What follows belongs to an exercise in optimizing a design on an open flow for small area and a short achievable clock period; a production flow would make more cautious choices.
Where RTL was checked, it was by simulation tests only, not by an equivalence proof against the original.
Some runs may be left out. An edit can pass the tests and still lose a function that they never use.
Function not checked in runs 2 to 12: the RTL went through the layout flow alone.
No activity file was given, so power comes from the tool's default toggle rates.

### design/flow/config.mk
export PLATFORM = sky130hd
export DESIGN_NAME = CPU
export DESIGN_NICKNAME = CPU
export VERILOG_FILES = /design/flow/design.v
export SDC_FILE = /design/flow/constraint.sdc
export NUM_CORES = 4
export LEC_CHECK = 0
export CAP_MARGIN = 20
export CORE_MARGIN = 2
export CORE_UTILIZATION = 40
export SLEW_MARGIN = 20
### design/flow/run.sh
#!/bin/bash
# synth_recipe.tcl (not shown) runs the flow's synth.tcl, then flattens the netlist and writes it again
# the make line also repeats each setting of config.mk as NAME=value (left out here)
make -C /OpenROAD-flow-scripts/flow DESIGN_CONFIG=/design/flow/config.mk WORK_HOME=/design/flow/orfs CLKGATE_MAP_FILE= SYNTH_SCRIPT=/design/flow/synth_recipe.tcl finish
### design/flow/constraint.sdc
create_clock -name core_clock -period 7.5 [get_ports {clk}]
set_input_delay 1.5000 -clock core_clock [delete_from_list [all_inputs] [get_ports {clk}]]
set_output_delay 1.5000 -clock core_clock [all_outputs]
set_load 0.01 [all_outputs]
### design/flow/design.v
`timescale 1ns/1ns
module adder_1(input[11:0] a ,output[11:0] out);
	wire[11:0] b = 12'b000000000001;
	assign out = a + b;
endmodule
module adder(input[11:0] a , b , output[11:0] out);
	assign out = a + b ;
endmodule
`timescale 1ns/1ns
module alu(input[2:0] fun , input[7:0] a,b ,input cin , output logic[7:0] out , output logic zero,cout);
	always @(fun,a,b,cin)begin
    cout = 1'b0;
    case(fun)
      3'b000 : {cout,out} = a + b ;
      3'b001 : {cout,out} = a + b + cin;
      3'b010 : {cout,out} = a - b;
		  3'b011 : {cout,out} = a - b + cin;
		  3'b100 : out = a & b;
		  3'b101 : out = a | b;
		  3'b110 : out = a ^ b;
		  3'b111 : out = ~(a & b);
    endcase
	end
  assign zero = (out == 8'b0) ? 1 : 0;
endmodule
module controller(input[5:0] code,input ze,c,rst,output reg pop,push,memorywrite,memoryread,writeReg,selRR2,selALU2,selpc,ldz,ldc,selz,selc,output reg [1:0] selWD,selRet,output reg [2:0]ALUfn);
  always @(ze,c,code,rst)begin
    pop <= 1'b0;
    push <= 1'b0;
    memorywrite <= 1'b0;
    memoryread <= 1'b0;
    writeReg<= 1'b0;
    selRR2<= 1'b0;
    selALU2<= 1'b0;
    selRet<= 2'b00;
    selpc<= 1'b0;
    ldz<= 1'b0;
    ldc<= 1'b0;
    selz <= 1'b0;
    selc <= 1'b0;
    selWD<= 2'b00;
    ALUfn <= 3'b000;
    if (~rst)begin
    if (code[5:4] == 2'b00) begin
      ALUfn <= code[3:1];
      ldz <= 1'b1;
      ldc <= 1'b1;
      selALU2 <= 1'b1;
      writeReg <= 1'b1;
    end
    if (code [5:4] == 2'b01) begin
      ALUfn <= code[3:1];
      ldz <= 1'b1;
      ldc <= 1'b1;
      writeReg <= 1'b1;
    end
    if (code[5:3] == 3'b110) begin
      selz <= 1'b1;
      selc <= 1'b1;
      ldz <= 1'b1;
      ldc <= 1'b1;
      selWD <= 2'b10;
      writeReg <= 1'b1;
    end
    if (code[5:3] == 3'b100) begin
      selRR2 <= 1'b1;
      ALUfn <= 3'b000;
      if (code [2:1] == 2'b00) begin
        memoryread <= 1'b1;
        selWD<= 2'b01;
        writeReg <= 1'b1;
      end
      if (code [2:1] == 2'b01)begin
        memorywrite<= 1'b1;
      end
    end
    if (code[5:3] == 3'b101) begin
      case(code[2:1])
        2'b00 : selpc <= ze?1:0;
        2'b01 : selpc <= ze?0:1;
        2'b10 : selpc <= c?1:0;
        2'b11 : selpc <= c?0:1;
      endcase
    end
    if (code[5:2] == 4'b1110)begin
      selRet <= 2'b10;
      selpc <= 1'b1;
      if (code[1] == 1'b1)
        push <= 1'b1;
    end
    if (code[5:0] == 6'b111100) begin
      pop <= 1'b1;
      selRet <=2'b01;
    end
    end
  end
endmodule
`timescale 1ns / 1ns
module signExtender(extend, extended );
	input[7:0] extend;
	output[11:0] extended;
	assign extended[7:0] = extend[7:0];
	assign extended[11:8] = {4{extend[7]}};
endmodule
module ff(input in,ld,clk,rst,output logic out);
  always@(posedge clk,posedge rst) begin
    if(rst)
      out <= 1'b0;
    else if(ld)
      out <= in;
  end
endmodule
`timescale 1ns/1ns
module mux2_12(input[11:0] a , b ,input sel , output[11:0] out);
	assign out = (sel) ? b : a ;
endmodule
module mux2_8(input[7:0] a , b , input sel , output[7:0] out);
	assign out = (sel) ? b : a ;
endmodule
module mux2_3(input[2:0] a , b , input sel , output[2:0] out);
	assign out = (sel) ? b : a ;
endmodule
module mux2_1(input a , b , input sel , output out);
	assign out = (sel) ? b : a ;
endmodule
module mux3(input[7:0] a , b , c,input[1:0] sel,output[7:0] out);
  assign out = (sel == 2'b00)?a:(sel == 2'b01)? b:c;
endmodule
module mux3_12(input[11:0] a , b , c,input[1:0] sel,output[11:0] out);
  assign out = (sel == 2'b00)?a:(sel == 2'b01)? b:c;
endmodule
module pc(input[11:0] in,input clk,rst,output logic[11:0] pc);
  always@(posedge clk,posedge rst)begin
    if (rst)
      pc <= 12'b0;
    else
      pc <= in;
  end
endmodule
module registerFile(input[2:0] RR1,RR2,WR,input[7:0] WD,input W,clk,rst,output logic [7:0] RD1,RD2);
  logic[7:0][7:0] registers;
  assign RD1 = registers[RR1];
  assign RD2 = registers[RR2];
  always @(posedge clk,posedge rst)begin
    if (rst)
      registers <= '0;
    else if (W)
      registers[WR] <= WD;
  end
endmodule
`timescale 1ns/1ns
module shiftReg(input[7:0] Data,input[2:0]sc,input[1:0]fn,output logic[7:0] out,output logic c,z);
  logic [15:0] rotl, rotr;
  assign rotl = {Data, Data} << sc;
  assign rotr = {Data, Data} >> sc;
  always@(*)begin
    c = 1'b0;
    case (fn)
      2'b00 : begin
        out = Data << sc;
        if (sc != 3'd0) c = Data[3'd0 - sc];
      end
      2'b01 : begin
        out = Data >> sc;
        if (sc != 3'd0) c = Data[sc - 3'd1];
      end
      2'b10 : out = rotl[15:8];
      default : out = rotr[7:0];
    endcase
  end
  assign z = out?0:1;
endmodule
module stack(input[11:0] in,input push,pop,clk,rst,output logic[11:0] out);
  logic[7:0][11:0] memory;
  assign out = memory[0];
  always@(posedge clk,posedge rst)begin
    if (rst)
      memory <= '0;
    else begin
      if(pop)begin
        for (int i=1; i<8; i++)begin
          memory[i-1] <= memory[i];
        end
        memory[7] <= 12'b0;
      end
      else if (push)begin
        for (int i=0; i<7; i++)begin
          memory[7-i] <= memory[6-i];
        end
        memory[0] <= in;
      end
    end
  end
endmodule
module datapath(input pop,push,memorywrite,memoryread,writeReg,selRR2,selALU2,selpc,ldz,ldc,selz,selc,input [1:0] selWD,selRet,input  [2:0]ALUfn,input clk,rst, output ze,c,output [5:0] code,
                output [11:0] imem_addr, input [18:0] imem_data, output [7:0] dmem_addr, dmem_wdata, input [7:0] dmem_rdata);
  wire [11:0] pc_1 , ret;
  stack Stack(pc_1,push,pop,clk,rst,ret);
  wire[11:0] f_pc,next_pc;
  wire [18:0] ins;
  mux3_12 pc_ret(f_pc , ret , ins[11:0] , selRet ,next_pc);
  wire[11:0] pc;
  pc PC(next_pc ,clk,rst,pc);
  assign imem_addr = pc;
  assign ins = imem_data;
  wire [11:0]extended;
  signExtender Ex(ins[7:0], extended );
  adder_1 In(pc ,pc_1);
  wire[11:0] apc;
  adder Add(pc_1 , extended , apc);
  mux2_12 pc1_apc(pc_1 , apc , selpc , f_pc);
  wire [2:0] RR2;
  mux2_3 sel_RR2(ins[7:5] , ins[13:11] , selRR2, RR2);
  wire [7:0] Out,RD,ALUOut,WD;
  mux3 sel_WD( ALUOut,RD,Out, selWD,WD);
  wire[7:0] RD1,RD2;
  registerFile RF(ins[10:8],RR2,ins[13:11],WD,writeReg,clk,rst,RD1,RD2);
  wire[7:0] ALU2;
  mux2_8 sel_ALU2(ins[7:0] , RD2, selALU2,ALU2);
  wire zero,carry;
  alu Alu(ALUfn ,RD1,ALU2 ,c ,ALUOut ,zero,carry);
  wire shc,shz;
  shiftReg Shr(RD1,ins[7:5],ins[15:14],Out,shc,shz);
  wire ff1;
  mux2_1 sel_z(zero,shz,selz , ff1);
  ff ff_z(ff1,ldz,clk,rst,ze);
  wire ff2;
  mux2_1 sel_c(carry,shc,selc , ff2);
  ff ff_c(ff2,ldc,clk,rst,c);
  assign dmem_addr = ALUOut;
  assign dmem_wdata = RD2;
  assign RD = dmem_rdata;
  assign code = ins[18:13];
endmodule
`timescale 1ns/1ns
module CPU(input clk,rst,
           output [11:0] imem_addr, input [18:0] imem_data,
           output [7:0] dmem_addr, dmem_wdata, output dmem_we, dmem_re, input [7:0] dmem_rdata);
  wire pop,push,memorywrite,memoryread,writeReg,selRR2,selALU2,selpc,ldz,ldc,selz,selc;
  wire[1:0] selWD,selRet;
  wire[2:0] ALUfn;
  wire ze,c;
  wire[5:0] code;
  datapath dp(pop,push,memorywrite,memoryread,writeReg,selRR2,selALU2,selpc,ldz,ldc,selz,selc,selWD,selRet,ALUfn,clk,rst, ze,c,code,
              imem_addr, imem_data, dmem_addr, dmem_wdata, dmem_rdata);
  controller cl( code, ze,c,rst, pop,push,memorywrite,memoryread,writeReg,selRR2,selALU2,selpc,ldz,ldc,selz,selc,selWD,selRet,ALUfn);
  assign dmem_we = memorywrite;
  assign dmem_re = memoryread;
endmodule
**Run 1: pin placement**

Pins as bars across the die edge, other pins in gray.
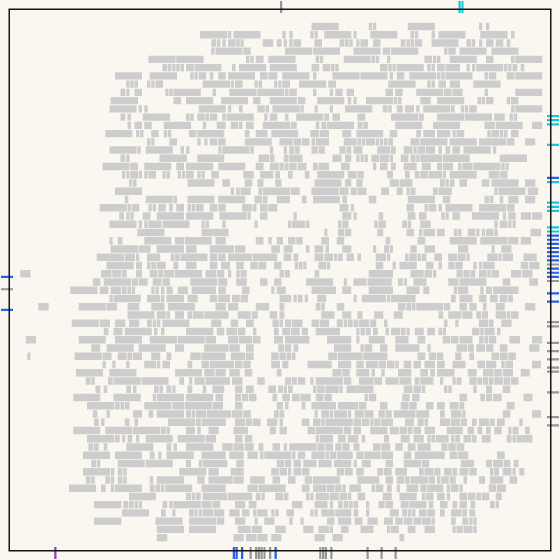
`imem_data`: drawn in blue, pins 19, direction input, edge 13 east, 4 south, 2 west. `imem_addr`: drawn in cyan, pins 12, direction output, edge 10 east, 2 north. `clk`: drawn in purple, pins 1, direction input, edge south.
All pins by edge: 35 east, 18 south, 3 north, 3 west.

**Run 1: cell density map**

The die is cut into 18 by 18 equal tiles; white is low, dark blue is high, 0 to 100% covered.
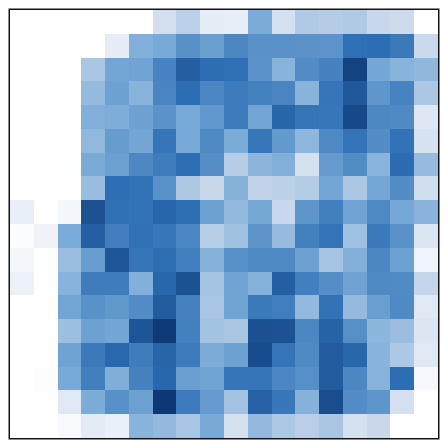
15% of the tiles are nearly empty. The emptiest ninth of the die: north-west. The fullest tile reaches 97%. The densest ninth of the die: south. 10% of the tiles are over 75% full.

==> impl_metrics.env, run 1 <==
export IMPL_status="no timing/DRC/antenna violations"
export IMPL_die_h_um=178
export IMPL_synth_avg_cell_area_um2=8.85
export IMPL_yosysTopAreaCellShare=0.359
export IMPL_grt_use_total=0.252
export IMPL_tns_ns=0
export IMPL_nNonClkBuffers=224
export IMPL_min_path_cells=2
export IMPL_die_area_um2=31700
export IMPL_finClkSkew_ns=0.0133
export IMPL_multi_input_area_um2=7530
export IMPL_pre_cts_ws_ns=-0.575
export IMPL_crit_type="in2out"
export IMPL_layout_drive_gt1_share=0.203
export IMPL_crit_path_start_kind="input port"
export IMPL_synthXorXnorAreaFrac=0.0231
export IMPL_seq_cells=174
export IMPL_syn_nets=1449
export IMPL_cts_hold_buf=0
export IMPL_synth_cell_type_count=88
export IMPL_diodes=0
export IMPL_comb_cell_power_mw=2.13
export IMPL_whs_ns=0.487
export IMPL_vias=11600
export IMPL_multi_input_gates=1064
export IMPL_die_w_um=178
export IMPL_clk_pin_slew_ns=0.07
export IMPL_post_dp_hpwl_um=28900
export IMPL_switching_power_mw=1.75
export IMPL_wl_per_cell_um=20.3
export IMPL_cts_resized=48
export IMPL_critical_path_required_ns=6.00
export IMPL_power_internal_mw=2.63
export IMPL_cts_tree="yes"
export IMPL_most_common_layout_cells="nand2_1 (280), dfrtp_1 (174), buf_4 (161)"
export IMPL_powerSeq_mw=1.37
export IMPL_wl_met3_um=2670
export IMPL_wl_met1_um=18000
export IMPL_clk_insertion_delay_late_ns=0.44
export IMPL_cp_max_fo=3
export IMPL_syn_inst=1370
export IMPL_placed_cell_area_um2=13900
export IMPL_nFillCells=2711
export IMPL_finalHoldViolCount=0
export IMPL_swShare=0.399
export IMPL_clock_buffers=18
export IMPL_r2r_slack_ns=3.15
export IMPL_core_um2=29700
export IMPL_vias_per_cell=5.97
export IMPL_synth_ff_latch_count=174
export IMPL_wirelength_um=39200
export IMPL_highest_layer="met4"
export IMPL_ant_nets=0
export IMPL_tap_cells=390
export IMPL_clockBufferDepth=2
export IMPL_min_period_over_period=0.975
export IMPL_gp_congestion=0.954
export IMPL_synthTopCellsByCount="nand2_1 (280), dfrtp_1 (174), a22oi_1 (107)"
export IMPL_multi_input_area_share=0.503
export IMPL_row_count=63
export IMPL_r2r_end="dp.RF.registers[42]"
export IMPL_slowest_delay_ns=0.52
export IMPL_synthSimpleGateAreaFrac=0.185
export IMPL_cp_end_kind="primary output"
export IMPL_htree_levels=4
export IMPL_io_buffers=58
export IMPL_drt_iter0_drc=1276
**Run 1: clock tree after CTS**

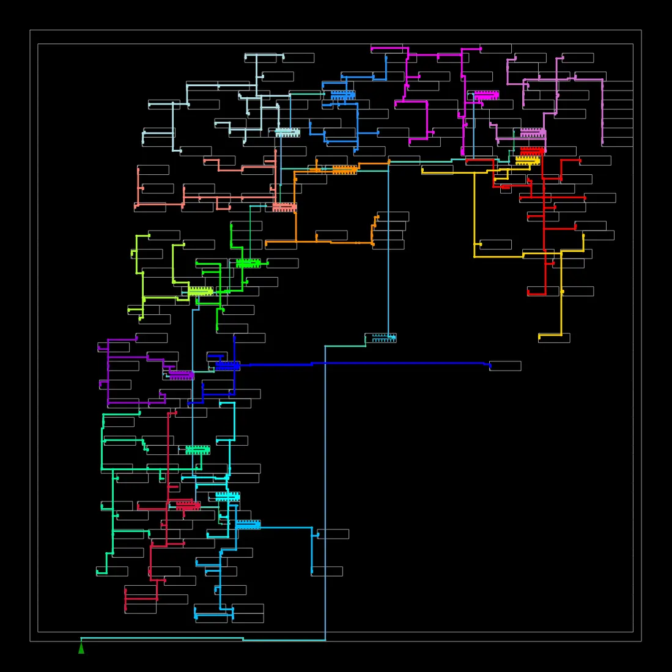
CTS root buffer: clkbuf_16
Clock Sinks: 174

## Run 2: files that changed since run 1, shown whole
==> design/flow/design.v <==
`timescale 1ns/1ns
module add8(input [7:0] a, b, input ci, output [7:0] s, output co);
  assign {co, s} = {1'b0, a} + {1'b0, b} + {8'b0, ci};
endmodule
module inc12(input [11:0] a, output [11:0] s);
  assign s = a + 12'd1;
endmodule
module addoff12(input [11:0] a, input [7:0] imm, output [11:0] s);
  assign s = a + {{4{imm[7]}}, imm};
endmodule
`timescale 1ns/1ns
module alu(input [2:0] fn, input [7:0] a, b, input cin, output [7:0] res, output cout);
  wire sub = fn[1];
  wire [8:0] b9 = sub ? {1'b1, ~b} : {1'b0, b};
  wire [1:0] k = {1'b0, sub} + {1'b0, fn[0] & cin};
  wire [8:0] sum9 = {1'b0, a} + b9 + {7'b0, k};
  logic [7:0] lg;
  always_comb begin
    case (fn[1:0])
      2'b00: lg = a & b;
      2'b01: lg = a | b;
      2'b10: lg = a ^ b;
      default: lg = ~(a & b);
    endcase
  end
  assign res = fn[2] ? lg : sum9[7:0];
  assign cout = ~fn[2] & sum9[8];
endmodule
`timescale 1ns/1ns
module registerFile(input clk, rst, input [2:0] ra, rb, wa, input [7:0] wd, input we,
                    output [7:0] rav, rbv);
  logic [7:0][7:0] R;
  assign rav = R[ra];
  assign rbv = R[rb];
  always_ff @(posedge clk, posedge rst) begin
    if (rst) R <= '0;
    else if (we) R[wa] <= wd;
  end
endmodule
`timescale 1ns/1ns
module shiftReg(input [7:0] d, input [2:0] s, input [1:0] fn, output [7:0] res, output c);
  wire right = fn[0];
  wire [2:0] amt = right ? (3'd0 - s) : s;            
  wire [15:0] dd = {d, d} << amt;
  wire [7:0] rot = dd[15:8];
  wire [7:0] lmask = 8'hff << s;
  wire [7:0] rmask = 8'hff >> s;
  assign res = fn[1] ? rot : (rot & (right ? rmask : lmask));
  assign c = ~fn[1] & (s != 3'd0) & (right ? rot[7] : rot[0]);
endmodule
`timescale 1ns/1ns
module stack(input clk, rst, input push, pop, input [11:0] din, output logic [11:0] top);
  logic [7:0][11:0] stk;
  logic [2:0] sp;
  logic [3:0] cnt;
  logic [7:0] spd;
  always_comb for (int i = 0; i < 8; i++) spd[i] = (sp == i);
  always_comb begin
    top = 12'd0;
    for (int i = 0; i < 8; i++) top = top | (stk[i] & {12{spd[i]}});
    if (cnt == 4'd0) top = 12'd0;
  end
  always_ff @(posedge clk, posedge rst) begin
    if (rst) begin
      sp <= 3'd0;
      cnt <= 4'd0;
    end else if (push) begin
      sp <= sp + 3'd1;
      if (cnt != 4'd8) cnt <= cnt + 4'd1;
    end else if (pop) begin
      sp <= sp - 3'd1;
      if (cnt != 4'd0) cnt <= cnt - 4'd1;
    end
  end
  always_ff @(posedge clk)
    for (int i = 0; i < 8; i++)
      if (push & spd[(i + 7) % 8]) stk[i] <= din;
endmodule
`timescale 1ns/1ns
module CPU(input clk,rst,
           output [11:0] imem_addr, input [18:0] imem_data,
           output [7:0] dmem_addr, dmem_wdata, output dmem_we, dmem_re, input [7:0] dmem_rdata);
  wire [18:0] ins = imem_data;
  logic [11:0] pc;
  logic z, c;
  wire is_alu  = ~ins[18];                            
  wire is_ld   = ins[18:14] == 5'b10000;
  wire is_st   = ins[18:14] == 5'b10001;
  wire is_sh   = ins[18:16] == 3'b110;
  wire is_br   = ins[18:16] == 3'b101;
  wire is_jmp  = ins[18:15] == 4'b1110;               
  wire is_call = ins[18:14] == 5'b11101;
  wire is_ret  = ins[18:13] == 6'b111100;
  wire wr_reg  = is_alu | is_ld | is_sh;
  wire ld_fl   = is_alu | is_sh;
  wire [7:0] imm = ins[7:0];
  wire [7:0] a, rbv;
  wire [7:0] wd;
  registerFile rf(.clk(clk), .rst(rst), .ra(ins[10:8]), .rb(ins[18] ? ins[13:11] : ins[7:5]),
                  .wa(ins[13:11]), .wd(wd), .we(wr_reg), .rav(a), .rbv(rbv));
  wire co_unused;
  add8 agu(.a(a), .b(imm), .ci(1'b0), .s(dmem_addr), .co(co_unused));
  assign dmem_wdata = rbv;
  assign dmem_we    = ~rst & is_st;
  assign dmem_re    = ~rst & is_ld;
  assign imem_addr  = pc;
  wire [7:0] alures, shres;
  wire aluc, shc;
  alu alu0(.fn(ins[16:14]), .a(a), .b(ins[17] ? imm : rbv), .cin(c), .res(alures), .cout(aluc));
  shiftReg sh0(.d(a), .s(ins[7:5]), .fn(ins[15:14]), .res(shres), .c(shc));
  wire [7:0] res = is_sh ? shres : alures;
  wire nc = is_sh ? shc : aluc;
  wire nzf = (res == 8'd0);
  assign wd = is_ld ? dmem_rdata : res;
  wire [11:0] pc1, pcb, top;
  inc12 pcinc(.a(pc), .s(pc1));
  addoff12 pcadd(.a(pc1), .imm(imm), .s(pcb));
  stack rs(.clk(clk), .rst(rst), .push(is_call), .pop(is_ret), .din(pc1), .top(top));
  wire cond = (ins[15] ? c : z) ^ ins[14];
  logic [11:0] npc;
  always_comb begin
    if (is_br & cond)   npc = pcb;
    else if (is_jmp)    npc = ins[11:0];
    else if (is_ret)    npc = top;
    else                npc = pc1;
  end
  always_ff @(posedge clk, posedge rst) begin
    if (rst) begin
      pc <= 12'd0;
      z <= 1'b0;
      c <= 1'b0;
    end else begin
      pc <= npc;
      if (ld_fl) begin
        z <= nzf;
        c <= nc;
      end
    end
  end
endmodule
**Run 2: floorplan with the power grid**

Scale bar: 50 um. Pins as bars on the die edge.
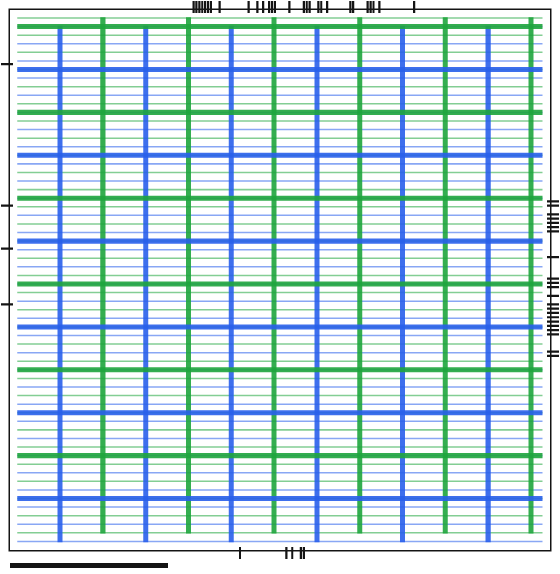
VDD: drawn in green. VSS: drawn in blue.
59 signal pins sit on the boundary. 12 straps on met4. 62 met1 rails follow the rows. 12 straps on met5.
die width: 171 um
Core ar.: 27,600 um^2
Die Height: 171 um
VDD IR-drop max: 161 uV

**Run 2: pin placement**

Pins as bars across the die edge, other pins in gray.
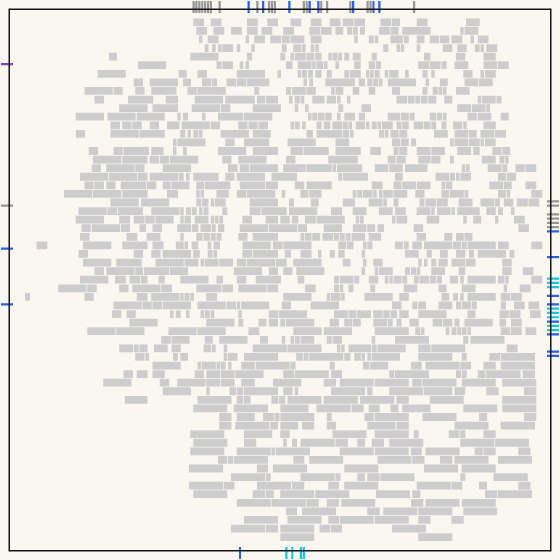
`clk`: drawn in purple, pins 1, direction input, edge west. `imem_data`: drawn in blue, pins 19, direction input, edge 8 east, 8 north, 2 west, 1 south. `imem_addr`: drawn in cyan, pins 12, direction output, edge 8 east, 4 south.
IO Port Bufs: 58

==> run 2 against run 1 <==
  * Sequential share of layout area grew 9.9 points
  * Still clean on timing, DRC and antenna
  * Largest cell class unchanged
  * Die area shrank 7.7%
  * Critical path type unchanged
  * Utilization is 3.9 points lower
  * Via count is 27% lower
==> impl_metrics.env, run 2 <==
export IMPL_slew_headroom=0.232
export IMPL_grtUsageMet1=0.322
export IMPL_r2r_slack_ns=3.13
export IMPL_gp_congestion=0.975
export IMPL_endpoint="dmem_addr[7]"
export IMPL_postCtsSetupBuffers=0
export IMPL_ant_nets=0
export IMPL_min_path_cells=2
export IMPL_final_seq_area_um2=5010
export IMPL_reg2reg_from="rf.R[32]"
export IMPL_cts_buffers=17
export IMPL_drc=0
export IMPL_cp_max_fo=11
export IMPL_diodes=1
export IMPL_num_io_pins=59
export IMPL_crit_path_start_kind="input port"
export IMPL_finClkSkew_ns=0.0194
export IMPL_cts_resized=0
export IMPL_grt_pass1_vias=7953
export IMPL_root_buffer="clkbuf_16"
export IMPL_critical_path_required_ns=6.00
export IMPL_power_internal_mw=2.89
export IMPL_syn_area_um2=11200
export IMPL_yosys_warnings=4
export IMPL_min_period_ns=7.20
export IMPL_most_common_layout_cells="edfxtp_1 (96), dfrtp_1 (85), ha_1 (66)"
export IMPL_dominant_cells="multi-input combinational cells"
export IMPL_seq_area_frac_synth=0.448
export IMPL_synth_adder_area_share=0.0810
export IMPL_largest_reg_flops=96
export IMPL_synth_ff_type="edfxtp_1"
export IMPL_synthXorXnorAreaFrac=0.0337
export IMPL_tns_ns=0
export IMPL_vias_per_cell=5.97
export IMPL_top_register="rs.stk"
export IMPL_clk_insertion_delay_late_ns=0.45
export IMPL_cts_tree="yes"
export IMPL_crit_path_frequent_cell="a21oi_1"
export IMPL_finalSetupViolCount=0
export IMPL_dr_pass1_iters=7
export IMPL_grt_use_total=0.221
export IMPL_grtUsageMet2=0.344
export IMPL_tap_cells=378
export IMPL_synth_top_family_by_area="compound AO/OA/AOI/OAI gates"
export IMPL_cts_sinks=181
export IMPL_grt_overflow=0
export IMPL_clk_pin_slew_ns=0.09
export IMPL_synth_area_leaders="edfxtp_1 (26%), dfrtp_1 (19%), ha_1 (7.4%)"
export IMPL_min_from="z"
export IMPL_comb_cell_power_mw=2.32
export IMPL_buf_share=0.0577
export IMPL_drt_iter0_drc=886
export IMPL_synth_most_common_cell="edfxtp_1"
export IMPL_reg_largest_list="rs.stk x96, rf.R x64, pc x12"
export IMPL_pre_cts_ws_ns=0.325
export IMPL_slowest_delay_ns=0.90
export IMPL_power_total_mw=4.83
export IMPL_rsz0062_at_grt="false"
export IMPL_cp_num_cells=13
export IMPL_die_area_um2=29300
export IMPL_p_clk_mw=0.951
export IMPL_nFillCells=2500
export IMPL_wl_met3_um=1960
export IMPL_highest_layer="met4"
export IMPL_placed_cell_area_um2=12200
export IMPL_antenna_found_initial=1
export IMPL_p_leak_nw=5.15
export IMPL_clkPwrFrac=0.197
export IMPL_fin_cells=1410
export IMPL_htree_levels=4
export IMPL_post_dp_hpwl_um=22400
export IMPL_placed_cells=1377
export IMPL_seq_share=0.390
export IMPL_fin_util=0.465
export IMPL_maxSlewViolCount=0
export IMPL_grt_busiest_layer="met2"
export IMPL_reg2regPathDepth=16
export IMPL_crit_type="in2out"
export IMPL_synthTopCellsByCount="edfxtp_1 (96), dfrtp_1 (85), ha_1 (66)"
export IMPL_synth_cell_type_count=64
export IMPL_clockNetworkAreaShare=0.0493
export IMPL_powerSeq_mw=1.55
export IMPL_swShare=0.402
export IMPL_powerDensity_nw_per_um2=376
export IMPL_wl_met2_um=14600
export IMPL_maxPowerGroup="combinational cells"
export IMPL_syn_inst=966
export IMPL_inv_count=55
export IMPL_grt_max_degree=61
export IMPL_status="no timing/DRC/antenna violations"
export IMPL_switching_power_mw=1.94
export IMPL_cts_hold_buf=0
export IMPL_path_buf_inv=3
export IMPL_synth_ff_latch_count=181
export IMPL_arrival_ns=5.70
export IMPL_syn_nets=1065
export IMPL_combPwrFrac=0.481
export IMPL_final_common_cell="edfxtp_1"
export IMPL_fmax_mhz=139
export IMPL_fin_ws_ns=0.301
export IMPL_seq_cells=181
export IMPL_startpoint="imem_data[9]"
export IMPL_multi_input_area_share=0.449
export IMPL_grt_pass1_wl_um=48500
export IMPL_synth_area_mux_share=0.152
export IMPL_synth_compound_area_frac=0.168
export IMPL_cp_end_kind="primary output"
export IMPL_start_util=0.405
export IMPL_yosys_area_top_type="edfxtp_1"
export IMPL_synthSimpleGateAreaFrac=0.0786
export IMPL_synth_edf_count=96
export IMPL_wl_per_cell_um=22.6
export IMPL_min_path_type="reg2reg"
export IMPL_nets=1117
export IMPL_wl_met1_um=14700
export IMPL_yosysTopAreaCellShare=0.258
export IMPL_layout_drive_gt1_share=0.147
export IMPL_multi_input_gates=683
export IMPL_whs_ns=0.487
export IMPL_nNonClkBuffers=80
export IMPL_wirelength_um=31900
export IMPL_row_count=61
export IMPL_grtUsageMet3=0.0347
export IMPL_async_reset_ff_frac=0.470
export IMPL_path_cells="clkdlybuf4s50_1 -> nand2b_1 -> o22ai_1 -> a21oi_1 -> inv_1 -> ha_1 -> a21oi_1 -> o21bai_1 -> a21oi_1 -> o21bai_1 -> a21oi_1 -> xnor2_1 -> clkdlybuf4s50_1"
export IMPL_crit_family="buffers and inverters"
export IMPL_vias=8419
export IMPL_drv_cap=0
export IMPL_synth_avg_cell_area_um2=11.6
export IMPL_postLayoutCellArea_um2=12800
export IMPL_p_seq_frac=0.322
export IMPL_clockBufferDepth=2
export IMPL_area_delta_synth_final_pct=14.8
export IMPL_finalHoldViolCount=0
export IMPL_hold_end="z"
export IMPL_multi_input_area_um2=5760
export IMPL_tightest_slew_ns=1.14
export IMPL_slowest_stage="clkdlybuf4s50_1"
export IMPL_min_period_over_period=0.960
export IMPL_r2r_end="rf.R[54]"
export IMPL_clock_buffers=17
**Run 2: layout detail**

Window x 66 to 106, y 66 to 106 um. Cells in gray, sequential cells in the stronger gray; small squares are vias.
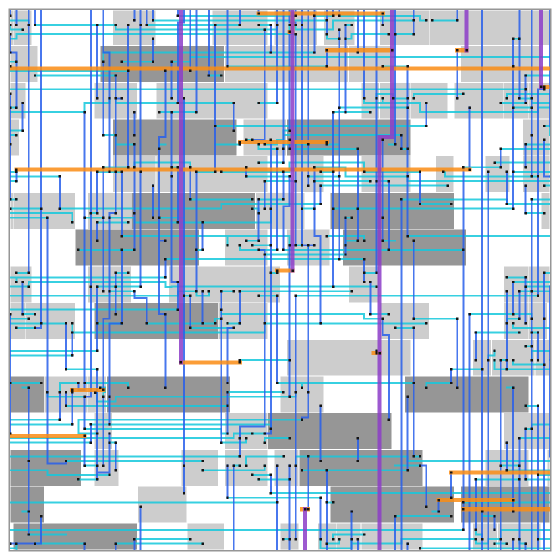
met1: drawn in cyan. met2: drawn in blue. met4: drawn in purple. met3: drawn in orange.
Sequential cells in the window: 16. 83 logic cells have their middle in the window. Most frequent: dfrtp_1 (16), a22o_1 (12), mux2i_1 (7). Netlist names of flops here include `rf.R` (12), `pc` (3).

## Run 3: what changed since run 2
--- a/design/flow/config.mk
+++ b/design/flow/config.mk
@@ -8,4 +8,5 @@
 export CAP_MARGIN = 20
 export CORE_MARGIN = 2
 export CORE_UTILIZATION = 40
+export SETUP_SLACK_MARGIN = 2.5
 export SLEW_MARGIN = 20
==> run 3 against run 2 <==
  * Global-route usage grew 1.0 points
  * Non-clock buffer count grew 52
  * Via count grew 4.1%
  * Hold slack gained 0.021 ns
  * Critical path type unchanged
  * Largest cell class unchanged
  * Largest power group unchanged
  * Highest routed layer unchanged
==> impl_metrics.env, run 3 <==
export IMPL_seq_share=0.356
export IMPL_gp_congestion=0.913
export IMPL_grt_busiest_layer="met2"
export IMPL_path_cells="buf_16 -> mux4_1 -> a21oi_4 -> inv_1 -> ha_1 -> a21oi_2 -> o21bai_1 -> a21oi_2 -> xnor2_1 -> buf_2"
export IMPL_crit_family="compound AO/OA/AOI/OAI gates"
export IMPL_cp_num_cells=10
export IMPL_maxSlewViolCount=0
export IMPL_r2r_end="rf.R[6]"
export IMPL_dominant_cells="multi-input combinational cells"
export IMPL_fin_util=0.510
export IMPL_maxPowerGroup="combinational cells"
export IMPL_placed_cells=1374
export IMPL_num_io_pins=59
export IMPL_status="no timing/DRC/antenna violations"
export IMPL_pre_cts_ws_ns=0.809
export IMPL_vdd_drop_max_uv=188
export IMPL_combPwrFrac=0.527
export IMPL_row_count=61
export IMPL_clockNetworkAreaShare=0.0465
export IMPL_fin_cells=1461
export IMPL_most_common_layout_cells="edfxtp_1 (96), dfrtp_1 (85), a22o_1 (58)"
export IMPL_drc=0
export IMPL_critical_path_required_ns=6.00
export IMPL_vias_per_cell=6.00
export IMPL_dr_pass1_iters=8
export IMPL_cp_max_fo=5
export IMPL_inv_count=55
export IMPL_grt_overflow=0
export IMPL_antenna_found_initial=0
export IMPL_root_buffer="clkbuf_16"
export IMPL_die_w_um=171
export IMPL_min_period_ns=5.25
export IMPL_rsz0062_at_grt="true"
export IMPL_synth_area_leaders="edfxtp_1 (26%), dfrtp_1 (19%), ha_1 (7.4%)"
export IMPL_crit_path_start_kind="input port"
export IMPL_async_reset_ff_frac=0.470
export IMPL_power_internal_mw=3.22
export IMPL_reg2reg_from="rf.R[27]"
export IMPL_min_path_cells=2
export IMPL_multi_input_area_share=0.457
export IMPL_clockBufferDepth=2
export IMPL_synth_compound_area_frac=0.168
export IMPL_postLayoutCellArea_um2=14100
export IMPL_cp_end_kind="primary output"
export IMPL_reg_largest_list="rs.stk x96, rf.R x64, pc x12"
export IMPL_synth_most_common_cell="edfxtp_1"
export IMPL_synth_adder_area_share=0.0810
export IMPL_tns_ns=0
export IMPL_start_util=0.405
export IMPL_io_buffers=58
export IMPL_fin_ws_ns=2.25
export IMPL_hold_end="z"
export IMPL_grtUsageMet2=0.359
export IMPL_layout_drive_gt1_share=0.280
export IMPL_p_leak_nw=5.68
export IMPL_synth_area_mux_share=0.152
export IMPL_grt_max_degree=51
export IMPL_die_area_um2=29300
export IMPL_arrival_ns=3.75
export IMPL_clock_buffers=17
export IMPL_drv_cap=0
export IMPL_synth_avg_cell_area_um2=11.6
export IMPL_p_seq_frac=0.291
export IMPL_synth_ff_type="edfxtp_1"
export IMPL_tap_cells=378
export IMPL_finalHoldViolCount=0
export IMPL_largest_reg_flops=96
export IMPL_syn_area_um2=11200
export IMPL_multi_input_gates=683
export IMPL_grt_pass1_wl_um=50600
export IMPL_vias=8764
export IMPL_clk_pin_slew_ns=0.09
export IMPL_tightest_slew_ns=0.926
export IMPL_r2r_slack_ns=3.50
export IMPL_cts_tree="yes"
export IMPL_wl_per_cell_um=23.3
export IMPL_buf_share=0.0915
export IMPL_area_delta_synth_final_pct=26.0
export IMPL_placed_cell_area_um2=12400
export IMPL_min_period_over_period=0.701
export IMPL_clk_insertion_delay_late_ns=0.45
export IMPL_syn_inst=966
export IMPL_syn_nets=1065
export IMPL_diodes=0
export IMPL_grtUsageMet1=0.334
export IMPL_drt_iter0_drc=991
export IMPL_switching_power_mw=2.23
export IMPL_cts_resized=135
export IMPL_grtUsageMet3=0.0391
export IMPL_synth_cell_type_count=64
export IMPL_crit_type="in2out"
export IMPL_postCtsSetupBuffers=33
export IMPL_post_dp_hpwl_um=22900
export IMPL_min_from="z"
export IMPL_power_total_mw=5.45
export IMPL_seq_area_frac_synth=0.448
export IMPL_slowest_stage="mux4_1"
export IMPL_comb_cell_power_mw=2.87
export IMPL_startpoint="imem_data[8]"
export IMPL_min_path_type="reg2reg"
export IMPL_path_buf_inv=3
export IMPL_swShare=0.410
export IMPL_nFillCells=2413
export IMPL_endpoint="dmem_addr[7]"
export IMPL_whs_ns=0.508
export IMPL_final_common_cell="edfxtp_1"
export IMPL_synthXorXnorAreaFrac=0.0337
export IMPL_nets=1169
export IMPL_powerSeq_mw=1.59
export IMPL_finalSetupViolCount=0
export IMPL_synthTopCellsByCount="edfxtp_1 (96), dfrtp_1 (85), ha_1 (66)"
export IMPL_synthSimpleGateAreaFrac=0.0786
export IMPL_yosys_warnings=4
export IMPL_multi_input_area_um2=6440
export IMPL_yosys_area_top_type="edfxtp_1"
export IMPL_yosysTopAreaCellShare=0.258
export IMPL_final_seq_area_um2=5010
export IMPL_synth_edf_count=96
export IMPL_slowest_delay_ns=0.64
export IMPL_highest_layer="met4"
export IMPL_die_h_um=171
export IMPL_synth_top_family_by_area="compound AO/OA/AOI/OAI gates"
export IMPL_reg2regPathDepth=14
export IMPL_top_register="rs.stk"
export IMPL_p_clk_mw=0.988
export IMPL_powerDensity_nw_per_um2=387
export IMPL_synth_ff_latch_count=181
export IMPL_grt_pass1_vias=8270
export IMPL_crit_path_frequent_cell="a21oi_2"
export IMPL_cts_hold_buf=0
export IMPL_slew_headroom=0.378
export IMPL_finClkSkew_ns=0.0193
export IMPL_clkPwrFrac=0.181
export IMPL_ant_nets=0
export IMPL_wl_met3_um=2520
export IMPL_core_um2=27600
export IMPL_nNonClkBuffers=132
export IMPL_fmax_mhz=190
**Run 3: signal routing as the flow saved it**

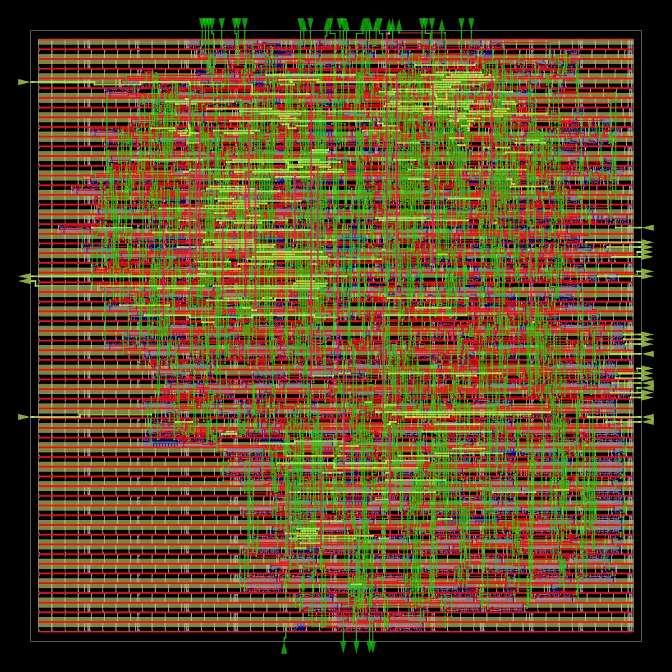
Routed met1 length: 15,100 um
Final Routed Wirelength: 34,000 um
total global-route track usage: 0.232
metal2 WL: 15,500 um

**Run 3: clock tree after CTS**

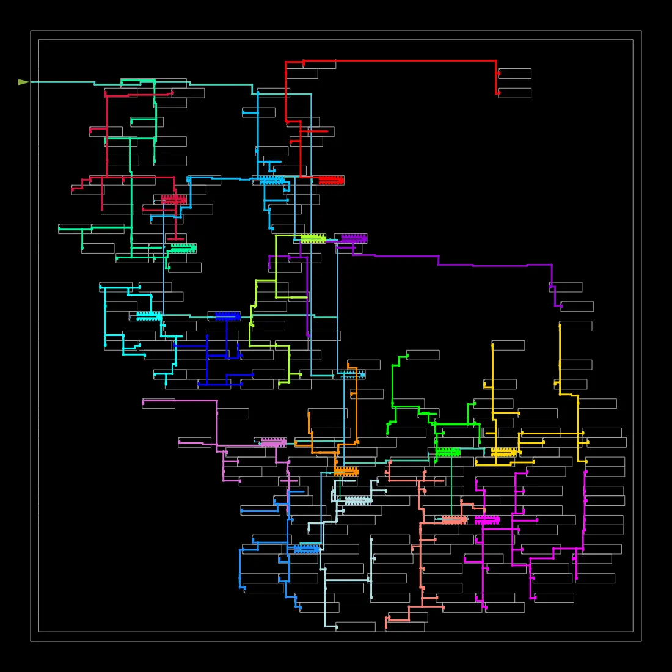
CTS buffer count: 17
H-tree depth: 4
Clock Sinks: 181
FFs & Latches: 181

**Run 3: pin placement**

Pins as bars across the die edge, other pins in gray.
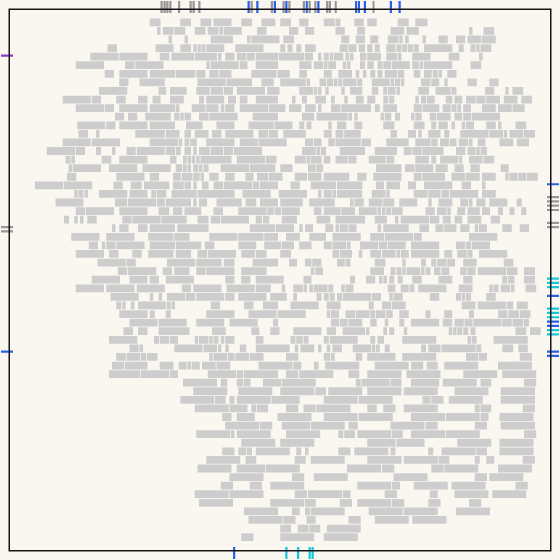
`imem_data`: drawn in blue, pins 19, direction input, edge 11 north, 6 east, 1 south, 1 west. `imem_addr`: drawn in cyan, pins 12, direction output, edge 8 east, 4 south. `clk`: drawn in purple, pins 1, direction input, edge west.

## Run 4: what changed since run 3
--- a/design/flow/config.mk
+++ b/design/flow/config.mk
@@ -8,5 +8,5 @@
 export CAP_MARGIN = 20
 export CORE_MARGIN = 2
 export CORE_UTILIZATION = 40
-export SETUP_SLACK_MARGIN = 2.5
+export SETUP_SLACK_MARGIN = 3.5
 export SLEW_MARGIN = 20
**Run 4: layout detail**

Window x 66 to 106, y 66 to 106 um. Cells in gray, sequential cells in the stronger gray; small squares are vias.
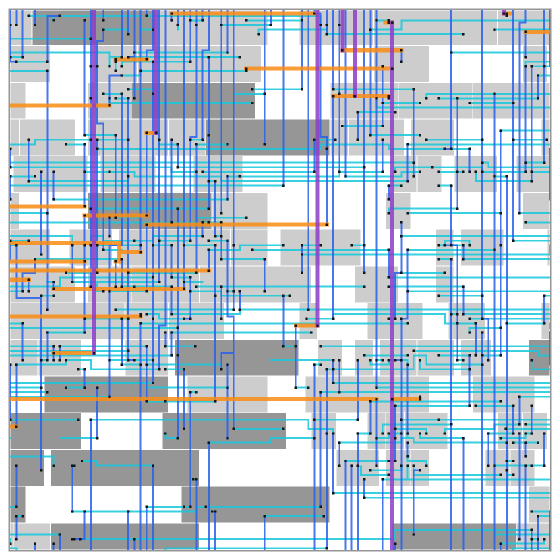
met2: drawn in blue. met3: drawn in orange. met4: drawn in purple. met1: drawn in cyan.
Most frequent: dfrtp_1 (9), a21oi_1 (8), a22o_1 (8). 81 logic cells have their middle in the window. Netlist names of flops here include `rf.R` (8), `rs.stk` (3). Sequential cells in the window: 12.

**Run 4: pin placement**

Pins as bars across the die edge, other pins in gray.
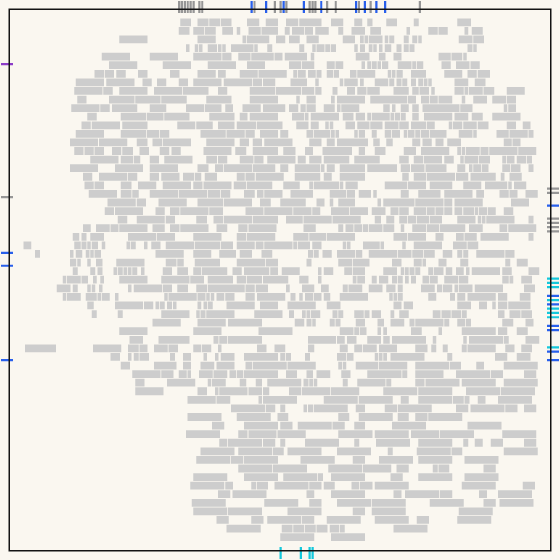
`clk`: drawn in purple, pins 1, direction input, edge west. `imem_addr`: drawn in cyan, pins 12, direction output, edge 8 east, 4 south. `imem_data`: drawn in blue, pins 19, direction input, edge 9 north, 7 east, 3 west.

==> run 4 against run 3 <==
  * Count of clock-buffer cells in the layout stayed put
  * Utilization is 1.3 points higher
  * Synthesized cell count stayed put
  * Combinational power is 2% higher
  * Clock skew is 0.0057 ns lower
  * Die area stayed put
  * Via count is 1.5% higher
  * Critical path depth is 3 higher
  * Hold slack worse by 0.0073 ns
  * Area after synthesis stayed put
  * Flip-flop and latch count stayed put
  * Critical endpoint unchanged
  * Largest power group unchanged
==> impl_metrics.env, run 4 <==
export IMPL_synthTopCellsByCount="edfxtp_1 (96), dfrtp_1 (85), ha_1 (66)"
export IMPL_tightest_slew_ns=1.08
export IMPL_finClkSkew_ns=0.0136
export IMPL_yosysTopAreaCellShare=0.258
export IMPL_wirelength_um=34800
export IMPL_postLayoutCellArea_um2=14400
export IMPL_yosys_area_top_type="edfxtp_1"
export IMPL_maxPowerGroup="combinational cells"
export IMPL_synth_most_common_cell="edfxtp_1"
export IMPL_hold_end="z"
export IMPL_inv_count=55
export IMPL_synth_top_family_by_area="compound AO/OA/AOI/OAI gates"
export IMPL_comb_cell_power_mw=2.92
export IMPL_seq_share=0.347
export IMPL_row_count=61
export IMPL_htree_levels=4
export IMPL_synth_ff_latch_count=181
export IMPL_nets=1188
export IMPL_nNonClkBuffers=151
export IMPL_power_internal_mw=3.25
export IMPL_crit_path_frequent_cell="a21oi_2"
export IMPL_synth_area_leaders="edfxtp_1 (26%), dfrtp_1 (19%), ha_1 (7.4%)"
export IMPL_multi_input_gates=683
export IMPL_syn_nets=1065
export IMPL_final_seq_area_um2=5010
export IMPL_grt_overflow=0
export IMPL_seq_area_frac_synth=0.448
export IMPL_cts_tree="yes"
export IMPL_p_seq_frac=0.289
export IMPL_drv_cap=0
export IMPL_antenna_found_initial=0
export IMPL_synth_adder_area_share=0.0810
export IMPL_status="no timing/DRC/antenna violations"
export IMPL_buf_share=0.107
export IMPL_grtUsageMet3=0.0490
export IMPL_startpoint="imem_data[8]"
export IMPL_clkPwrFrac=0.174
export IMPL_vdd_drop_max_uv=188
export IMPL_combPwrFrac=0.536
export IMPL_min_period_over_period=0.701
export IMPL_arrival_ns=3.75
export IMPL_p_leak_nw=5.85
export IMPL_critical_path_required_ns=6.00
export IMPL_synth_avg_cell_area_um2=11.6
export IMPL_min_path_cells=2
export IMPL_min_path_type="reg2reg"
export IMPL_slowest_stage="mux4_2"
export IMPL_wl_met3_um=2490
export IMPL_powerSeq_mw=1.58
export IMPL_dr_pass1_iters=5
export IMPL_pre_cts_ws_ns=0.523
export IMPL_nFillCells=2387
export IMPL_path_buf_inv=3
export IMPL_clock_buffers=17
export IMPL_syn_inst=966
export IMPL_clk_insertion_delay_late_ns=0.44
export IMPL_most_common_layout_cells="edfxtp_1 (96), dfrtp_1 (85), buf_4 (60)"
export IMPL_async_reset_ff_frac=0.470
export IMPL_synth_compound_area_frac=0.168
export IMPL_die_h_um=171
export IMPL_dominant_cells="multi-input combinational cells"
export IMPL_wl_met1_um=15300
export IMPL_die_w_um=171
**Run 4: cell density map**

The die is cut into 17 by 17 equal tiles; white is low, dark blue is high, 0 to 100% covered.
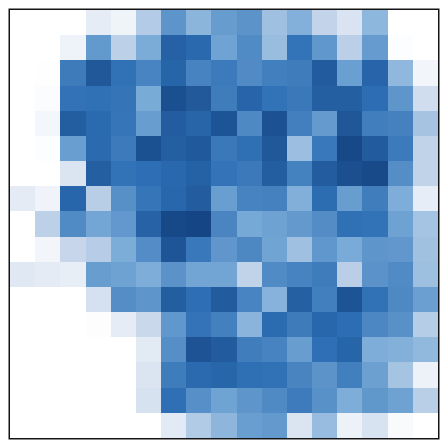
The emptiest ninth of the die: south-west. 19% of the tiles are over 75% full. The fullest tile reaches 91%. 17% of the tiles are nearly empty.

## Run 5: what changed since run 4
--- a/design/flow/config.mk
+++ b/design/flow/config.mk
@@ -7,6 +7,7 @@
 export LEC_CHECK = 0
 export CAP_MARGIN = 20
 export CORE_MARGIN = 2
-export CORE_UTILIZATION = 40
-export SETUP_SLACK_MARGIN = 3.5
+export CORE_UTILIZATION = 60
+export CTS_BUF_LIST = sky130_fd_sc_hd__clkbuf_8
+export SETUP_SLACK_MARGIN = 2.5
 export SLEW_MARGIN = 20
**Run 5: signal routing as the flow saved it**

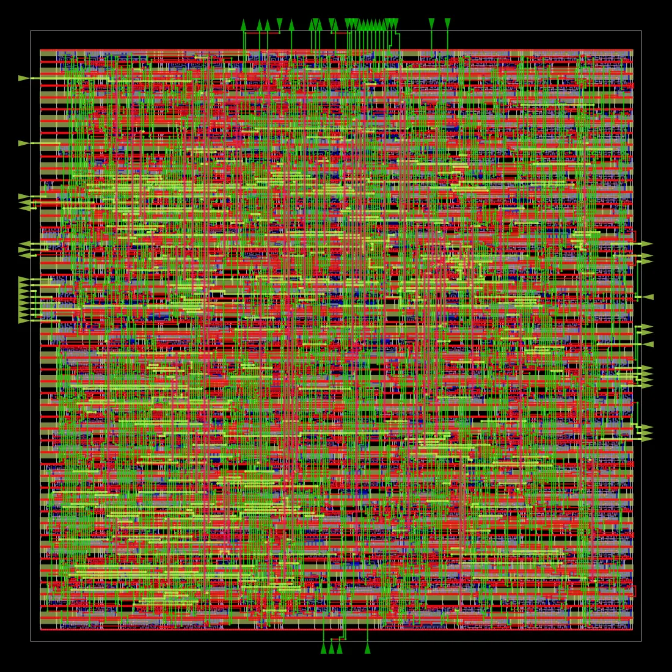
metal2 WL: 16,600 um
average wire per standard cell: 26.4 um

**Run 5: layout detail**

Window x 50 to 90, y 50 to 90 um. Cells in gray, sequential cells in the stronger gray; small squares are vias.
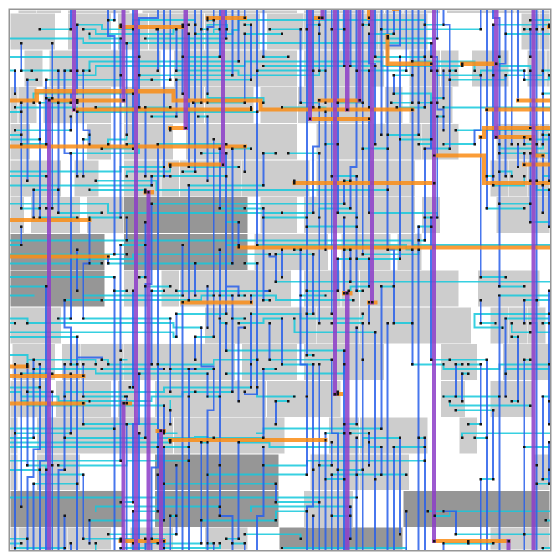
met3: drawn in orange. met4: drawn in purple. met2: drawn in blue. met1: drawn in cyan.
109 logic cells have their middle in the window. Netlist names of flops here include `rf.R` (8), `rs.stk` (1). Most frequent: buf_4 (11), nor2_1 (10). Sequential cells in the window: 9.

==> run 5 against run 4 <==
  * First-iteration DRC count down 6.6%
  * Sequential share of layout area up 2.4 points
  * Die area down 33%
  * Count of clock-buffer cells in the layout unchanged
  * Synthesized cell count unchanged
  * Area after synthesis unchanged
  * Critical endpoint unchanged
  * Highest routed layer unchanged
==> impl_metrics.env, run 5 <==
export IMPL_cp_max_fo=9
export IMPL_htree_levels=4
export IMPL_dr_pass1_iters=5
export IMPL_clkPwrFrac=0.144
export IMPL_postCtsSetupBuffers=35
export IMPL_synthTopCellsByCount="edfxtp_1 (96), dfrtp_1 (85), ha_1 (66)"
export IMPL_p_clk_mw=0.735
export IMPL_inv_count=55
export IMPL_reg2reg_from="rf.R[42]"
export IMPL_synth_compound_area_frac=0.168
export IMPL_nets=1162
export IMPL_grt_pass1_vias=9218
export IMPL_seq_area_frac_synth=0.448
export IMPL_synth_area_leaders="edfxtp_1 (26%), dfrtp_1 (19%), ha_1 (7.4%)"
export IMPL_diodes=0
export IMPL_synth_most_common_cell="edfxtp_1"
export IMPL_wl_met1_um=12800
export IMPL_clk_pin_slew_ns=0.12
export IMPL_final_seq_area_um2=5010
export IMPL_min_path_cells=2
export IMPL_synth_ff_latch_count=181
export IMPL_synth_top_family_by_area="compound AO/OA/AOI/OAI gates"
export IMPL_fin_cells=1305
export IMPL_swShare=0.414
export IMPL_slowest_stage="mux4_2"
export IMPL_synth_edf_count=96
export IMPL_grt_overflow=0
export IMPL_cts_resized=121
export IMPL_clock_buffers=17
export IMPL_nFillCells=1201
export IMPL_min_path_type="reg2reg"
export IMPL_drv_cap=0
export IMPL_row_count=49
export IMPL_yosys_area_top_type="edfxtp_1"
export IMPL_p_seq_frac=0.308
export IMPL_clk_insertion_delay_late_ns=0.49
export IMPL_postLayoutCellArea_um2=13500
export IMPL_wl_met3_um=2860
export IMPL_arrival_ns=3.74
export IMPL_critical_path_required_ns=6.00
export IMPL_startpoint="imem_data[8]"
export IMPL_antenna_found_initial=1
export IMPL_nNonClkBuffers=125
export IMPL_status="no timing/DRC/antenna violations"
export IMPL_tightest_slew_ns=1.02
export IMPL_die_w_um=141
export IMPL_path_buf_inv=4
export IMPL_syn_inst=966
export IMPL_comb_cell_power_mw=2.80
export IMPL_pre_cts_ws_ns=0.785
export IMPL_async_reset_ff_frac=0.470
export IMPL_synth_avg_cell_area_um2=11.6
export IMPL_most_common_layout_cells="edfxtp_1 (96), dfrtp_1 (85), a22o_1 (58)"
export IMPL_synth_adder_area_share=0.0810
export IMPL_cts_tree="yes"
export IMPL_p_leak_nw=5.50
export IMPL_hold_end="z"
export IMPL_multi_input_gates=683
export IMPL_yosysTopAreaCellShare=0.258
export IMPL_power_total_mw=5.10
export IMPL_maxPowerGroup="combinational cells"
export IMPL_slew_headroom=0.316
export IMPL_tap_cells=229
export IMPL_die_h_um=141
export IMPL_combPwrFrac=0.548
export IMPL_finClkSkew_ns=0.0268
export IMPL_grtUsageMet3=0.0663
export IMPL_vdd_drop_max_uv=188
export IMPL_min_period_over_period=0.699
export IMPL_syn_nets=1065
export IMPL_dominant_cells="multi-input combinational cells"
export IMPL_top_register="rs.stk"
export IMPL_seq_share=0.371
export IMPL_crit_type="in2out"
export IMPL_powerSeq_mw=1.57
export IMPL_switching_power_mw=2.11
export IMPL_buf_share=0.0886
export IMPL_crit_path_frequent_cell="buf_12"
export IMPL_wirelength_um=34400
export IMPL_power_internal_mw=2.99
**Run 5: clock tree after CTS**

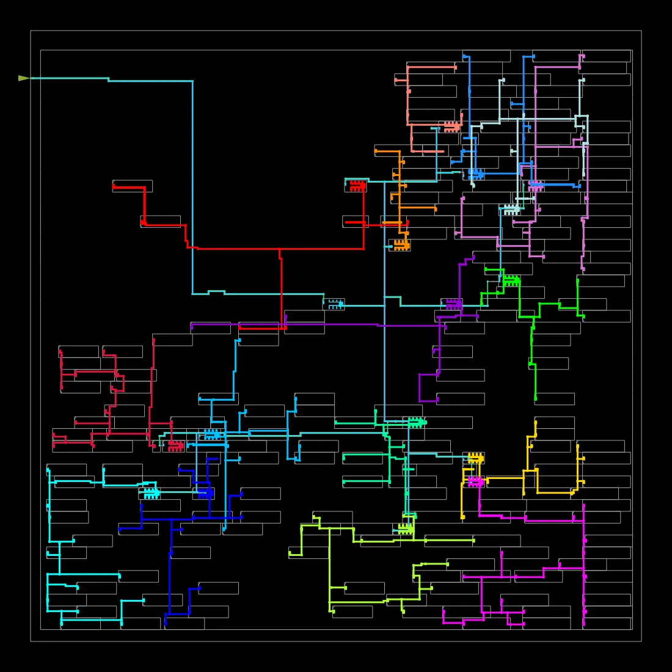
CTS root buffer: clkbuf_8

==> run 6: a larger rewrite; changed files in full <==
==> design/flow/design.v <==
`timescale 1ns/1ns
module agu(input [7:0] a, b, output logic [7:0] s);
  logic [7:0] g [0:3];
  logic [7:0] p [0:3];
  always_comb begin
    g[0] = a & b;
    p[0] = a ^ b;
    for (int l = 0; l < 3; l++)
      for (int i = 0; i < 8; i++)
        if (i >= (1 << l)) begin
          g[l+1][i] = g[l][i] | (p[l][i] & g[l][i - (1 << l)]);
          p[l+1][i] = p[l][i] & p[l][i - (1 << l)];
        end else begin
          g[l+1][i] = g[l][i];
          p[l+1][i] = p[l][i];
        end
    s[0] = p[0][0];
    for (int i = 1; i < 8; i++) s[i] = p[0][i] ^ g[3][i-1];
  end
endmodule
`timescale 1ns/1ns
module CPU(input clk,rst,
           output [11:0] imem_addr, input [18:0] imem_data,
           output [7:0] dmem_addr, dmem_wdata, output dmem_we, dmem_re, input [7:0] dmem_rdata);
  wire [18:0] ins = imem_data;
  logic [11:0] pc;
  logic z, c;
  logic [7:0][7:0] R;           
  logic [7:0][11:0] stk;        
  logic [2:0] sp;               
  logic [3:0] cnt;              
  wire is_alu  = ~ins[18];                            
  wire is_ld   = ins[18:14] == 5'b10000;
  wire is_st   = ins[18:14] == 5'b10001;
  wire is_sh   = ins[18:16] == 3'b110;
  wire is_br   = ins[18:16] == 3'b101;
  wire is_jmp  = ins[18:15] == 4'b1110;               
  wire is_call = ins[18:14] == 5'b11101;
  wire is_ret  = ins[18:13] == 6'b111100;
  wire wr_reg  = is_alu | is_ld | is_sh;
  wire ld_fl   = is_alu | is_sh;
  wire [7:0] imm = ins[7:0];
  wire [2:0] ra = ins[10:8];
  wire [2:0] rb = ins[18] ? ins[13:11] : ins[7:5];
  logic [7:0] a, rbv;
  always_comb begin
    a = 8'd0;
    rbv = 8'd0;
    for (int i = 0; i < 8; i++) begin
      a = a | (R[i] & {8{ra == i}});
      rbv = rbv | (R[i] & {8{rb == i}});
    end
  end
  agu agu0(.a(a), .b(imm), .s(dmem_addr));
  assign dmem_wdata = rbv;
  assign dmem_we    = ~rst & is_st;
  assign dmem_re    = ~rst & is_ld;
  assign imem_addr  = pc;
  wire [2:0] fn = ins[16:14];
  wire [7:0] b = ins[17] ? imm : rbv;
  wire sub = fn[1] & ~fn[2];
  wire y = sub & fn[0] & c;                     
  wire ci = sub | (fn[0] & c);
  logic [7:0] ay;                               
  logic ya;
  always_comb begin
    logic t;
    t = y;
    for (int i = 0; i < 8; i++) begin
      ay[i] = a[i] ^ t;
      t = t & a[i];
    end
    ya = t;
  end
  wire [7:0] bb = sub ? ~b : b;
  wire [8:0] sum9 = {1'b0, ay} + {1'b0, bb} + {8'd0, ci};
  wire c8 = sum9[8] ^ ya ^ sub;                 
  wire [7:0] lp = a ^ b;
  wire [7:0] lgg = a & b;
  logic [7:0] lg;
  always_comb begin
    case (fn[1:0])
      2'b00: lg = lgg;
      2'b01: lg = lgg | lp;
      2'b10: lg = lp;
      default: lg = ~lgg;
    endcase
  end
  wire [7:0] pp = ay ^ bb;
  wire [7:0] oo = ay | bb;
  wire zsum = (pp[0] == ci) & (pp[7:1] == oo[6:0]);
  wire [7:0] alures = fn[2] ? lg : sum9[7:0];
  wire aluc = ~fn[2] & c8;
  wire aluz = fn[2] ? (lg == 8'd0) : zsum;
  wire [2:0] s = ins[7:5];
  wire [1:0] fn2 = ins[15:14];
  wire right = fn2[0];
  wire [2:0] amt = right ? (3'd0 - s) : s;            
  wire [15:0] dd = {a, a} << amt;
  wire [7:0] rot = dd[15:8];
  wire [7:0] lmask = 8'hff << s;
  wire [7:0] rmask = 8'hff >> s;
  wire [7:0] shres = fn2[1] ? rot : (rot & (right ? rmask : lmask));
  wire shc = ~fn2[1] & (s != 3'd0) & (right ? rot[7] : rot[0]);
  wire [7:0] res = is_sh ? shres : alures;
  wire nc = is_sh ? shc : aluc;
  wire nz = is_sh ? (shres == 8'd0) : aluz;
  wire [7:0] wd = is_ld ? dmem_rdata : res;
  logic [7:0] spd;
  wire live = cnt != 4'd0;
  always_comb for (int i = 0; i < 8; i++) spd[i] = (sp == i);
  logic [11:0] top;
  always_comb begin
    top = 12'd0;
    for (int i = 0; i < 8; i++) top = top | (stk[i] & {12{spd[i] & live}});
  end
  wire [11:0] pc1 = pc + 12'd1;
  wire [11:0] pcb = pc1 + {{4{imm[7]}}, imm};
  wire cond = (ins[15] ? c : z) ^ ins[14];
  logic [11:0] npc;
  always_comb begin
    if (is_br & cond)   npc = pcb;
    else if (is_jmp)    npc = ins[11:0];
    else if (is_ret)    npc = top;
    else                npc = pc1;
  end
  always_ff @(posedge clk, posedge rst) begin
    if (rst) begin
      pc <= 12'd0;
      z <= 1'b0;
      c <= 1'b0;
      R <= '0;
      sp <= 3'd0;
      cnt <= 4'd0;
    end else begin
      pc <= npc;
      if (ld_fl) begin
        z <= nz;
        c <= nc;
      end
      for (int i = 0; i < 8; i++)
        if (wr_reg && ins[13:11] == i) R[i] <= wd;
      if (is_call) begin
        sp <= sp + 3'd1;
        if (cnt != 4'd8) cnt <= cnt + 4'd1;
      end else if (is_ret) begin
        sp <= sp - 3'd1;
        if (cnt != 4'd0) cnt <= cnt - 4'd1;
      end
    end
  end
  always_ff @(posedge clk)
    for (int i = 0; i < 8; i++)
      if (is_call & spd[(i + 7) % 8]) stk[i] <= pc1;
endmodule
==> design/flow/config.mk <==
export PLATFORM = sky130hd
export DESIGN_NAME = CPU
export DESIGN_NICKNAME = CPU
export VERILOG_FILES = /design/flow/design.v
export SDC_FILE = /design/flow/constraint.sdc
export NUM_CORES = 4
export LEC_CHECK = 0
export CAP_MARGIN = 20
export CORE_MARGIN = 2
export CORE_UTILIZATION = 60
export CTS_BUF_LIST = sky130_fd_sc_hd__clkbuf_8
export SETUP_SLACK_MARGIN = 2.5
export SLEW_MARGIN = 20
export SYNTH_HIERARCHICAL = 1
**Run 6: layout detail**

Window x 50 to 90, y 50 to 90 um. Cells in gray, sequential cells in the stronger gray; small squares are vias.
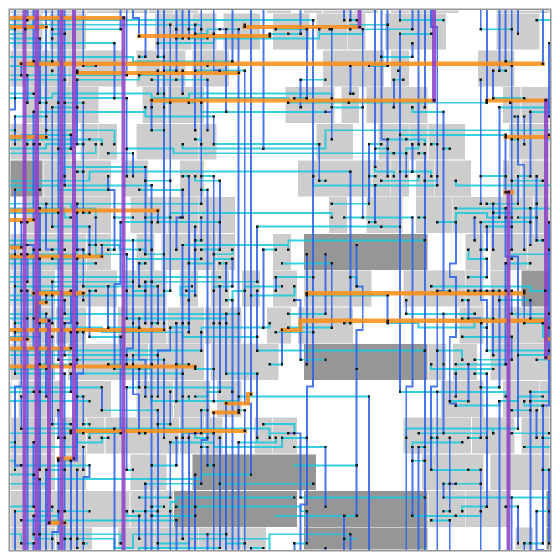
met3: drawn in orange. met4: drawn in purple. met1: drawn in cyan. met2: drawn in blue.
Netlist names of flops here include `R` (6). Most frequent: buf_4 (15), nor2_1 (13), nand2_1 (13). Sequential cells in the window: 6. 137 logic cells have their middle in the window.

**Run 6: signal routing as the flow saved it**

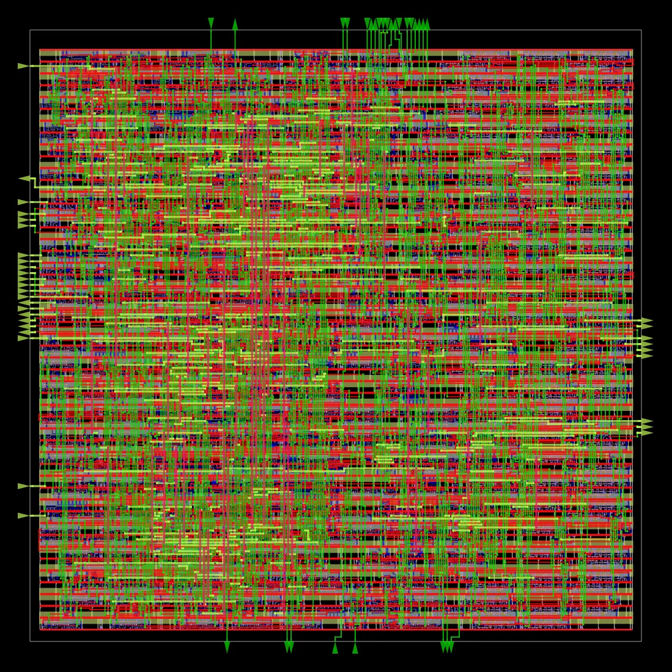
total global-route track usage: 0.336
top routing layer in use: met4
metal2 WL: 16,300 um
via count: 9,319
met3 WL: 2750 um

**Run 6: floorplan with the power grid**

Scale bar: 50 um. Pins as bars on the die edge.
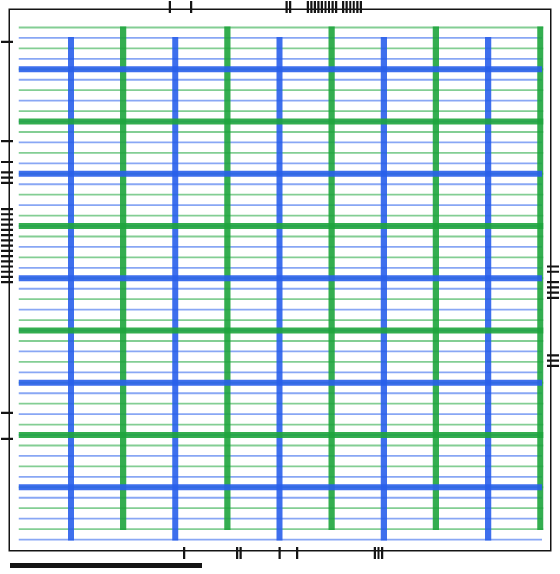
VDD: drawn in green. VSS: drawn in blue.
9 straps on met5. 50 met1 rails follow the rows. 10 straps on met4.
VDD IR-drop max: 220 uV
Die Height: 141 um
die width: 141 um

==> run 6 against run 5 <==
  * Still clean
  * Clock power shrank 5.7%
  * Worst setup slack lost 0.010 ns
  * Global-route usage shrank 1.0 points
  * Non-clock buffer count grew 27
  * Register-to-register slack lost 0.17 ns
  * Clock skew shrank 0.0042 ns
  * Via count grew 2.1%
  * Maximum frequency shrank 0.19%
  * Design area grew 1.1%
  * Wire length shrank 1.9%
  * Utilization grew 0.84 points
  * Critical endpoint is now dmem_addr[6]
==> impl_metrics.env, run 6 <==
export IMPL_grtUsageMet2=0.550
export IMPL_path_cells="buf_16 -> buf_6 -> buf_4 -> nor2b_4 -> a221oi_4 -> o21ai_4 -> ha_4 -> buf_4 -> a211oi_2 -> or4b_1 -> o2111ai_1 -> buf_2"
export IMPL_cts_hold_buf=0
export IMPL_crit_family="simple AND/OR/NAND/NOR gates"
export IMPL_synth_area_mux_share=0.0982
export IMPL_wl_per_cell_um=24.2
export IMPL_p_leak_nw=5.49
export IMPL_min_path_cells=1
export IMPL_syn_nets=1144
export IMPL_placed_cells=1294
export IMPL_seq_cells=181
export IMPL_wl_met1_um=13400
export IMPL_final_common_cell="edfxtp_1"
export IMPL_combPwrFrac=0.491
export IMPL_rsz0062_at_grt="true"
export IMPL_clk_insertion_delay_late_ns=0.48
export IMPL_cts_tree="yes"
export IMPL_synthSimpleGateAreaFrac=0.105
export IMPL_ant_nets=0
export IMPL_num_io_pins=59
export IMPL_synthTopCellsByCount="edfxtp_1 (96), nand2_1 (95), dfrtp_1 (85)"
export IMPL_diodes=0
export IMPL_largest_reg_flops=96
export IMPL_buf_share=0.105
export IMPL_synth_ff_type="edfxtp_1"
export IMPL_slew_headroom=0.383
export IMPL_top_register="stk"
export IMPL_grt_pass1_wl_um=50500
export IMPL_clk_pin_slew_ns=0.10
export IMPL_seq_share=0.366
export IMPL_synth_cell_type_count=71
export IMPL_reg2regPathDepth=17
export IMPL_seq_area_frac_synth=0.448
export IMPL_drt_iter0_drc=1196
export IMPL_fmax_mhz=190
export IMPL_cp_num_cells=12
export IMPL_swShare=0.412
export IMPL_arrival_ns=3.75
export IMPL_clock_buffers=17
export IMPL_finalSetupViolCount=0
export IMPL_tightest_slew_ns=0.923
export IMPL_r2r_slack_ns=3.35
export IMPL_whs_ns=0.519
export IMPL_area_delta_synth_final_pct=22.2
export IMPL_root_buffer="clkbuf_8"
export IMPL_grt_overflow=0
export IMPL_cts_resized=166
export IMPL_clockNetworkAreaShare=0.0301
export IMPL_antenna_found_initial=0
export IMPL_synthXorXnorAreaFrac=0.0431
export IMPL_syn_inst=1040
export IMPL_hold_end="cnt[3]"
export IMPL_post_dp_hpwl_um=22000
export IMPL_dr_pass1_iters=6
export IMPL_dominant_cells="multi-input combinational cells"
export IMPL_comb_cell_power_mw=2.22
export IMPL_syn_area_um2=11200
export IMPL_maxSlewViolCount=0
export IMPL_cts_buffers=17
export IMPL_layout_drive_gt1_share=0.253
export IMPL_synth_most_common_cell="edfxtp_1"
export IMPL_p_clk_mw=0.693
export IMPL_synth_adder_area_share=0.0872
export IMPL_final_seq_area_um2=5010
export IMPL_fin_cells=1396
export IMPL_synth_avg_cell_area_um2=10.8
export IMPL_synth_top_family_by_area="compound AO/OA/AOI/OAI gates"
export IMPL_grt_busiest_layer="met2"
export IMPL_min_from="cnt[3]"
export IMPL_power_total_mw=4.52
export IMPL_finClkSkew_ns=0.0226
export IMPL_crit_path_frequent_cell="buf_4"
export IMPL_fin_util=0.753
export IMPL_drv_cap=0
export IMPL_vias_per_cell=6.68
export IMPL_reg2reg_from="R[17]"
export IMPL_slowest_delay_ns=0.54
export IMPL_nets=1258
export IMPL_most_common_layout_cells="edfxtp_1 (96), nand2_1 (91), dfrtp_1 (85)"
export IMPL_multi_input_gates=752
export IMPL_clkPwrFrac=0.154
export IMPL_gp_congestion=0.976
export IMPL_grtUsageMet1=0.450
export IMPL_synth_compound_area_frac=0.180
export IMPL_finalHoldViolCount=0
export IMPL_status="no timing/DRC/antenna violations"
export IMPL_min_period_ns=5.25
export IMPL_synth_ff_latch_count=181
export IMPL_grt_pass1_vias=8774
export IMPL_critical_path_required_ns=6.00
export IMPL_multi_input_area_share=0.462
export IMPL_slowest_stage="or4b_1"
export IMPL_reg_largest_list="stk x96, R x64, pc x12"
export IMPL_postCtsSetupBuffers=41
export IMPL_crit_type="in2out"
export IMPL_power_internal_mw=2.65
export IMPL_tns_ns=0
export IMPL_p_seq_frac=0.355
export IMPL_core_um2=18100
export IMPL_switching_power_mw=1.86
export IMPL_io_buffers=58
export IMPL_powerSeq_mw=1.60
export IMPL_clockBufferDepth=2
export IMPL_min_path_type="reg2reg"
export IMPL_path_buf_inv=5
export IMPL_r2r_end="R[38]"
export IMPL_row_count=49
export IMPL_wirelength_um=33700
export IMPL_yosys_warnings=10
export IMPL_nFillCells=1250
export IMPL_yosys_area_top_type="edfxtp_1"
export IMPL_synth_edf_count=96
export IMPL_cts_sinks=181
export IMPL_postLayoutCellArea_um2=13700
export IMPL_htree_levels=4
export IMPL_start_util=0.616
export IMPL_placed_cell_area_um2=12100
export IMPL_powerDensity_nw_per_um2=330
export IMPL_multi_input_area_um2=6320
export IMPL_crit_path_start_kind="input port"
export IMPL_synth_area_leaders="edfxtp_1 (26%), dfrtp_1 (19%), ha_1 (7.8%)"
export IMPL_endpoint="dmem_addr[6]"
export IMPL_yosysTopAreaCellShare=0.258
export IMPL_tap_cells=229
export IMPL_die_area_um2=19800
export IMPL_min_period_over_period=0.701
export IMPL_drc=0
export IMPL_maxPowerGroup="combinational cells"
export IMPL_nNonClkBuffers=152
export IMPL_startpoint="imem_data[10]"
export IMPL_fin_ws_ns=2.25
export IMPL_grt_max_degree=84
export IMPL_inv_count=50
export IMPL_cp_max_fo=6
export IMPL_pre_cts_ws_ns=0.833
export IMPL_cp_end_kind="primary output"
export IMPL_grtUsageMet3=0.0636
export IMPL_async_reset_ff_frac=0.470
**Run 6: cell density map**

The die is cut into 14 by 14 equal tiles; white is low, dark blue is high, 0 to 100% covered.
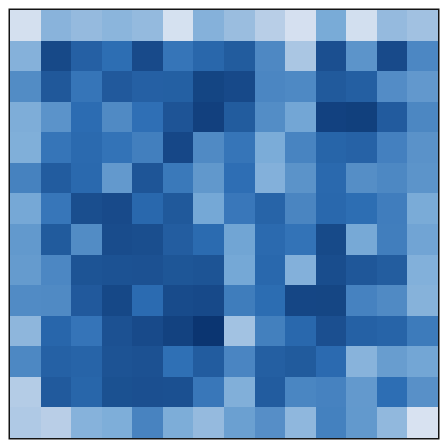

## Run 7: what changed since run 6
--- a/design/flow/config.mk
+++ b/design/flow/config.mk
@@ -9,6 +9,6 @@
 export CORE_MARGIN = 2
 export CORE_UTILIZATION = 60
 export CTS_BUF_LIST = sky130_fd_sc_hd__clkbuf_8
-export SETUP_SLACK_MARGIN = 2.5
+export SETUP_SLACK_MARGIN = 3.0
 export SLEW_MARGIN = 20
 export SYNTH_HIERARCHICAL = 1
**Run 7: cell density map**

The die is cut into 14 by 14 equal tiles; white is low, dark blue is high, 0 to 100% covered.
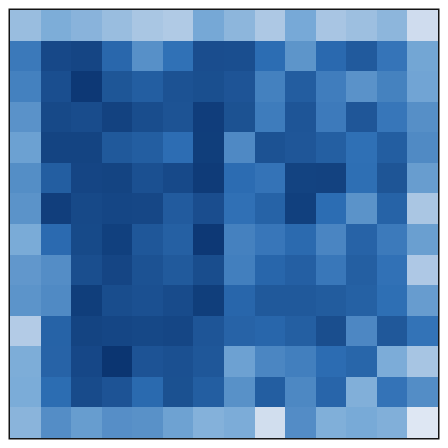
55% of the tiles are over 75% full. The fullest tile reaches 98%. The mean over all tiles is 72%.
initial core utilization: 0.616
Final Util: 0.803

**Run 7: clock tree after CTS**

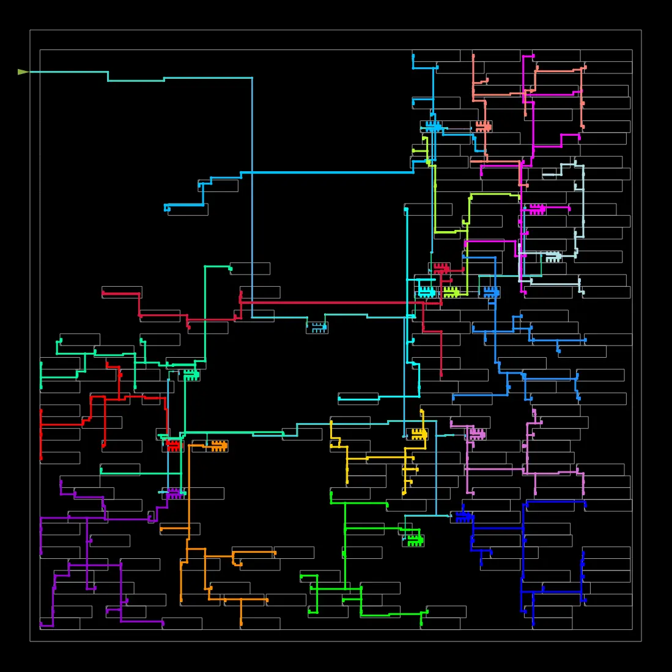

**Run 7: signal routing as the flow saved it**

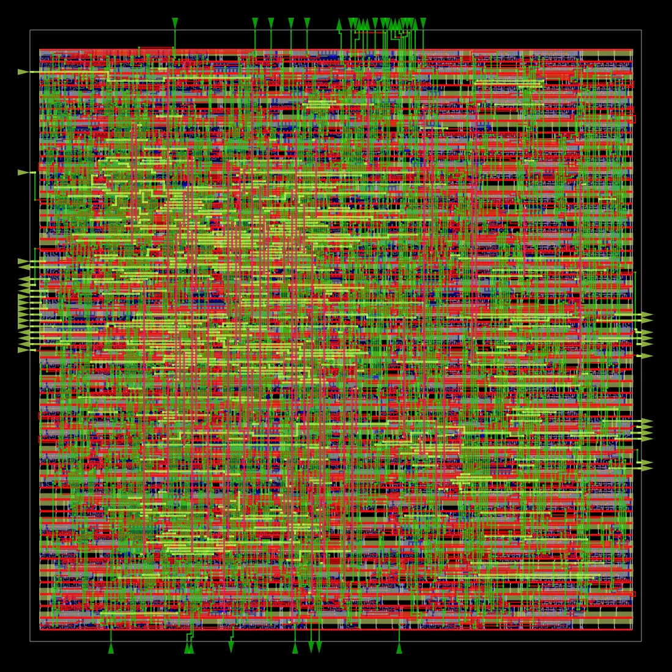
met3 WL: 3290 um
Final Routed Wirelength: 35,900 um
average wire per standard cell: 25.2 um
via count: 9,711

==> run 7 against run 6 <==
  * Critical path depth stayed put
  * Wire length is 6.4% higher
  * Total power is 6.2% higher
  * Design area is 6.6% higher
==> impl_metrics.env, run 7 <==
export IMPL_drc=0
export IMPL_synth_edf_count=96
export IMPL_syn_inst=1040
export IMPL_rsz0062_at_grt="true"
export IMPL_dominant_cells="multi-input combinational cells"
export IMPL_largest_reg_flops=96
export IMPL_final_seq_area_um2=5010
export IMPL_path_cells="buf_4 -> buf_12 -> mux2_2 -> nand2_1 -> o221a_4 -> inv_6 -> ha_4 -> fa_2 -> a211oi_2 -> or4b_1 -> o2111ai_2 -> buf_2"
export IMPL_die_h_um=141
export IMPL_fin_cells=1425
export IMPL_synthSimpleGateAreaFrac=0.105
export IMPL_area_delta_synth_final_pct=30.2
export IMPL_min_path_type="reg2reg"
export IMPL_cts_resized=272
export IMPL_syn_area_um2=11200
export IMPL_layout_drive_gt1_share=0.334
export IMPL_clockNetworkAreaShare=0.0272
export IMPL_cp_max_fo=5
export IMPL_fin_ws_ns=2.20
export IMPL_synth_ff_latch_count=181
export IMPL_core_um2=18100
export IMPL_antenna_found_initial=0
export IMPL_synth_ff_type="edfxtp_1"
export IMPL_syn_nets=1144
export IMPL_synthTopCellsByCount="edfxtp_1 (96), nand2_1 (95), dfrtp_1 (85)"
export IMPL_vdd_drop_max_uv=258
export IMPL_tap_cells=229
export IMPL_placed_cells=1286
export IMPL_seq_cells=181
export IMPL_num_io_pins=59
export IMPL_grtUsageMet2=0.577
export IMPL_endpoint="dmem_addr[6]"
export IMPL_vias_per_cell=6.81
export IMPL_yosysTopAreaCellShare=0.258
export IMPL_postCtsSetupBuffers=84
export IMPL_clockBufferDepth=2
export IMPL_finalSetupViolCount=0
export IMPL_grt_overflow=0
export IMPL_reg2regPathDepth=20
export IMPL_finClkSkew_ns=0.0284
export IMPL_multi_input_area_share=0.469
export IMPL_dr_pass1_iters=6
export IMPL_nNonClkBuffers=181
export IMPL_maxPowerGroup="combinational cells"
export IMPL_drv_cap=0
export IMPL_ant_nets=0
export IMPL_grtUsageMet3=0.0725
export IMPL_row_count=49
export IMPL_combPwrFrac=0.524
export IMPL_slew_headroom=0.386
export IMPL_nFillCells=1065
export IMPL_synth_avg_cell_area_um2=10.8
export IMPL_wl_met2_um=17100
export IMPL_cp_end_kind="primary output"
export IMPL_seq_area_frac_synth=0.448
export IMPL_yosys_warnings=10
export IMPL_pre_cts_ws_ns=0.688
export IMPL_multi_input_area_um2=6840
export IMPL_power_internal_mw=2.82
export IMPL_synth_area_mux_share=0.0982
export IMPL_grt_max_degree=78
export IMPL_critical_path_required_ns=6.00
export IMPL_cts_hold_buf=0
export IMPL_status="no timing/DRC/antenna violations"
export IMPL_clkPwrFrac=0.142
export IMPL_min_path_cells=2
export IMPL_clock_buffers=17
export IMPL_fmax_mhz=189
export IMPL_most_common_layout_cells="edfxtp_1 (96), nand2_1 (91), dfrtp_1 (85)"
export IMPL_final_common_cell="edfxtp_1"
export IMPL_min_period_ns=5.30
export IMPL_synth_cell_type_count=71
export IMPL_clk_pin_slew_ns=0.10
export IMPL_gp_congestion=0.939
export IMPL_synth_adder_area_share=0.0872
export IMPL_swShare=0.413
export IMPL_crit_path_start_kind="input port"
export IMPL_path_buf_inv=4
export IMPL_synth_area_leaders="edfxtp_1 (26%), dfrtp_1 (19%), ha_1 (7.8%)"
export IMPL_clk_insertion_delay_late_ns=0.48
export IMPL_multi_input_gates=752
export IMPL_crit_family="compound AO/OA/AOI/OAI gates"
export IMPL_comb_cell_power_mw=2.51
export IMPL_switching_power_mw=1.98
export IMPL_drt_iter0_drc=1253
export IMPL_highest_layer="met4"
export IMPL_inv_count=50
export IMPL_min_from="R[61]"
export IMPL_reg2reg_from="R[41]"
export IMPL_grt_pass1_wl_um=52800
export IMPL_slowest_stage="fa_2"
export IMPL_arrival_ns=3.80
export IMPL_crit_type="in2out"
export IMPL_die_w_um=141
## Run 8: what changed since run 7
--- a/design/flow/config.mk
+++ b/design/flow/config.mk
@@ -5,10 +5,11 @@
 export SDC_FILE = /design/flow/constraint.sdc
 export NUM_CORES = 4
 export LEC_CHECK = 0
+export ABC_AREA = 1
 export CAP_MARGIN = 20
 export CORE_MARGIN = 2
 export CORE_UTILIZATION = 60
 export CTS_BUF_LIST = sky130_fd_sc_hd__clkbuf_8
 export SETUP_SLACK_MARGIN = 3.0
 export SLEW_MARGIN = 20
-export SYNTH_HIERARCHICAL = 1
+export SYNTH_HIERARCHICAL = 0
==> run 8 against run 7 <==
  * Die area grew 4.5%
  * Worst setup slack gained 0.14 ns
  * Highest routed layer unchanged
  * First-iteration DRC count grew 5.7%
  * Still clean on timing, DRC and antenna
==> impl_metrics.env, run 8 <==
export IMPL_status="no timing/DRC/antenna violations"
export IMPL_dominant_cells="multi-input combinational cells"
export IMPL_grtUsageMet3=0.0873
export IMPL_reg2reg_from="R[8]"
export IMPL_tightest_slew_ns=1.10
export IMPL_highest_layer="met4"
export IMPL_syn_area_um2=11700
export IMPL_finalHoldViolCount=0
export IMPL_path_cells="buf_12 -> buf_12 -> buf_6 -> nand3_4 -> o21ai_2 -> nor2_2 -> nand2_2 -> ha_4 -> a21oi_4 -> nand2_2 -> a21oi_2 -> o21bai_1 -> nand2_1 -> nand2_1 -> a21oi_2 -> xor2_1 -> buf_2"
export IMPL_vias_per_cell=6.03
export IMPL_combPwrFrac=0.510
export IMPL_synth_top_family_by_area="simple AND/OR/NAND/NOR gates"
export IMPL_cts_tree="yes"
export IMPL_clk_pin_slew_ns=0.11
export IMPL_clockBufferDepth=2
export IMPL_synth_avg_cell_area_um2=8.01
export IMPL_antenna_found_initial=0
export IMPL_num_io_pins=59
export IMPL_clockNetworkAreaShare=0.0282
export IMPL_final_seq_area_um2=5010
export IMPL_cts_sinks=181
export IMPL_min_path_type="reg2reg"
export IMPL_min_period_ns=5.15
export IMPL_yosys_area_top_type="edfxtp_1"
export IMPL_critical_path_required_ns=6.00
export IMPL_vdd_drop_max_uv=206
export IMPL_crit_type="in2out"
export IMPL_finClkSkew_ns=0.0279
export IMPL_drt_iter0_drc=1324
export IMPL_drv_cap=0
export IMPL_yosysTopAreaCellShare=0.246
export IMPL_grt_pass1_wl_um=57300
export IMPL_maxPowerGroup="combinational cells"
export IMPL_min_period_over_period=0.687
export IMPL_synth_ff_type="edfxtp_1"
export IMPL_ant_nets=0
export IMPL_endpoint="dmem_addr[7]"
export IMPL_path_buf_inv=4
export IMPL_min_from="R[15]"
export IMPL_reg2regPathDepth=21
export IMPL_cp_end_kind="primary output"
export IMPL_vias=11300
export IMPL_synthTopCellsByCount="nand2_1 (379), nand3_1 (171), inv_1 (157)"
export IMPL_cts_resized=268
export IMPL_syn_inst=1461
export IMPL_layout_drive_gt1_share=0.243
export IMPL_switching_power_mw=2.07
export IMPL_row_count=51
export IMPL_wl_per_cell_um=20.7
export IMPL_fin_util=0.775
export IMPL_yosys_warnings=4
export IMPL_r2r_end="R[31]"
export IMPL_drc=0
export IMPL_syn_nets=1565
export IMPL_fmax_mhz=194
export IMPL_hold_end="R[15]"
export IMPL_core_um2=19300
export IMPL_comb_cell_power_mw=2.32
export IMPL_synth_area_mux_share=0.000962
export IMPL_multi_input_area_share=0.469
export IMPL_post_dp_hpwl_um=26900
export IMPL_synth_cell_type_count=54
export IMPL_clock_buffers=17
export IMPL_swShare=0.455
export IMPL_cts_buffers=17
export IMPL_most_common_layout_cells="nand2_1 (349), inv_1 (149), nand3_1 (122)"
export IMPL_fin_cells=1874
export IMPL_cts_hold_buf=0
export IMPL_fin_ws_ns=2.35
export IMPL_final_common_cell="nand2_1"
export IMPL_crit_path_start_kind="input port"
export IMPL_slowest_stage="ha_4"
export IMPL_wl_met3_um=3620
export IMPL_nNonClkBuffers=161
export IMPL_cp_max_fo=8
export IMPL_slew_headroom=0.264
export IMPL_nFillCells=1351
export IMPL_largest_reg_flops=96
export IMPL_multi_input_area_um2=7000
export IMPL_pre_cts_ws_ns=0.964
export IMPL_grtUsageMet2=0.584
export IMPL_synth_ff_latch_count=181
export IMPL_multi_input_gates=1063
export IMPL_grt_max_degree=72
export IMPL_tns_ns=0
export IMPL_finalSetupViolCount=0
export IMPL_wl_met2_um=18000
export IMPL_power_internal_mw=2.48
export IMPL_dr_pass1_iters=6
export IMPL_synth_edf_count=96
export IMPL_clkPwrFrac=0.152
export IMPL_placed_cells=1755
export IMPL_synthSimpleGateAreaFrac=0.280
export IMPL_powerSeq_mw=1.54
export IMPL_seq_share=0.336
export IMPL_synth_area_leaders="edfxtp_1 (25%), dfrtp_1 (18%), nand2_1 (12%)"
export IMPL_maxSlewViolCount=0
export IMPL_inv_count=172
export IMPL_start_util=0.607
export IMPL_grt_overflow=0
export IMPL_seq_cells=181
export IMPL_tap_cells=265
export IMPL_crit_family="compound AO/OA/AOI/OAI gates"
export IMPL_synth_adder_area_share=0.0834
export IMPL_area_delta_synth_final_pct=27.6
export IMPL_arrival_ns=3.65
export IMPL_rsz0062_at_grt="true"
export IMPL_postCtsSetupBuffers=59
export IMPL_wl_met1_um=15100
export IMPL_clk_insertion_delay_late_ns=0.49
export IMPL_seq_area_frac_synth=0.428
export IMPL_min_path_cells=2
export IMPL_gp_congestion=1.02
**Run 8: clock tree after CTS**

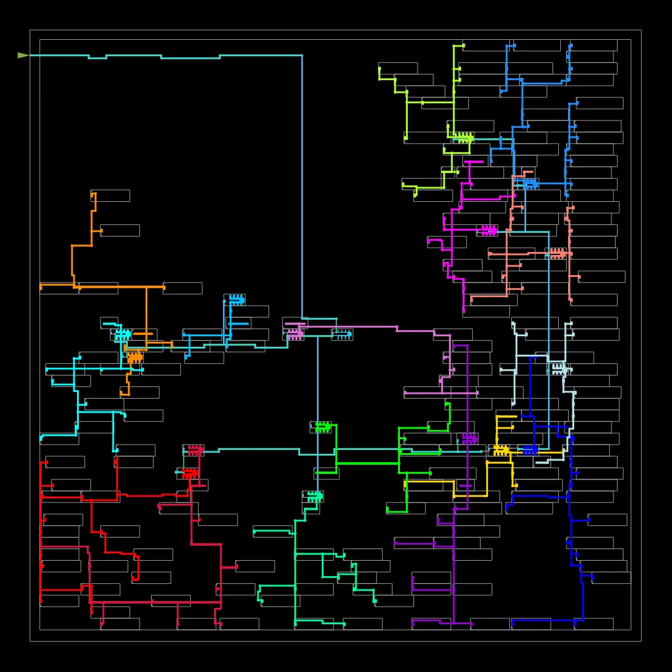

**Run 8: signal routing as the flow saved it**

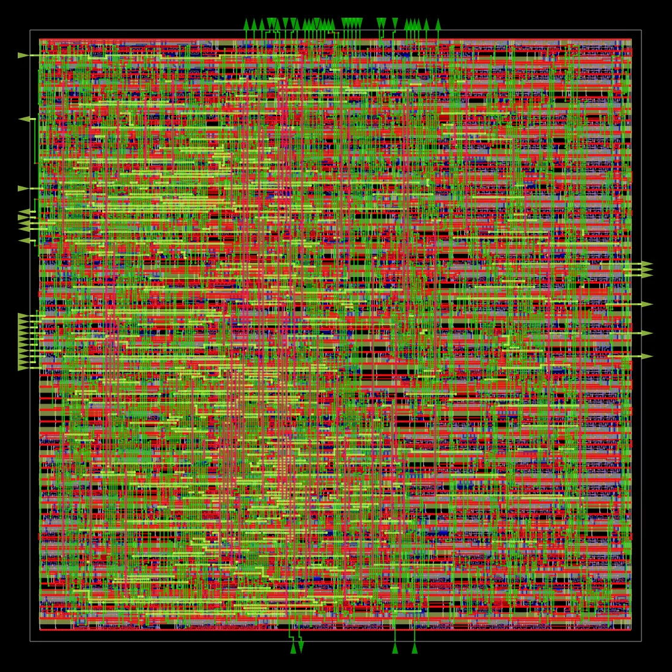
total global-route track usage: 0.369
Final Routed Wirelength: 38,900 um

**Run 8: pin placement**

Pins as bars across the die edge, other pins in gray.
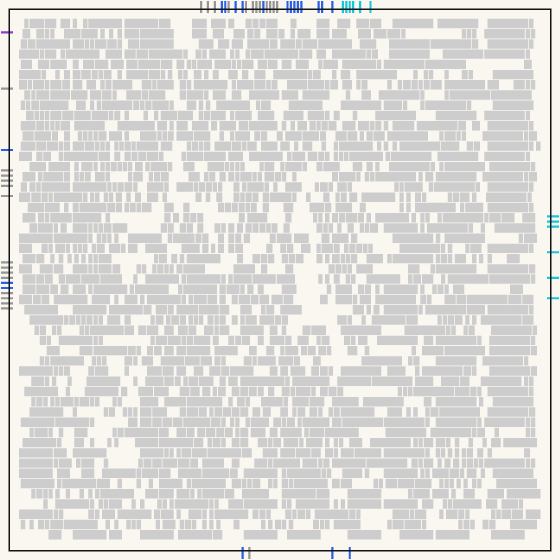
`imem_addr`: drawn in cyan, pins 12, direction output, edge 6 north, 6 east. `imem_data`: drawn in blue, pins 19, direction input, edge 13 north, 3 south, 3 west. `clk`: drawn in purple, pins 1, direction input, edge west.
All pins by edge: 31 north, 18 west, 6 east, 4 south.
die width: 144 um
Die Height: 144 um

**Run 8: floorplan with the power grid**

Scale bar: 50 um. Pins as bars on the die edge.
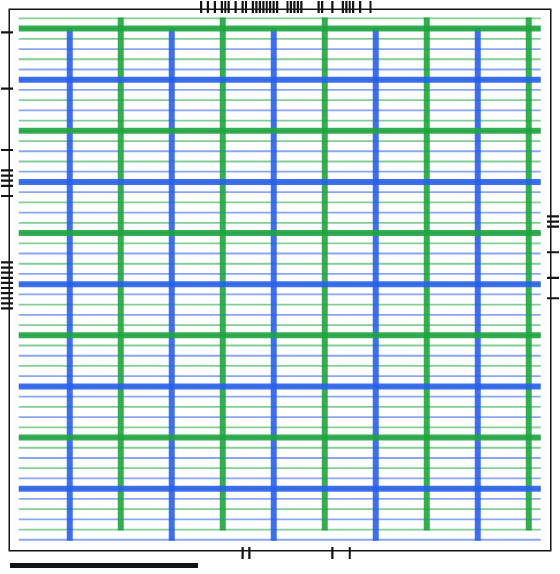

## Run 9: what changed since run 8
--- a/design/flow/design.v
+++ b/design/flow/design.v
@@ -1,10 +1,13 @@
 `timescale 1ns/1ns
-module agu(input [7:0] a, b, output logic [7:0] s);
+module rd_agu(input [7:0][7:0] R, input [2:0] ra, input [7:0] imm,
+              output logic [7:0] a, output logic [7:0] addr);
   logic [7:0] g [0:3];
   logic [7:0] p [0:3];
   always_comb begin
-    g[0] = a & b;
-    p[0] = a ^ b;
+    a = 8'd0;
+    for (int i = 0; i < 8; i++) a = a | (R[i] & {8{ra == i}});
+    g[0] = a & imm;
+    p[0] = a ^ imm;
     for (int l = 0; l < 3; l++)
       for (int i = 0; i < 8; i++)
         if (i >= (1 << l)) begin
@@ -14,8 +17,14 @@
           g[l+1][i] = g[l][i];
           p[l+1][i] = p[l][i];
         end
-    s[0] = p[0][0];
-    for (int i = 1; i < 8; i++) s[i] = p[0][i] ^ g[3][i-1];
+    addr[0] = p[0][0];
+    for (int i = 1; i < 8; i++) addr[i] = p[0][i] ^ g[3][i-1];
+  end
+endmodule
+module rd_b(input [7:0][7:0] R, input sel, input [2:0] r1, r0, output logic [7:0] v);
+  always_comb begin
+    v = 8'd0;
+    for (int i = 0; i < 8; i++) v = v | (R[i] & {8{(sel ? r1 : r0) == i}});
   end
 endmodule
 `timescale 1ns/1ns
@@ -40,18 +49,9 @@
   wire wr_reg  = is_alu | is_ld | is_sh;
   wire ld_fl   = is_alu | is_sh;
   wire [7:0] imm = ins[7:0];
-  wire [2:0] ra = ins[10:8];
-  wire [2:0] rb = ins[18] ? ins[13:11] : ins[7:5];
-  logic [7:0] a, rbv;
-  always_comb begin
-    a = 8'd0;
-    rbv = 8'd0;
-    for (int i = 0; i < 8; i++) begin
-      a = a | (R[i] & {8{ra == i}});
-      rbv = rbv | (R[i] & {8{rb == i}});
-    end
-  end
-  agu agu0(.a(a), .b(imm), .s(dmem_addr));
+  wire [7:0] a, rbv;
+  rd_agu rda(.R(R), .ra(ins[10:8]), .imm(imm), .a(a), .addr(dmem_addr));
+  rd_b rdb(.R(R), .sel(ins[18]), .r1(ins[13:11]), .r0(ins[7:5]), .v(rbv));
   assign dmem_wdata = rbv;
   assign dmem_we    = ~rst & is_st;
   assign dmem_re    = ~rst & is_ld;
==> design/flow/config.mk (replaced) <==
export PLATFORM = sky130hd
export DESIGN_NAME = CPU
export DESIGN_NICKNAME = CPU
export VERILOG_FILES = /design/flow/design.v
export SDC_FILE = /design/flow/constraint.sdc
export NUM_CORES = 4
export LEC_CHECK = 0
export CAP_MARGIN = 20
export CORE_MARGIN = 2
export CORE_UTILIZATION = 60
export CTS_BUF_LIST = sky130_fd_sc_hd__clkbuf_8
export SETUP_SLACK_MARGIN = 3.5
export SLEW_MARGIN = 20
export SYNTH_HIERARCHICAL = 1
**Run 9: floorplan with the power grid**

Scale bar: 50 um. Pins as bars on the die edge.
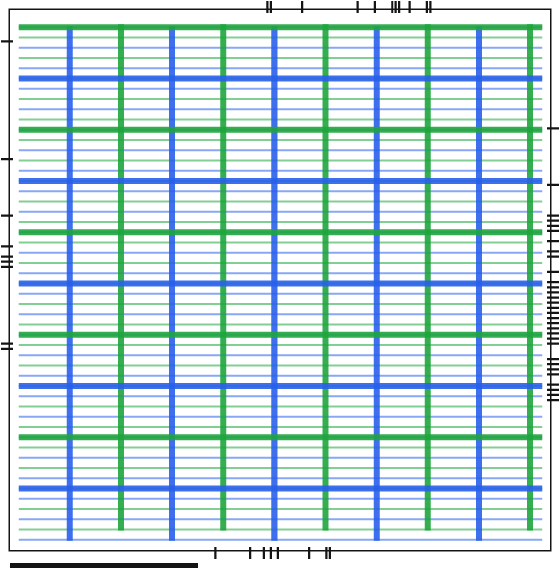
VSS: drawn in blue. VDD: drawn in green.
10 straps on met5. 51 met1 rails follow the rows.

**Run 9: layout detail**

Window x 52 to 92, y 52 to 92 um. Cells in gray, sequential cells in the stronger gray; small squares are vias.
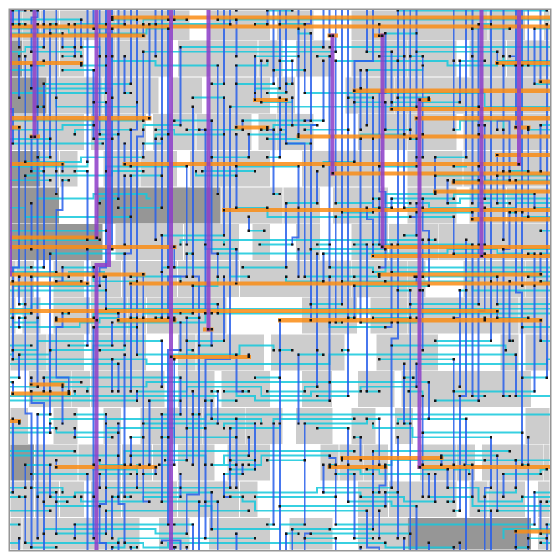
met4: drawn in purple. met3: drawn in orange. met1: drawn in cyan. met2: drawn in blue.
Netlist names of flops here include `R` (2), `pc` (1). Most frequent: buf_4 (16), nand2_1 (15), ha_1 (10). 131 logic cells have their middle in the window. Sequential cells in the window: 3.

**Run 9: clock tree after CTS**

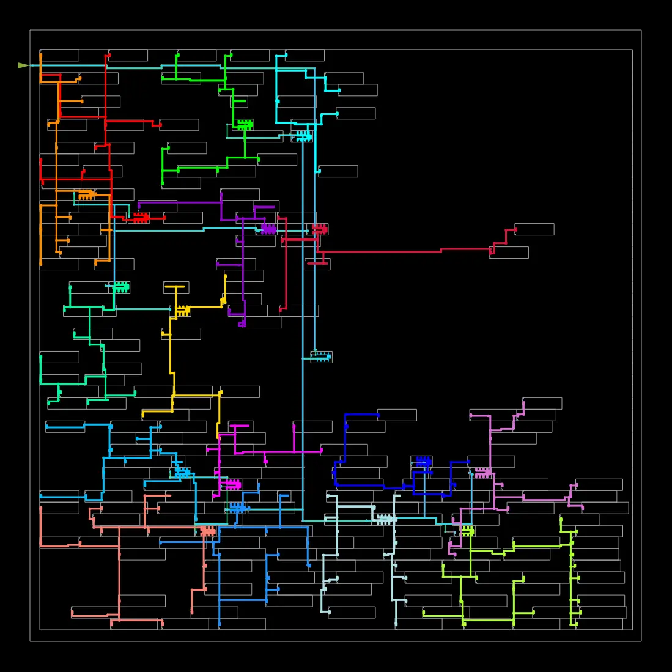

==> run 9 against run 8 <==
  * Global-route usage down 2.7 points
  * Combinational power up 32%
  * Critical path depth down 5
  * Critical path type unchanged
  * Highest routed layer unchanged
==> impl_metrics.env, run 9 <==
export IMPL_drt_iter0_drc=1254
export IMPL_gp_congestion=0.876
export IMPL_num_io_pins=59
export IMPL_ant_nets=0
export IMPL_min_period_ns=5.39
export IMPL_seq_area_frac_synth=0.430
export IMPL_syn_area_um2=11600
export IMPL_min_path_type="reg2reg"
export IMPL_reg2reg_from="R[40]"
export IMPL_multi_input_gates=775
export IMPL_wl_met2_um=16000
export IMPL_synth_area_leaders="edfxtp_1 (25%), dfrtp_1 (18%), ha_1 (7.5%)"
export IMPL_cts_tree="yes"
export IMPL_clockNetworkAreaShare=0.0307
export IMPL_inv_count=54
export IMPL_fin_util=0.781
export IMPL_row_count=50
export IMPL_crit_family="multiplexers"
export IMPL_die_w_um=143
export IMPL_synth_adder_area_share=0.0838
export IMPL_finalSetupViolCount=0
export IMPL_clkPwrFrac=0.137
export IMPL_multi_input_area_share=0.479
export IMPL_vias_per_cell=6.59
export IMPL_grtUsageMet3=0.0816
export IMPL_status="no timing/DRC/antenna violations"
export IMPL_finClkSkew_ns=0.0204
export IMPL_drv_cap=0
export IMPL_syn_nets=1168
export IMPL_synth_ff_latch_count=181
export IMPL_wl_met3_um=3740
export IMPL_cts_sinks=181
export IMPL_p_clk_mw=0.747
export IMPL_wirelength_um=35800
export IMPL_switching_power_mw=2.24
export IMPL_comb_cell_power_mw=3.06
export IMPL_postCtsSetupBuffers=50
export IMPL_multi_input_area_um2=7070
export IMPL_grt_use_total=0.342
export IMPL_cts_resized=240
export IMPL_final_seq_area_um2=5010
export IMPL_maxSlewViolCount=0
export IMPL_clockBufferDepth=2
export IMPL_cts_hold_buf=0
export IMPL_hold_end="R[28]"
export IMPL_dr_pass1_iters=7
export IMPL_min_path_cells=1
export IMPL_grtUsageMet2=0.523
export IMPL_nFillCells=1202
export IMPL_cp_max_fo=6
export IMPL_grt_pass1_wl_um=52200
export IMPL_synth_compound_area_frac=0.142
export IMPL_fin_ws_ns=2.11
export IMPL_combPwrFrac=0.563
export IMPL_most_common_layout_cells="nand2_1 (111), edfxtp_1 (96), dfrtp_1 (85)"
export IMPL_placed_cells=1348
export IMPL_layout_drive_gt1_share=0.322
export IMPL_seq_share=0.339
export IMPL_power_internal_mw=3.20
export IMPL_wl_per_cell_um=24.4
export IMPL_crit_path_start_kind="input port"
export IMPL_antenna_found_initial=0
export IMPL_synth_area_mux_share=0.144
export IMPL_slowest_stage="mux4_2"
export IMPL_synth_top_family_by_area="multiplexers"
export IMPL_pre_cts_ws_ns=0.620
export IMPL_path_cells="buf_12 -> mux4_2 -> mux2_4 -> ha_4 -> inv_2 -> fa_2 -> nor2b_1 -> o21ai_1 -> a21boi_1 -> or4b_1 -> nand3_2 -> buf_6"
export IMPL_min_from="R[28]"
export IMPL_tightest_slew_ns=1.21
export IMPL_tns_ns=0
export IMPL_seq_cells=181
export IMPL_vias=9691
export IMPL_core_um2=18900
export IMPL_synth_edf_count=96
export IMPL_synth_cell_type_count=80
export IMPL_area_delta_synth_final_pct=26.8
export IMPL_die_h_um=143
export IMPL_nNonClkBuffers=169
export IMPL_clk_insertion_delay_late_ns=0.49
export IMPL_cp_end_kind="primary output"
export IMPL_slew_headroom=0.192
export IMPL_yosysTopAreaCellShare=0.248
export IMPL_synth_avg_cell_area_um2=10.9
export IMPL_highest_layer="met4"
export IMPL_crit_type="in2out"
export IMPL_clk_pin_slew_ns=0.10
export IMPL_finalHoldViolCount=0
export IMPL_reg2regPathDepth=17
export IMPL_syn_inst=1064
export IMPL_grt_max_degree=68
export IMPL_clock_buffers=17
export IMPL_final_common_cell="nand2_1"
export IMPL_path_buf_inv=3
export IMPL_largest_reg_flops=96
export IMPL_top_register="stk"
export IMPL_fin_cells=1471
export IMPL_powerSeq_mw=1.63
export IMPL_maxPowerGroup="combinational cells"
export IMPL_min_period_over_period=0.718
export IMPL_vdd_drop_max_uv=259
export IMPL_synthSimpleGateAreaFrac=0.115
export IMPL_synthTopCellsByCount="nand2_1 (113), edfxtp_1 (96), dfrtp_1 (85)"
export IMPL_critical_path_required_ns=6.00
export IMPL_rsz0062_at_grt="true"
export IMPL_swShare=0.412
export IMPL_arrival_ns=3.89
export IMPL_wl_met1_um=15100
export IMPL_yosys_warnings=11
## Run 10: what changed since run 9
--- a/design/flow/config.mk
+++ b/design/flow/config.mk
@@ -9,6 +9,6 @@
 export CORE_MARGIN = 2
 export CORE_UTILIZATION = 60
 export CTS_BUF_LIST = sky130_fd_sc_hd__clkbuf_8
-export SETUP_SLACK_MARGIN = 3.5
+export SETUP_SLACK_MARGIN = 2.5
 export SLEW_MARGIN = 20
 export SYNTH_HIERARCHICAL = 1
**Run 10: pin placement**

Pins as bars across the die edge, other pins in gray.
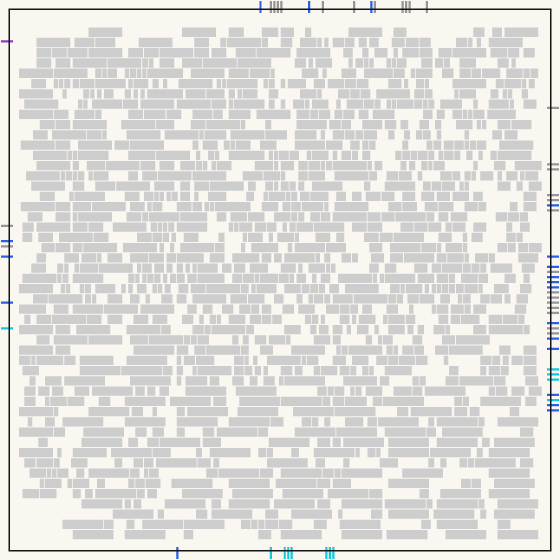
`imem_data`: drawn in blue, pins 19, direction input, edge 12 east, 3 west, 3 north, 1 south. `imem_addr`: drawn in cyan, pins 12, direction output, edge 7 south, 4 east, 1 west. `clk`: drawn in purple, pins 1, direction input, edge west.
All pins by edge: 30 east, 14 north, 8 south, 7 west.

**Run 10: floorplan with the power grid**

Scale bar: 50 um. Pins as bars on the die edge.
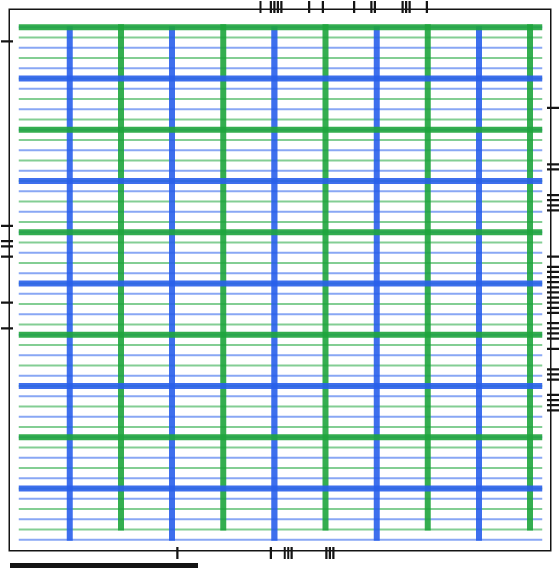
VSS: drawn in blue. VDD: drawn in green.
The core has 50 rows. 10 straps on met5. 59 signal pins sit on the boundary.
VDD IR-drop max: 211 uV
die width: 143 um
Die Height: 143 um

==> run 10 against run 9 <==
  * Hold slack worse by 0.0034 ns
  * Combinational power decreased by 11%
  * Count of clock-buffer cells in the layout is the same
  * Clock skew fell by 0.0037 ns
  * Wire length down 7.6%
  * Design area is 7.1% lower
==> impl_metrics.env, run 10 <==
export IMPL_status="no timing/DRC/antenna violations"
export IMPL_wl_met2_um=15000
export IMPL_clock_buffers=17
export IMPL_wirelength_um=33100
export IMPL_path_buf_inv=3
export IMPL_clockBufferDepth=2
export IMPL_nFillCells=1427
export IMPL_swShare=0.419
export IMPL_clk_pin_slew_ns=0.10
export IMPL_highest_layer="met4"
export IMPL_wl_per_cell_um=23.2
export IMPL_finClkSkew_ns=0.0167
export IMPL_cts_resized=117
export IMPL_slew_headroom=0.233
export IMPL_placed_cells=1348
export IMPL_layout_drive_gt1_share=0.252
export IMPL_power_internal_mw=2.92
export IMPL_min_period_over_period=0.717
export IMPL_fin_ws_ns=2.12
export IMPL_synth_avg_cell_area_um2=10.9
export IMPL_grtUsageMet3=0.0703
export IMPL_maxSlewViolCount=0
export IMPL_yosys_warnings=11
export IMPL_switching_power_mw=2.10
export IMPL_crit_family="multiplexers"
export IMPL_top_register="stk"
export IMPL_area_delta_synth_final_pct=17.8
export IMPL_clockNetworkAreaShare=0.0305
export IMPL_synthSimpleGateAreaFrac=0.115
export IMPL_grt_use_total=0.330
export IMPL_p_clk_mw=0.688
export IMPL_most_common_layout_cells="nand2_1 (113), edfxtp_1 (96), dfrtp_1 (85)"
export IMPL_synth_area_mux_share=0.144
export IMPL_maxPowerGroup="combinational cells"
export IMPL_syn_area_um2=11600
export IMPL_gp_congestion=0.904
export IMPL_largest_reg_flops=96
export IMPL_crit_type="in2out"
export IMPL_synth_edf_count=96
export IMPL_cp_end_kind="primary output"
export IMPL_synth_compound_area_frac=0.142
export IMPL_tightest_slew_ns=1.15
export IMPL_final_seq_area_um2=5010
export IMPL_rsz0062_at_grt="true"
export IMPL_grt_pass1_wl_um=50300
export IMPL_antenna_found_initial=1
export IMPL_arrival_ns=3.88
export IMPL_min_path_type="reg2reg"
export IMPL_synthTopCellsByCount="nand2_1 (113), edfxtp_1 (96), dfrtp_1 (85)"
export IMPL_core_um2=18900
export IMPL_clkPwrFrac=0.137
export IMPL_synth_adder_area_share=0.0838
export IMPL_grt_overflow=0
export IMPL_pre_cts_ws_ns=0.649
export IMPL_multi_input_area_share=0.481
export IMPL_cts_sinks=181
export IMPL_comb_cell_power_mw=2.73
export IMPL_wl_met1_um=14400
export IMPL_combPwrFrac=0.543
export IMPL_num_io_pins=59
export IMPL_crit_path_start_kind="input port"
export IMPL_synth_ff_latch_count=181
export IMPL_syn_inst=1064
export IMPL_synth_area_leaders="edfxtp_1 (25%), dfrtp_1 (18%), ha_1 (7.5%)"
export IMPL_seq_share=0.365
export IMPL_finalHoldViolCount=0
export IMPL_whs_ns=0.540
export IMPL_multi_input_area_um2=6600
export IMPL_fin_cells=1427
export IMPL_drt_iter0_drc=889
export IMPL_min_path_cells=1
export IMPL_clk_insertion_delay_late_ns=0.49
export IMPL_ant_nets=0
export IMPL_tns_ns=0
export IMPL_dr_pass1_iters=5
export IMPL_slowest_stage="mux4_2"
export IMPL_yosysTopAreaCellShare=0.248
export IMPL_critical_path_required_ns=6.00
export IMPL_synth_top_family_by_area="multiplexers"
export IMPL_powerSeq_mw=1.61
export IMPL_reg2reg_from="R[32]"
export IMPL_synth_ff_type="edfxtp_1"
export IMPL_synth_cell_type_count=80
export IMPL_vias_per_cell=6.54
export IMPL_min_from="R[17]"
export IMPL_row_count=50
export IMPL_syn_nets=1168
export IMPL_grtUsageMet2=0.498
export IMPL_grt_max_degree=76
export IMPL_finalSetupViolCount=0
export IMPL_fin_util=0.726
export IMPL_cp_max_fo=8
export IMPL_min_period_ns=5.38
**Run 10: cell density map**

The die is cut into 14 by 14 equal tiles; white is low, dark blue is high, 0 to 100% covered.
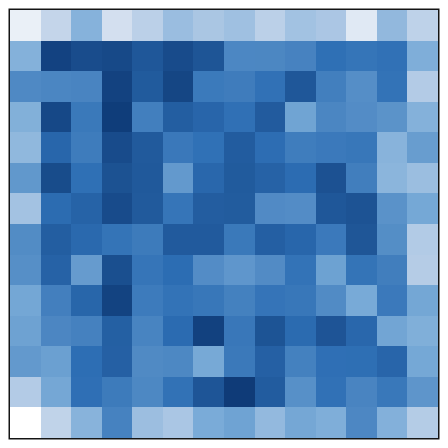
31% of the tiles are over 75% full. The fullest tile reaches 95%. 0.50% of the tiles are nearly empty. The mean over all tiles is 65%.

## Run 11: what changed since run 10
--- a/design/flow/config.mk
+++ b/design/flow/config.mk
@@ -5,10 +5,11 @@
 export SDC_FILE = /design/flow/constraint.sdc
 export NUM_CORES = 4
 export LEC_CHECK = 0
+export ABC_AREA = 1
 export CAP_MARGIN = 20
 export CORE_MARGIN = 2
 export CORE_UTILIZATION = 60
 export CTS_BUF_LIST = sky130_fd_sc_hd__clkbuf_8
-export SETUP_SLACK_MARGIN = 2.5
+export SETUP_SLACK_MARGIN = 3.0
 export SLEW_MARGIN = 20
 export SYNTH_HIERARCHICAL = 1
**Run 11: signal routing as the flow saved it**

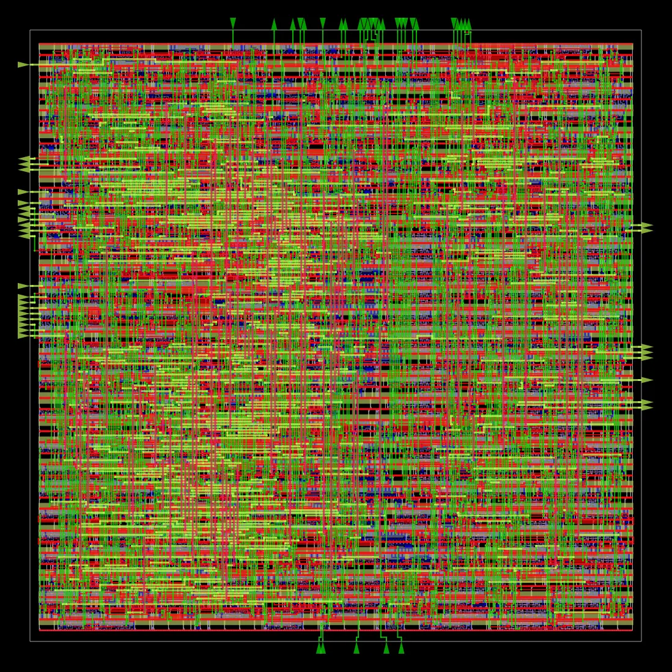
Final Routed Wirelength: 44,500 um
via count: 12,900
metal2 WL: 20,700 um
Routed met1 length: 16,100 um
average wire per standard cell: 21.3 um

**Run 11: cell density map**

The die is cut into 15 by 15 equal tiles; white is low, dark blue is high, 0 to 100% covered.
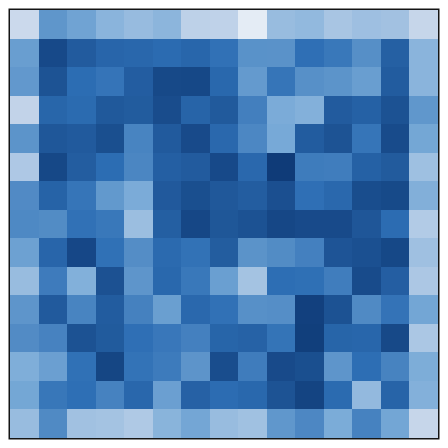
44% of the tiles are over 75% full. The mean over all tiles is 68%. The densest ninth of the die: center. The fullest tile reaches 95%.

**Run 11: floorplan with the power grid**

Scale bar: 50 um. Pins as bars on the die edge.
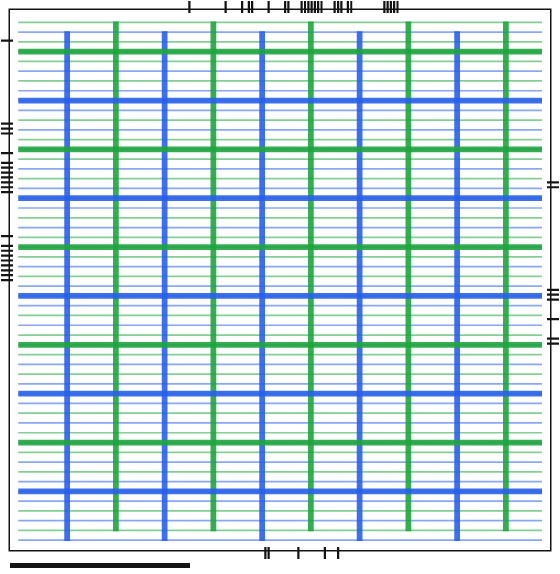
VDD: drawn in green. VSS: drawn in blue.
54 met1 rails follow the rows. 10 straps on met5. 10 straps on met4. 59 signal pins sit on the boundary.

==> run 11 against run 10 <==
  * Still clean on timing, DRC and antenna
  * Sequential share of layout area decreased by 4.5 points
  * Count of clock-buffer cells in the layout did not move
  * Global-route usage is 6.2 points higher
  * First-iteration DRC count is 85% higher
  * Utilization increased by 1.8 points
  * Critical path depth grew 6
  * Clock skew grew 0.0070 ns
  * Critical path type unchanged
  * Design area grew 14%
==> impl_metrics.env, run 11 <==
export IMPL_die_h_um=150
export IMPL_finClkSkew_ns=0.0238
export IMPL_synth_edf_count=96
export IMPL_fin_ws_ns=2.50
export IMPL_critical_path_required_ns=6.00
export IMPL_largest_reg_flops=96
export IMPL_r2r_end="R[47]"
export IMPL_clock_buffers=17
export IMPL_cts_tree="yes"
export IMPL_grt_max_degree=92
export IMPL_multi_input_gates=1250
export IMPL_start_util=0.611
export IMPL_grtUsageMet3=0.0839
export IMPL_nFillCells=1617
export IMPL_postCtsSetupBuffers=57
export IMPL_min_path_cells=2
export IMPL_crit_family="simple AND/OR/NAND/NOR gates"
export IMPL_comb_cell_power_mw=2.49
export IMPL_synth_ff_type="edfxtp_1"
export IMPL_drt_iter0_drc=1641
export IMPL_cp_num_cells=18
export IMPL_final_common_cell="nand2_1"
export IMPL_final_seq_area_um2=5010
export IMPL_multi_input_area_um2=7650
export IMPL_grt_overflow=0
export IMPL_dr_pass1_iters=8
export IMPL_grtUsageMet2=0.627
export IMPL_grt_use_total=0.392
export IMPL_synth_area_leaders="edfxtp_1 (22%), dfrtp_1 (17%), nand2_1 (14%)"
export IMPL_async_reset_ff_frac=0.470
export IMPL_cp_end_kind="primary output"
export IMPL_htree_levels=4
export IMPL_synth_area_mux_share=0
export IMPL_layout_drive_gt1_share=0.211
export IMPL_startpoint="imem_data[9]"
export IMPL_vias_per_cell=6.18
export IMPL_path_buf_inv=6
export IMPL_yosysTopAreaCellShare=0.224
export IMPL_min_from="cnt[3]"
export IMPL_diodes=0
export IMPL_postLayoutCellArea_um2=15600
export IMPL_dominant_cells="multi-input combinational cells"
export IMPL_synth_most_common_cell="nand2_1"
export IMPL_grt_busiest_layer="met2"
export IMPL_crit_path_start_kind="input port"
export IMPL_maxSlewViolCount=0
export IMPL_rsz0062_at_grt="true"
export IMPL_die_w_um=150
export IMPL_synth_adder_area_share=0.0760
export IMPL_clockNetworkAreaShare=0.0250
export IMPL_min_path_type="reg2reg"
export IMPL_arrival_ns=3.50
export IMPL_seq_area_frac_synth=0.390
export IMPL_cts_hold_buf=0
export IMPL_grtUsageMet1=0.499
export IMPL_tap_cells=275
export IMPL_min_period_over_period=0.667
export IMPL_synth_ff_latch_count=181
export IMPL_syn_area_um2=12800
export IMPL_nets=1904
export IMPL_wl_met3_um=4910
export IMPL_drv_cap=0
export IMPL_multi_input_area_share=0.489
export IMPL_top_register="stk"
export IMPL_root_buffer="clkbuf_8"
export IMPL_slowest_delay_ns=0.37
export IMPL_synth_cell_type_count=53
export IMPL_combPwrFrac=0.525
export IMPL_antenna_found_initial=0
export IMPL_crit_path_frequent_cell="nand2_2"
export IMPL_slowest_stage="fa_2"
export IMPL_cts_resized=224
export IMPL_clk_insertion_delay_late_ns=0.50
export IMPL_slew_headroom=0.222
export IMPL_p_seq_frac=0.331
export IMPL_endpoint="dmem_addr[6]"
export IMPL_clk_pin_slew_ns=0.10
export IMPL_syn_inst=1691
export IMPL_switching_power_mw=2.22
export IMPL_nNonClkBuffers=154
export IMPL_synth_top_family_by_area="simple AND/OR/NAND/NOR gates"
export IMPL_grt_pass1_vias=11700
export IMPL_hold_end="cnt[3]"
export IMPL_seq_cells=181
export IMPL_fin_cells=2088
export IMPL_synthSimpleGateAreaFrac=0.361
export IMPL_clockBufferDepth=2
export IMPL_cp_max_fo=7
export IMPL_crit_type="in2out"
export IMPL_grt_pass1_wl_um=66100
export IMPL_cts_buffers=17
export IMPL_p_leak_nw=7.27
export IMPL_whs_ns=0.504
export IMPL_finalSetupViolCount=0
export IMPL_most_common_layout_cells="nand2_1 (441), nand3_1 (206), inv_1 (163)"
export IMPL_inv_count=196
export IMPL_seq_share=0.320
export IMPL_path_cells="buf_12 -> buf_8 -> nor3_4 -> buf_6 -> a221oi_2 -> nand2_2 -> ha_4 -> inv_4 -> fa_2 -> inv_2 -> nand3_2 -> nand2_2 -> nand2_2 -> a21oi_2 -> nor2_1 -> nand2_1 -> nand2_2 -> buf_6"
export IMPL_reg2regPathDepth=25
export IMPL_tightest_slew_ns=1.16
export IMPL_fin_util=0.744
export IMPL_tns_ns=0
export IMPL_die_area_um2=22600
export IMPL_placed_cell_area_um2=13700
export IMPL_row_count=53
export IMPL_powerSeq_mw=1.57
export IMPL_core_um2=21000
export IMPL_synth_avg_cell_area_um2=7.60
export IMPL_highest_layer="met4"
export IMPL_ant_nets=0
export IMPL_yosys_warnings=11
export IMPL_synth_compound_area_frac=0.0646
export IMPL_syn_nets=1795
export IMPL_finalHoldViolCount=0
export IMPL_fmax_mhz=200
export IMPL_status="no timing/DRC/antenna violations"
export IMPL_reg_largest_list="stk x96, R x64, pc x12"
export IMPL_post_dp_hpwl_um=29800
export IMPL_io_buffers=58
export IMPL_vdd_drop_max_uv=183
export IMPL_yosys_area_top_type="edfxtp_1"
export IMPL_p_clk_mw=0.685
export IMPL_cts_sinks=181
export IMPL_synthTopCellsByCount="nand2_1 (479), nand3_1 (232), inv_1 (171)"
export IMPL_power_total_mw=4.74
export IMPL_reg2reg_from="R[1]"
export IMPL_num_io_pins=59
export IMPL_maxPowerGroup="combinational cells"
export IMPL_pre_cts_ws_ns=0.959
export IMPL_swShare=0.469
export IMPL_drc=0
export IMPL_area_delta_synth_final_pct=21.8
export IMPL_synthXorXnorAreaFrac=0.0205
export IMPL_power_internal_mw=2.52
export IMPL_placed_cells=1972
export IMPL_gp_congestion=0.994
export IMPL_powerDensity_nw_per_um2=303
export IMPL_clkPwrFrac=0.144
export IMPL_r2r_slack_ns=3.53
export IMPL_buf_share=0.0926
export IMPL_min_period_ns=5.00
## Run 12: what changed since run 11
--- a/design/flow/design.v
+++ b/design/flow/design.v
@@ -1,13 +1,10 @@
 `timescale 1ns/1ns
-module rd_agu(input [7:0][7:0] R, input [2:0] ra, input [7:0] imm,
-              output logic [7:0] a, output logic [7:0] addr);
+module agu(input [7:0] a, b, output logic [7:0] s);
   logic [7:0] g [0:3];
   logic [7:0] p [0:3];
   always_comb begin
-    a = 8'd0;
-    for (int i = 0; i < 8; i++) a = a | (R[i] & {8{ra == i}});
-    g[0] = a & imm;
-    p[0] = a ^ imm;
+    g[0] = a & b;
+    p[0] = a ^ b;
     for (int l = 0; l < 3; l++)
       for (int i = 0; i < 8; i++)
         if (i >= (1 << l)) begin
@@ -17,14 +14,8 @@
           g[l+1][i] = g[l][i];
           p[l+1][i] = p[l][i];
         end
-    addr[0] = p[0][0];
-    for (int i = 1; i < 8; i++) addr[i] = p[0][i] ^ g[3][i-1];
-  end
-endmodule
-module rd_b(input [7:0][7:0] R, input sel, input [2:0] r1, r0, output logic [7:0] v);
-  always_comb begin
-    v = 8'd0;
-    for (int i = 0; i < 8; i++) v = v | (R[i] & {8{(sel ? r1 : r0) == i}});
+    s[0] = p[0][0];
+    for (int i = 1; i < 8; i++) s[i] = p[0][i] ^ g[3][i-1];
   end
 endmodule
 `timescale 1ns/1ns
@@ -49,9 +40,18 @@
   wire wr_reg  = is_alu | is_ld | is_sh;
   wire ld_fl   = is_alu | is_sh;
   wire [7:0] imm = ins[7:0];
-  wire [7:0] a, rbv;
-  rd_agu rda(.R(R), .ra(ins[10:8]), .imm(imm), .a(a), .addr(dmem_addr));
-  rd_b rdb(.R(R), .sel(ins[18]), .r1(ins[13:11]), .r0(ins[7:5]), .v(rbv));
+  wire [2:0] ra = ins[10:8];
+  wire [2:0] rb = ins[18] ? ins[13:11] : ins[7:5];
+  logic [7:0] a, rbv;
+  always_comb begin
+    a = 8'd0;
+    rbv = 8'd0;
+    for (int i = 0; i < 8; i++) begin
+      a = a | (R[i] & {8{ra == i}});
+      rbv = rbv | (R[i] & {8{rb == i}});
+    end
+  end
+  agu agu0(.a(a), .b(imm), .s(dmem_addr));
   assign dmem_wdata = rbv;
   assign dmem_we    = ~rst & is_st;
   assign dmem_re    = ~rst & is_ld;
==> design/flow/flow/run.sh (new file) <==
#!/bin/bash
# Own layout flow: the standard ORFS flow, with two changes to synthesis
# (no full/half-adder extraction, and an area-oriented abc mapping) and
# plain buffers on the ports. Each step's output goes to a log of its own.
set -euo pipefail
HERE=$(pwd)
FL=$HERE/flow

# synthesis script: the standard flow's, sourcing ORFS's synth.tcl with the abc call
# switched to flow/synth.abc
sed "s#log_cmd abc {\\*}\$abc_args#log_cmd abc -script $FL/synth.abc {*}[lrange \$abc_args 2 end]#" \
  "$FLOW_HOME/scripts/synth.tcl" > "$HERE/own_synth_core.tcl"
grep -q 'synth.abc' "$HERE/own_synth_core.tcl"
sed "s#source \$::env(SCRIPTS_DIR)/synth.tcl#source $HERE/own_synth_core.tcl#" \
  "$HERE/synth_recipe.tcl" > "$HERE/own_synth.tcl"
grep -q own_synth_core "$HERE/own_synth.tcl"

bash standard.sh SYNTH_SCRIPT="$HERE/own_synth.tcl" ADDER_MAP_FILE= SYNTH_OPERATIONS_ARGS=" " synth > "$HERE/synth.log" 2>&1

EXTRA=()
if [[ -f $FL/extra.mk ]]; then
  while read -r l; do [[ -n $l && $l != \#* ]] && EXTRA+=("$l"); done < "$FL/extra.mk"
fi
bash standard.sh "${EXTRA[@]}" finish > "$HERE/layout.log" 2>&1
==> design/flow/flow/extra.mk (new file) <==
# make variables for the layout steps, one per line
BUFFER_PORTS_ARGS=-buffer_cell sky130_fd_sc_hd__buf_2
==> design/flow/flow/synth.abc (new file) <==
strash
dch
map -D 3500
topo
buffer -c
upsize -c -D 3500
dnsize -c -D 3500
==> design/flow/standard.sh (new file) <==
#!/bin/bash
# synth_recipe.tcl (not shown) runs the flow's synth.tcl, then flattens the netlist and writes it again
# the make line also repeats each setting of config.mk as NAME=value (left out here)
make -C /OpenROAD-flow-scripts/flow DESIGN_CONFIG=/design/flow/config.mk WORK_HOME=/design/flow/orfs CLKGATE_MAP_FILE= SYNTH_SCRIPT=/design/flow/synth_recipe.tcl "${@:-finish}"
==> design/flow/config.mk (replaced) <==
export PLATFORM = sky130hd
export DESIGN_NAME = CPU
export DESIGN_NICKNAME = CPU
export VERILOG_FILES = /design/flow/design.v
export SDC_FILE = /design/flow/constraint.sdc
export NUM_CORES = 4
export LEC_CHECK = 0
export CAP_MARGIN = 20
export CORE_MARGIN = 2
export CORE_UTILIZATION = 60
export CTS_BUF_LIST = sky130_fd_sc_hd__clkbuf_8
export SETUP_SLACK_MARGIN = 2.5
export SLEW_MARGIN = 20
removed: design/flow/run.sh
**Run 12: cell density map**

The die is cut into 13 by 13 equal tiles; white is low, dark blue is high, 0 to 100% covered.
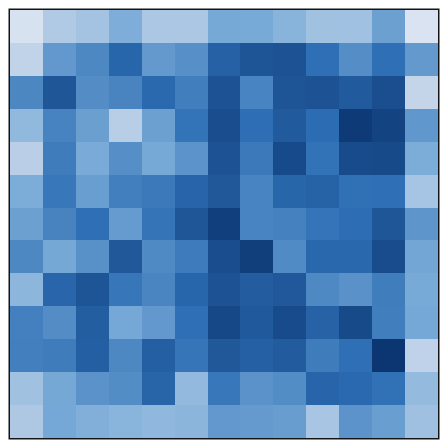
33% of the tiles are over 75% full. The densest ninth of the die: center. The mean over all tiles is 65%. The fullest tile reaches 98%. The emptiest ninth of the die: north-west.

**Run 12: layout detail**

Window x 47 to 87, y 47 to 87 um. Cells in gray, sequential cells in the stronger gray; small squares are vias.
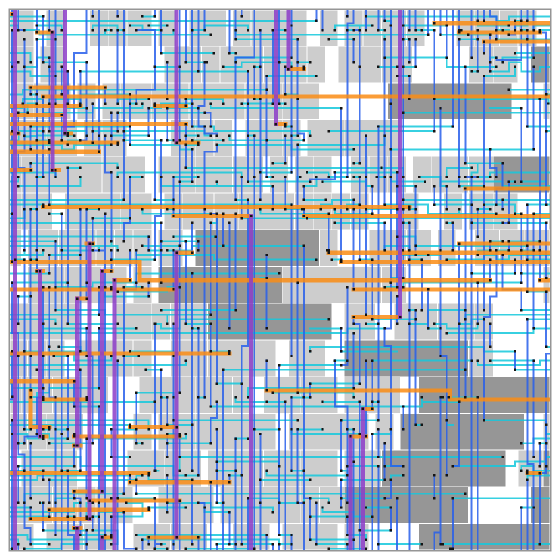
met4: drawn in purple. met1: drawn in cyan. met2: drawn in blue. met3: drawn in orange.
Netlist names of flops here include `R` (6), `pc` (2), `stk` (2). 164 logic cells have their middle in the window. Sequential cells in the window: 10. Most frequent: nor2_1 (22), nand2_1 (21), buf_4 (20).

==> run 12 against run 11 <==
  * Clock power fell by 6.7%
  * Count of clock-buffer cells in the layout rose by 3
  * Sequential power decreased by 4%
  * Highest routed layer unchanged
  * Clock skew fell by 0.0014 ns
  * Via count shrank 24%
  * Utilization down 1.9 points
  * Worst setup slack worse by 0.51 ns
  * Final cell count fell by 24%
  * First-iteration DRC count is 20% lower
==> impl_metrics.env, run 12 <==
export IMPL_status="no timing/DRC/antenna violations"
export IMPL_grtUsageMet3=0.0544
export IMPL_min_path_type="reg2reg"
export IMPL_synthTopCellsByCount="nor2_1 (224), nand2_1 (192), inv_1 (145)"
export IMPL_tns_ns=0
export IMPL_startpoint="imem_data[10]"
export IMPL_drt_iter0_drc=1311
export IMPL_drv_cap=0
export IMPL_arrival_ns=4.01
export IMPL_synth_ff_latch_count=181
export IMPL_postLayoutCellArea_um2=12000
export IMPL_tap_cells=220
export IMPL_multi_input_gates=870
export IMPL_row_count=47
export IMPL_combPwrFrac=0.446
export IMPL_synth_top_family_by_area="compound AO/OA/AOI/OAI gates"
export IMPL_io_buffers=58
export IMPL_gp_congestion=0.973
export IMPL_vdd_drop_max_uv=174
export IMPL_clock_buffers=20
export IMPL_core_um2=16600
export IMPL_slowest_stage="nand4_1"
export IMPL_r2r_end="pc[11]"
export IMPL_cp_max_fo=7
export IMPL_min_period_over_period=0.735
export IMPL_grt_overflow=0
export IMPL_yosys_area_top_type="edfxtp_1"
export IMPL_seq_area_frac_synth=0.493
export IMPL_maxPowerGroup="combinational cells"
export IMPL_reg2reg_from="pc[0]"
export IMPL_largest_reg_flops=96
export IMPL_root_buffer="clkbuf_8"
export IMPL_postCtsSetupBuffers=35
export IMPL_rsz0062_at_grt="true"
export IMPL_crit_path_start_kind="input port"
export IMPL_grtUsageMet1=0.491
export IMPL_fin_util=0.725
export IMPL_finalHoldViolCount=0
export IMPL_crit_type="in2out"
export IMPL_finClkSkew_ns=0.0224
export IMPL_maxSlewViolCount=0
export IMPL_crit_family="buffers and inverters"
export IMPL_seq_cells=181
export IMPL_swShare=0.436
export IMPL_slew_headroom=0.255
export IMPL_synth_adder_area_share=0
export IMPL_hold_end="z"
export IMPL_highest_layer="met4"
export IMPL_pre_cts_ws_ns=1.51
export IMPL_whs_ns=0.531
export IMPL_num_io_pins=59
export IMPL_seq_share=0.417
export IMPL_synth_area_leaders="edfxtp_1 (28%), dfrtp_1 (21%), nor2_1 (8.3%)"
export IMPL_path_cells="buf_12 -> clkinvlp_4 -> nand2_4 -> inv_4 -> a22oi_1 -> nand4_1 -> buf_4 -> nor2_4 -> nor2_4 -> a21oi_2 -> o21ai_2 -> a21oi_2 -> nor2_1 -> nor2_1 -> inv_1 -> nand2_1 -> inv_2 -> nor2_4 -> buf_4 -> buf_6 -> xnor2_2 -> buf_2"
export IMPL_endpoint="dmem_addr[6]"
export IMPL_cp_end_kind="primary output"
export IMPL_min_from="z"
export IMPL_fin_ws_ns=1.99
export IMPL_r2r_slack_ns=3.05
export IMPL_clk_pin_slew_ns=0.10
export IMPL_cts_tree="yes"
export IMPL_p_clk_mw=0.639
export IMPL_path_buf_inv=9
export IMPL_start_util=0.613
export IMPL_placed_cell_area_um2=10800
export IMPL_synth_compound_area_frac=0.214
export IMPL_post_dp_hpwl_um=22300
export IMPL_syn_area_um2=10200
export IMPL_grtUsageMet2=0.583
export IMPL_slowest_delay_ns=0.26
export IMPL_inv_count=149
export IMPL_comb_cell_power_mw=1.73
export IMPL_p_seq_frac=0.389
export IMPL_placed_cells=1494
export IMPL_syn_inst=1235
export IMPL_tightest_slew_ns=1.11
export IMPL_finalSetupViolCount=0
export IMPL_vias=9827
export IMPL_fin_cells=1577
export IMPL_synthXorXnorAreaFrac=0.0310
export IMPL_multi_input_area_share=0.406
export IMPL_ant_nets=0
export IMPL_htree_levels=4
export IMPL_yosysTopAreaCellShare=0.283
export IMPL_diodes=0
export IMPL_reg_largest_list="stk x96, R x64, pc x12"
export IMPL_dr_pass1_iters=6
export IMPL_clockNetworkAreaShare=0.0305
export IMPL_die_area_um2=18000
export IMPL_layout_drive_gt1_share=0.186
export IMPL_synth_most_common_cell="nor2_1"
export IMPL_cts_resized=62
export IMPL_final_seq_area_um2=5010
export IMPL_cts_sinks=181
export IMPL_multi_input_area_um2=4890
export IMPL_powerDensity_nw_per_um2=322
export IMPL_cts_hold_buf=0
export IMPL_min_period_ns=5.51
export IMPL_grt_pass1_vias=9006
export IMPL_cts_buffers=17
export IMPL_power_internal_mw=2.19
export IMPL_clockBufferDepth=2
export IMPL_yosys_warnings=4
export IMPL_vias_per_cell=6.23
export IMPL_fmax_mhz=181
export IMPL_nNonClkBuffers=125
**Run 12: signal routing as the flow saved it**

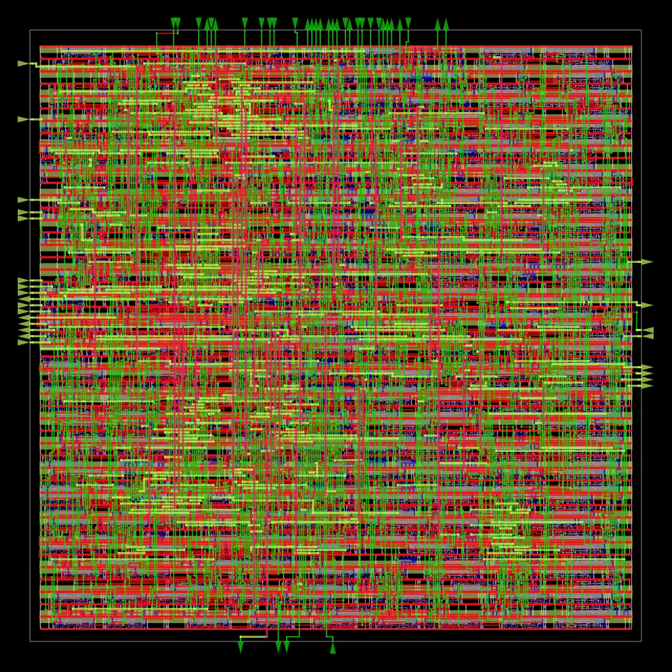
met3 WL: 2900 um
metal2 WL: 15,000 um
average wire per standard cell: 20.4 um
Routed met1 length: 12,800 um
total global-route track usage: 0.360

## afterwards: timing with drivers on the ports
The flow's constraints put no driver on any port. The routed layouts listed below were extracted and timed again, unchanged, in two steps. Step 1 (the two cells are an assumption about what drives the block):
set clk [get_ports {clk}]
set_driving_cell -lib_cell sky130_fd_sc_hd__clkbuf_16 $clk
set_driving_cell -lib_cell sky130_fd_sc_hd__buf_2 [delete_from_list [all_inputs] $clk]
Step 2 times the ports against the registers' clock, not the clock port: input delays grow and output delays shrink by t, the midpoint of the rising clock arrivals with the driver on. a / b / c = ideal ports / drivers / drivers and shift; a / b = the first two.
run | t, ns | slack for setup (ns) | worst slew at a driven data input, ns
run 1 | 0.485 | 0.190 / 0.171 / 0.171 | 0.05
run 2 | 0.489 | 0.301 / 0.278 / 0.278 | 0.08
run 3 | 0.498 | 2.246 / 2.019 / 1.754 | 0.23
run 4 | 0.490 | 2.246 / 2.099 / 1.882 | 0.15
run 5 | 0.514 | 2.256 / 2.183 / 1.745 | 0.07
run 6 | 0.516 | 2.246 / 2.187 / 1.691 | 0.16
run 7 | 0.507 | 2.203 / 2.090 / 1.901 | 0.15
run 8 | 0.521 | 2.346 / 2.285 / 2.207 | 0.08
run 9 | 0.525 | 2.112 / 2.007 / 1.882 | 0.20
run 10 | 0.523 | 2.121 / 2.060 / 1.994 | 0.06
run 11 | 0.534 | 2.499 / 2.407 / 2.087 | 0.10
run 12 | 0.508 | 1.988 / 1.894 / 1.894 | 0.09
After both steps every run listed still meets setup and hold. For run 6, which loses most, drivers alone change the setup slack by -0.059 ns; drivers and shift together by -0.555 ns.
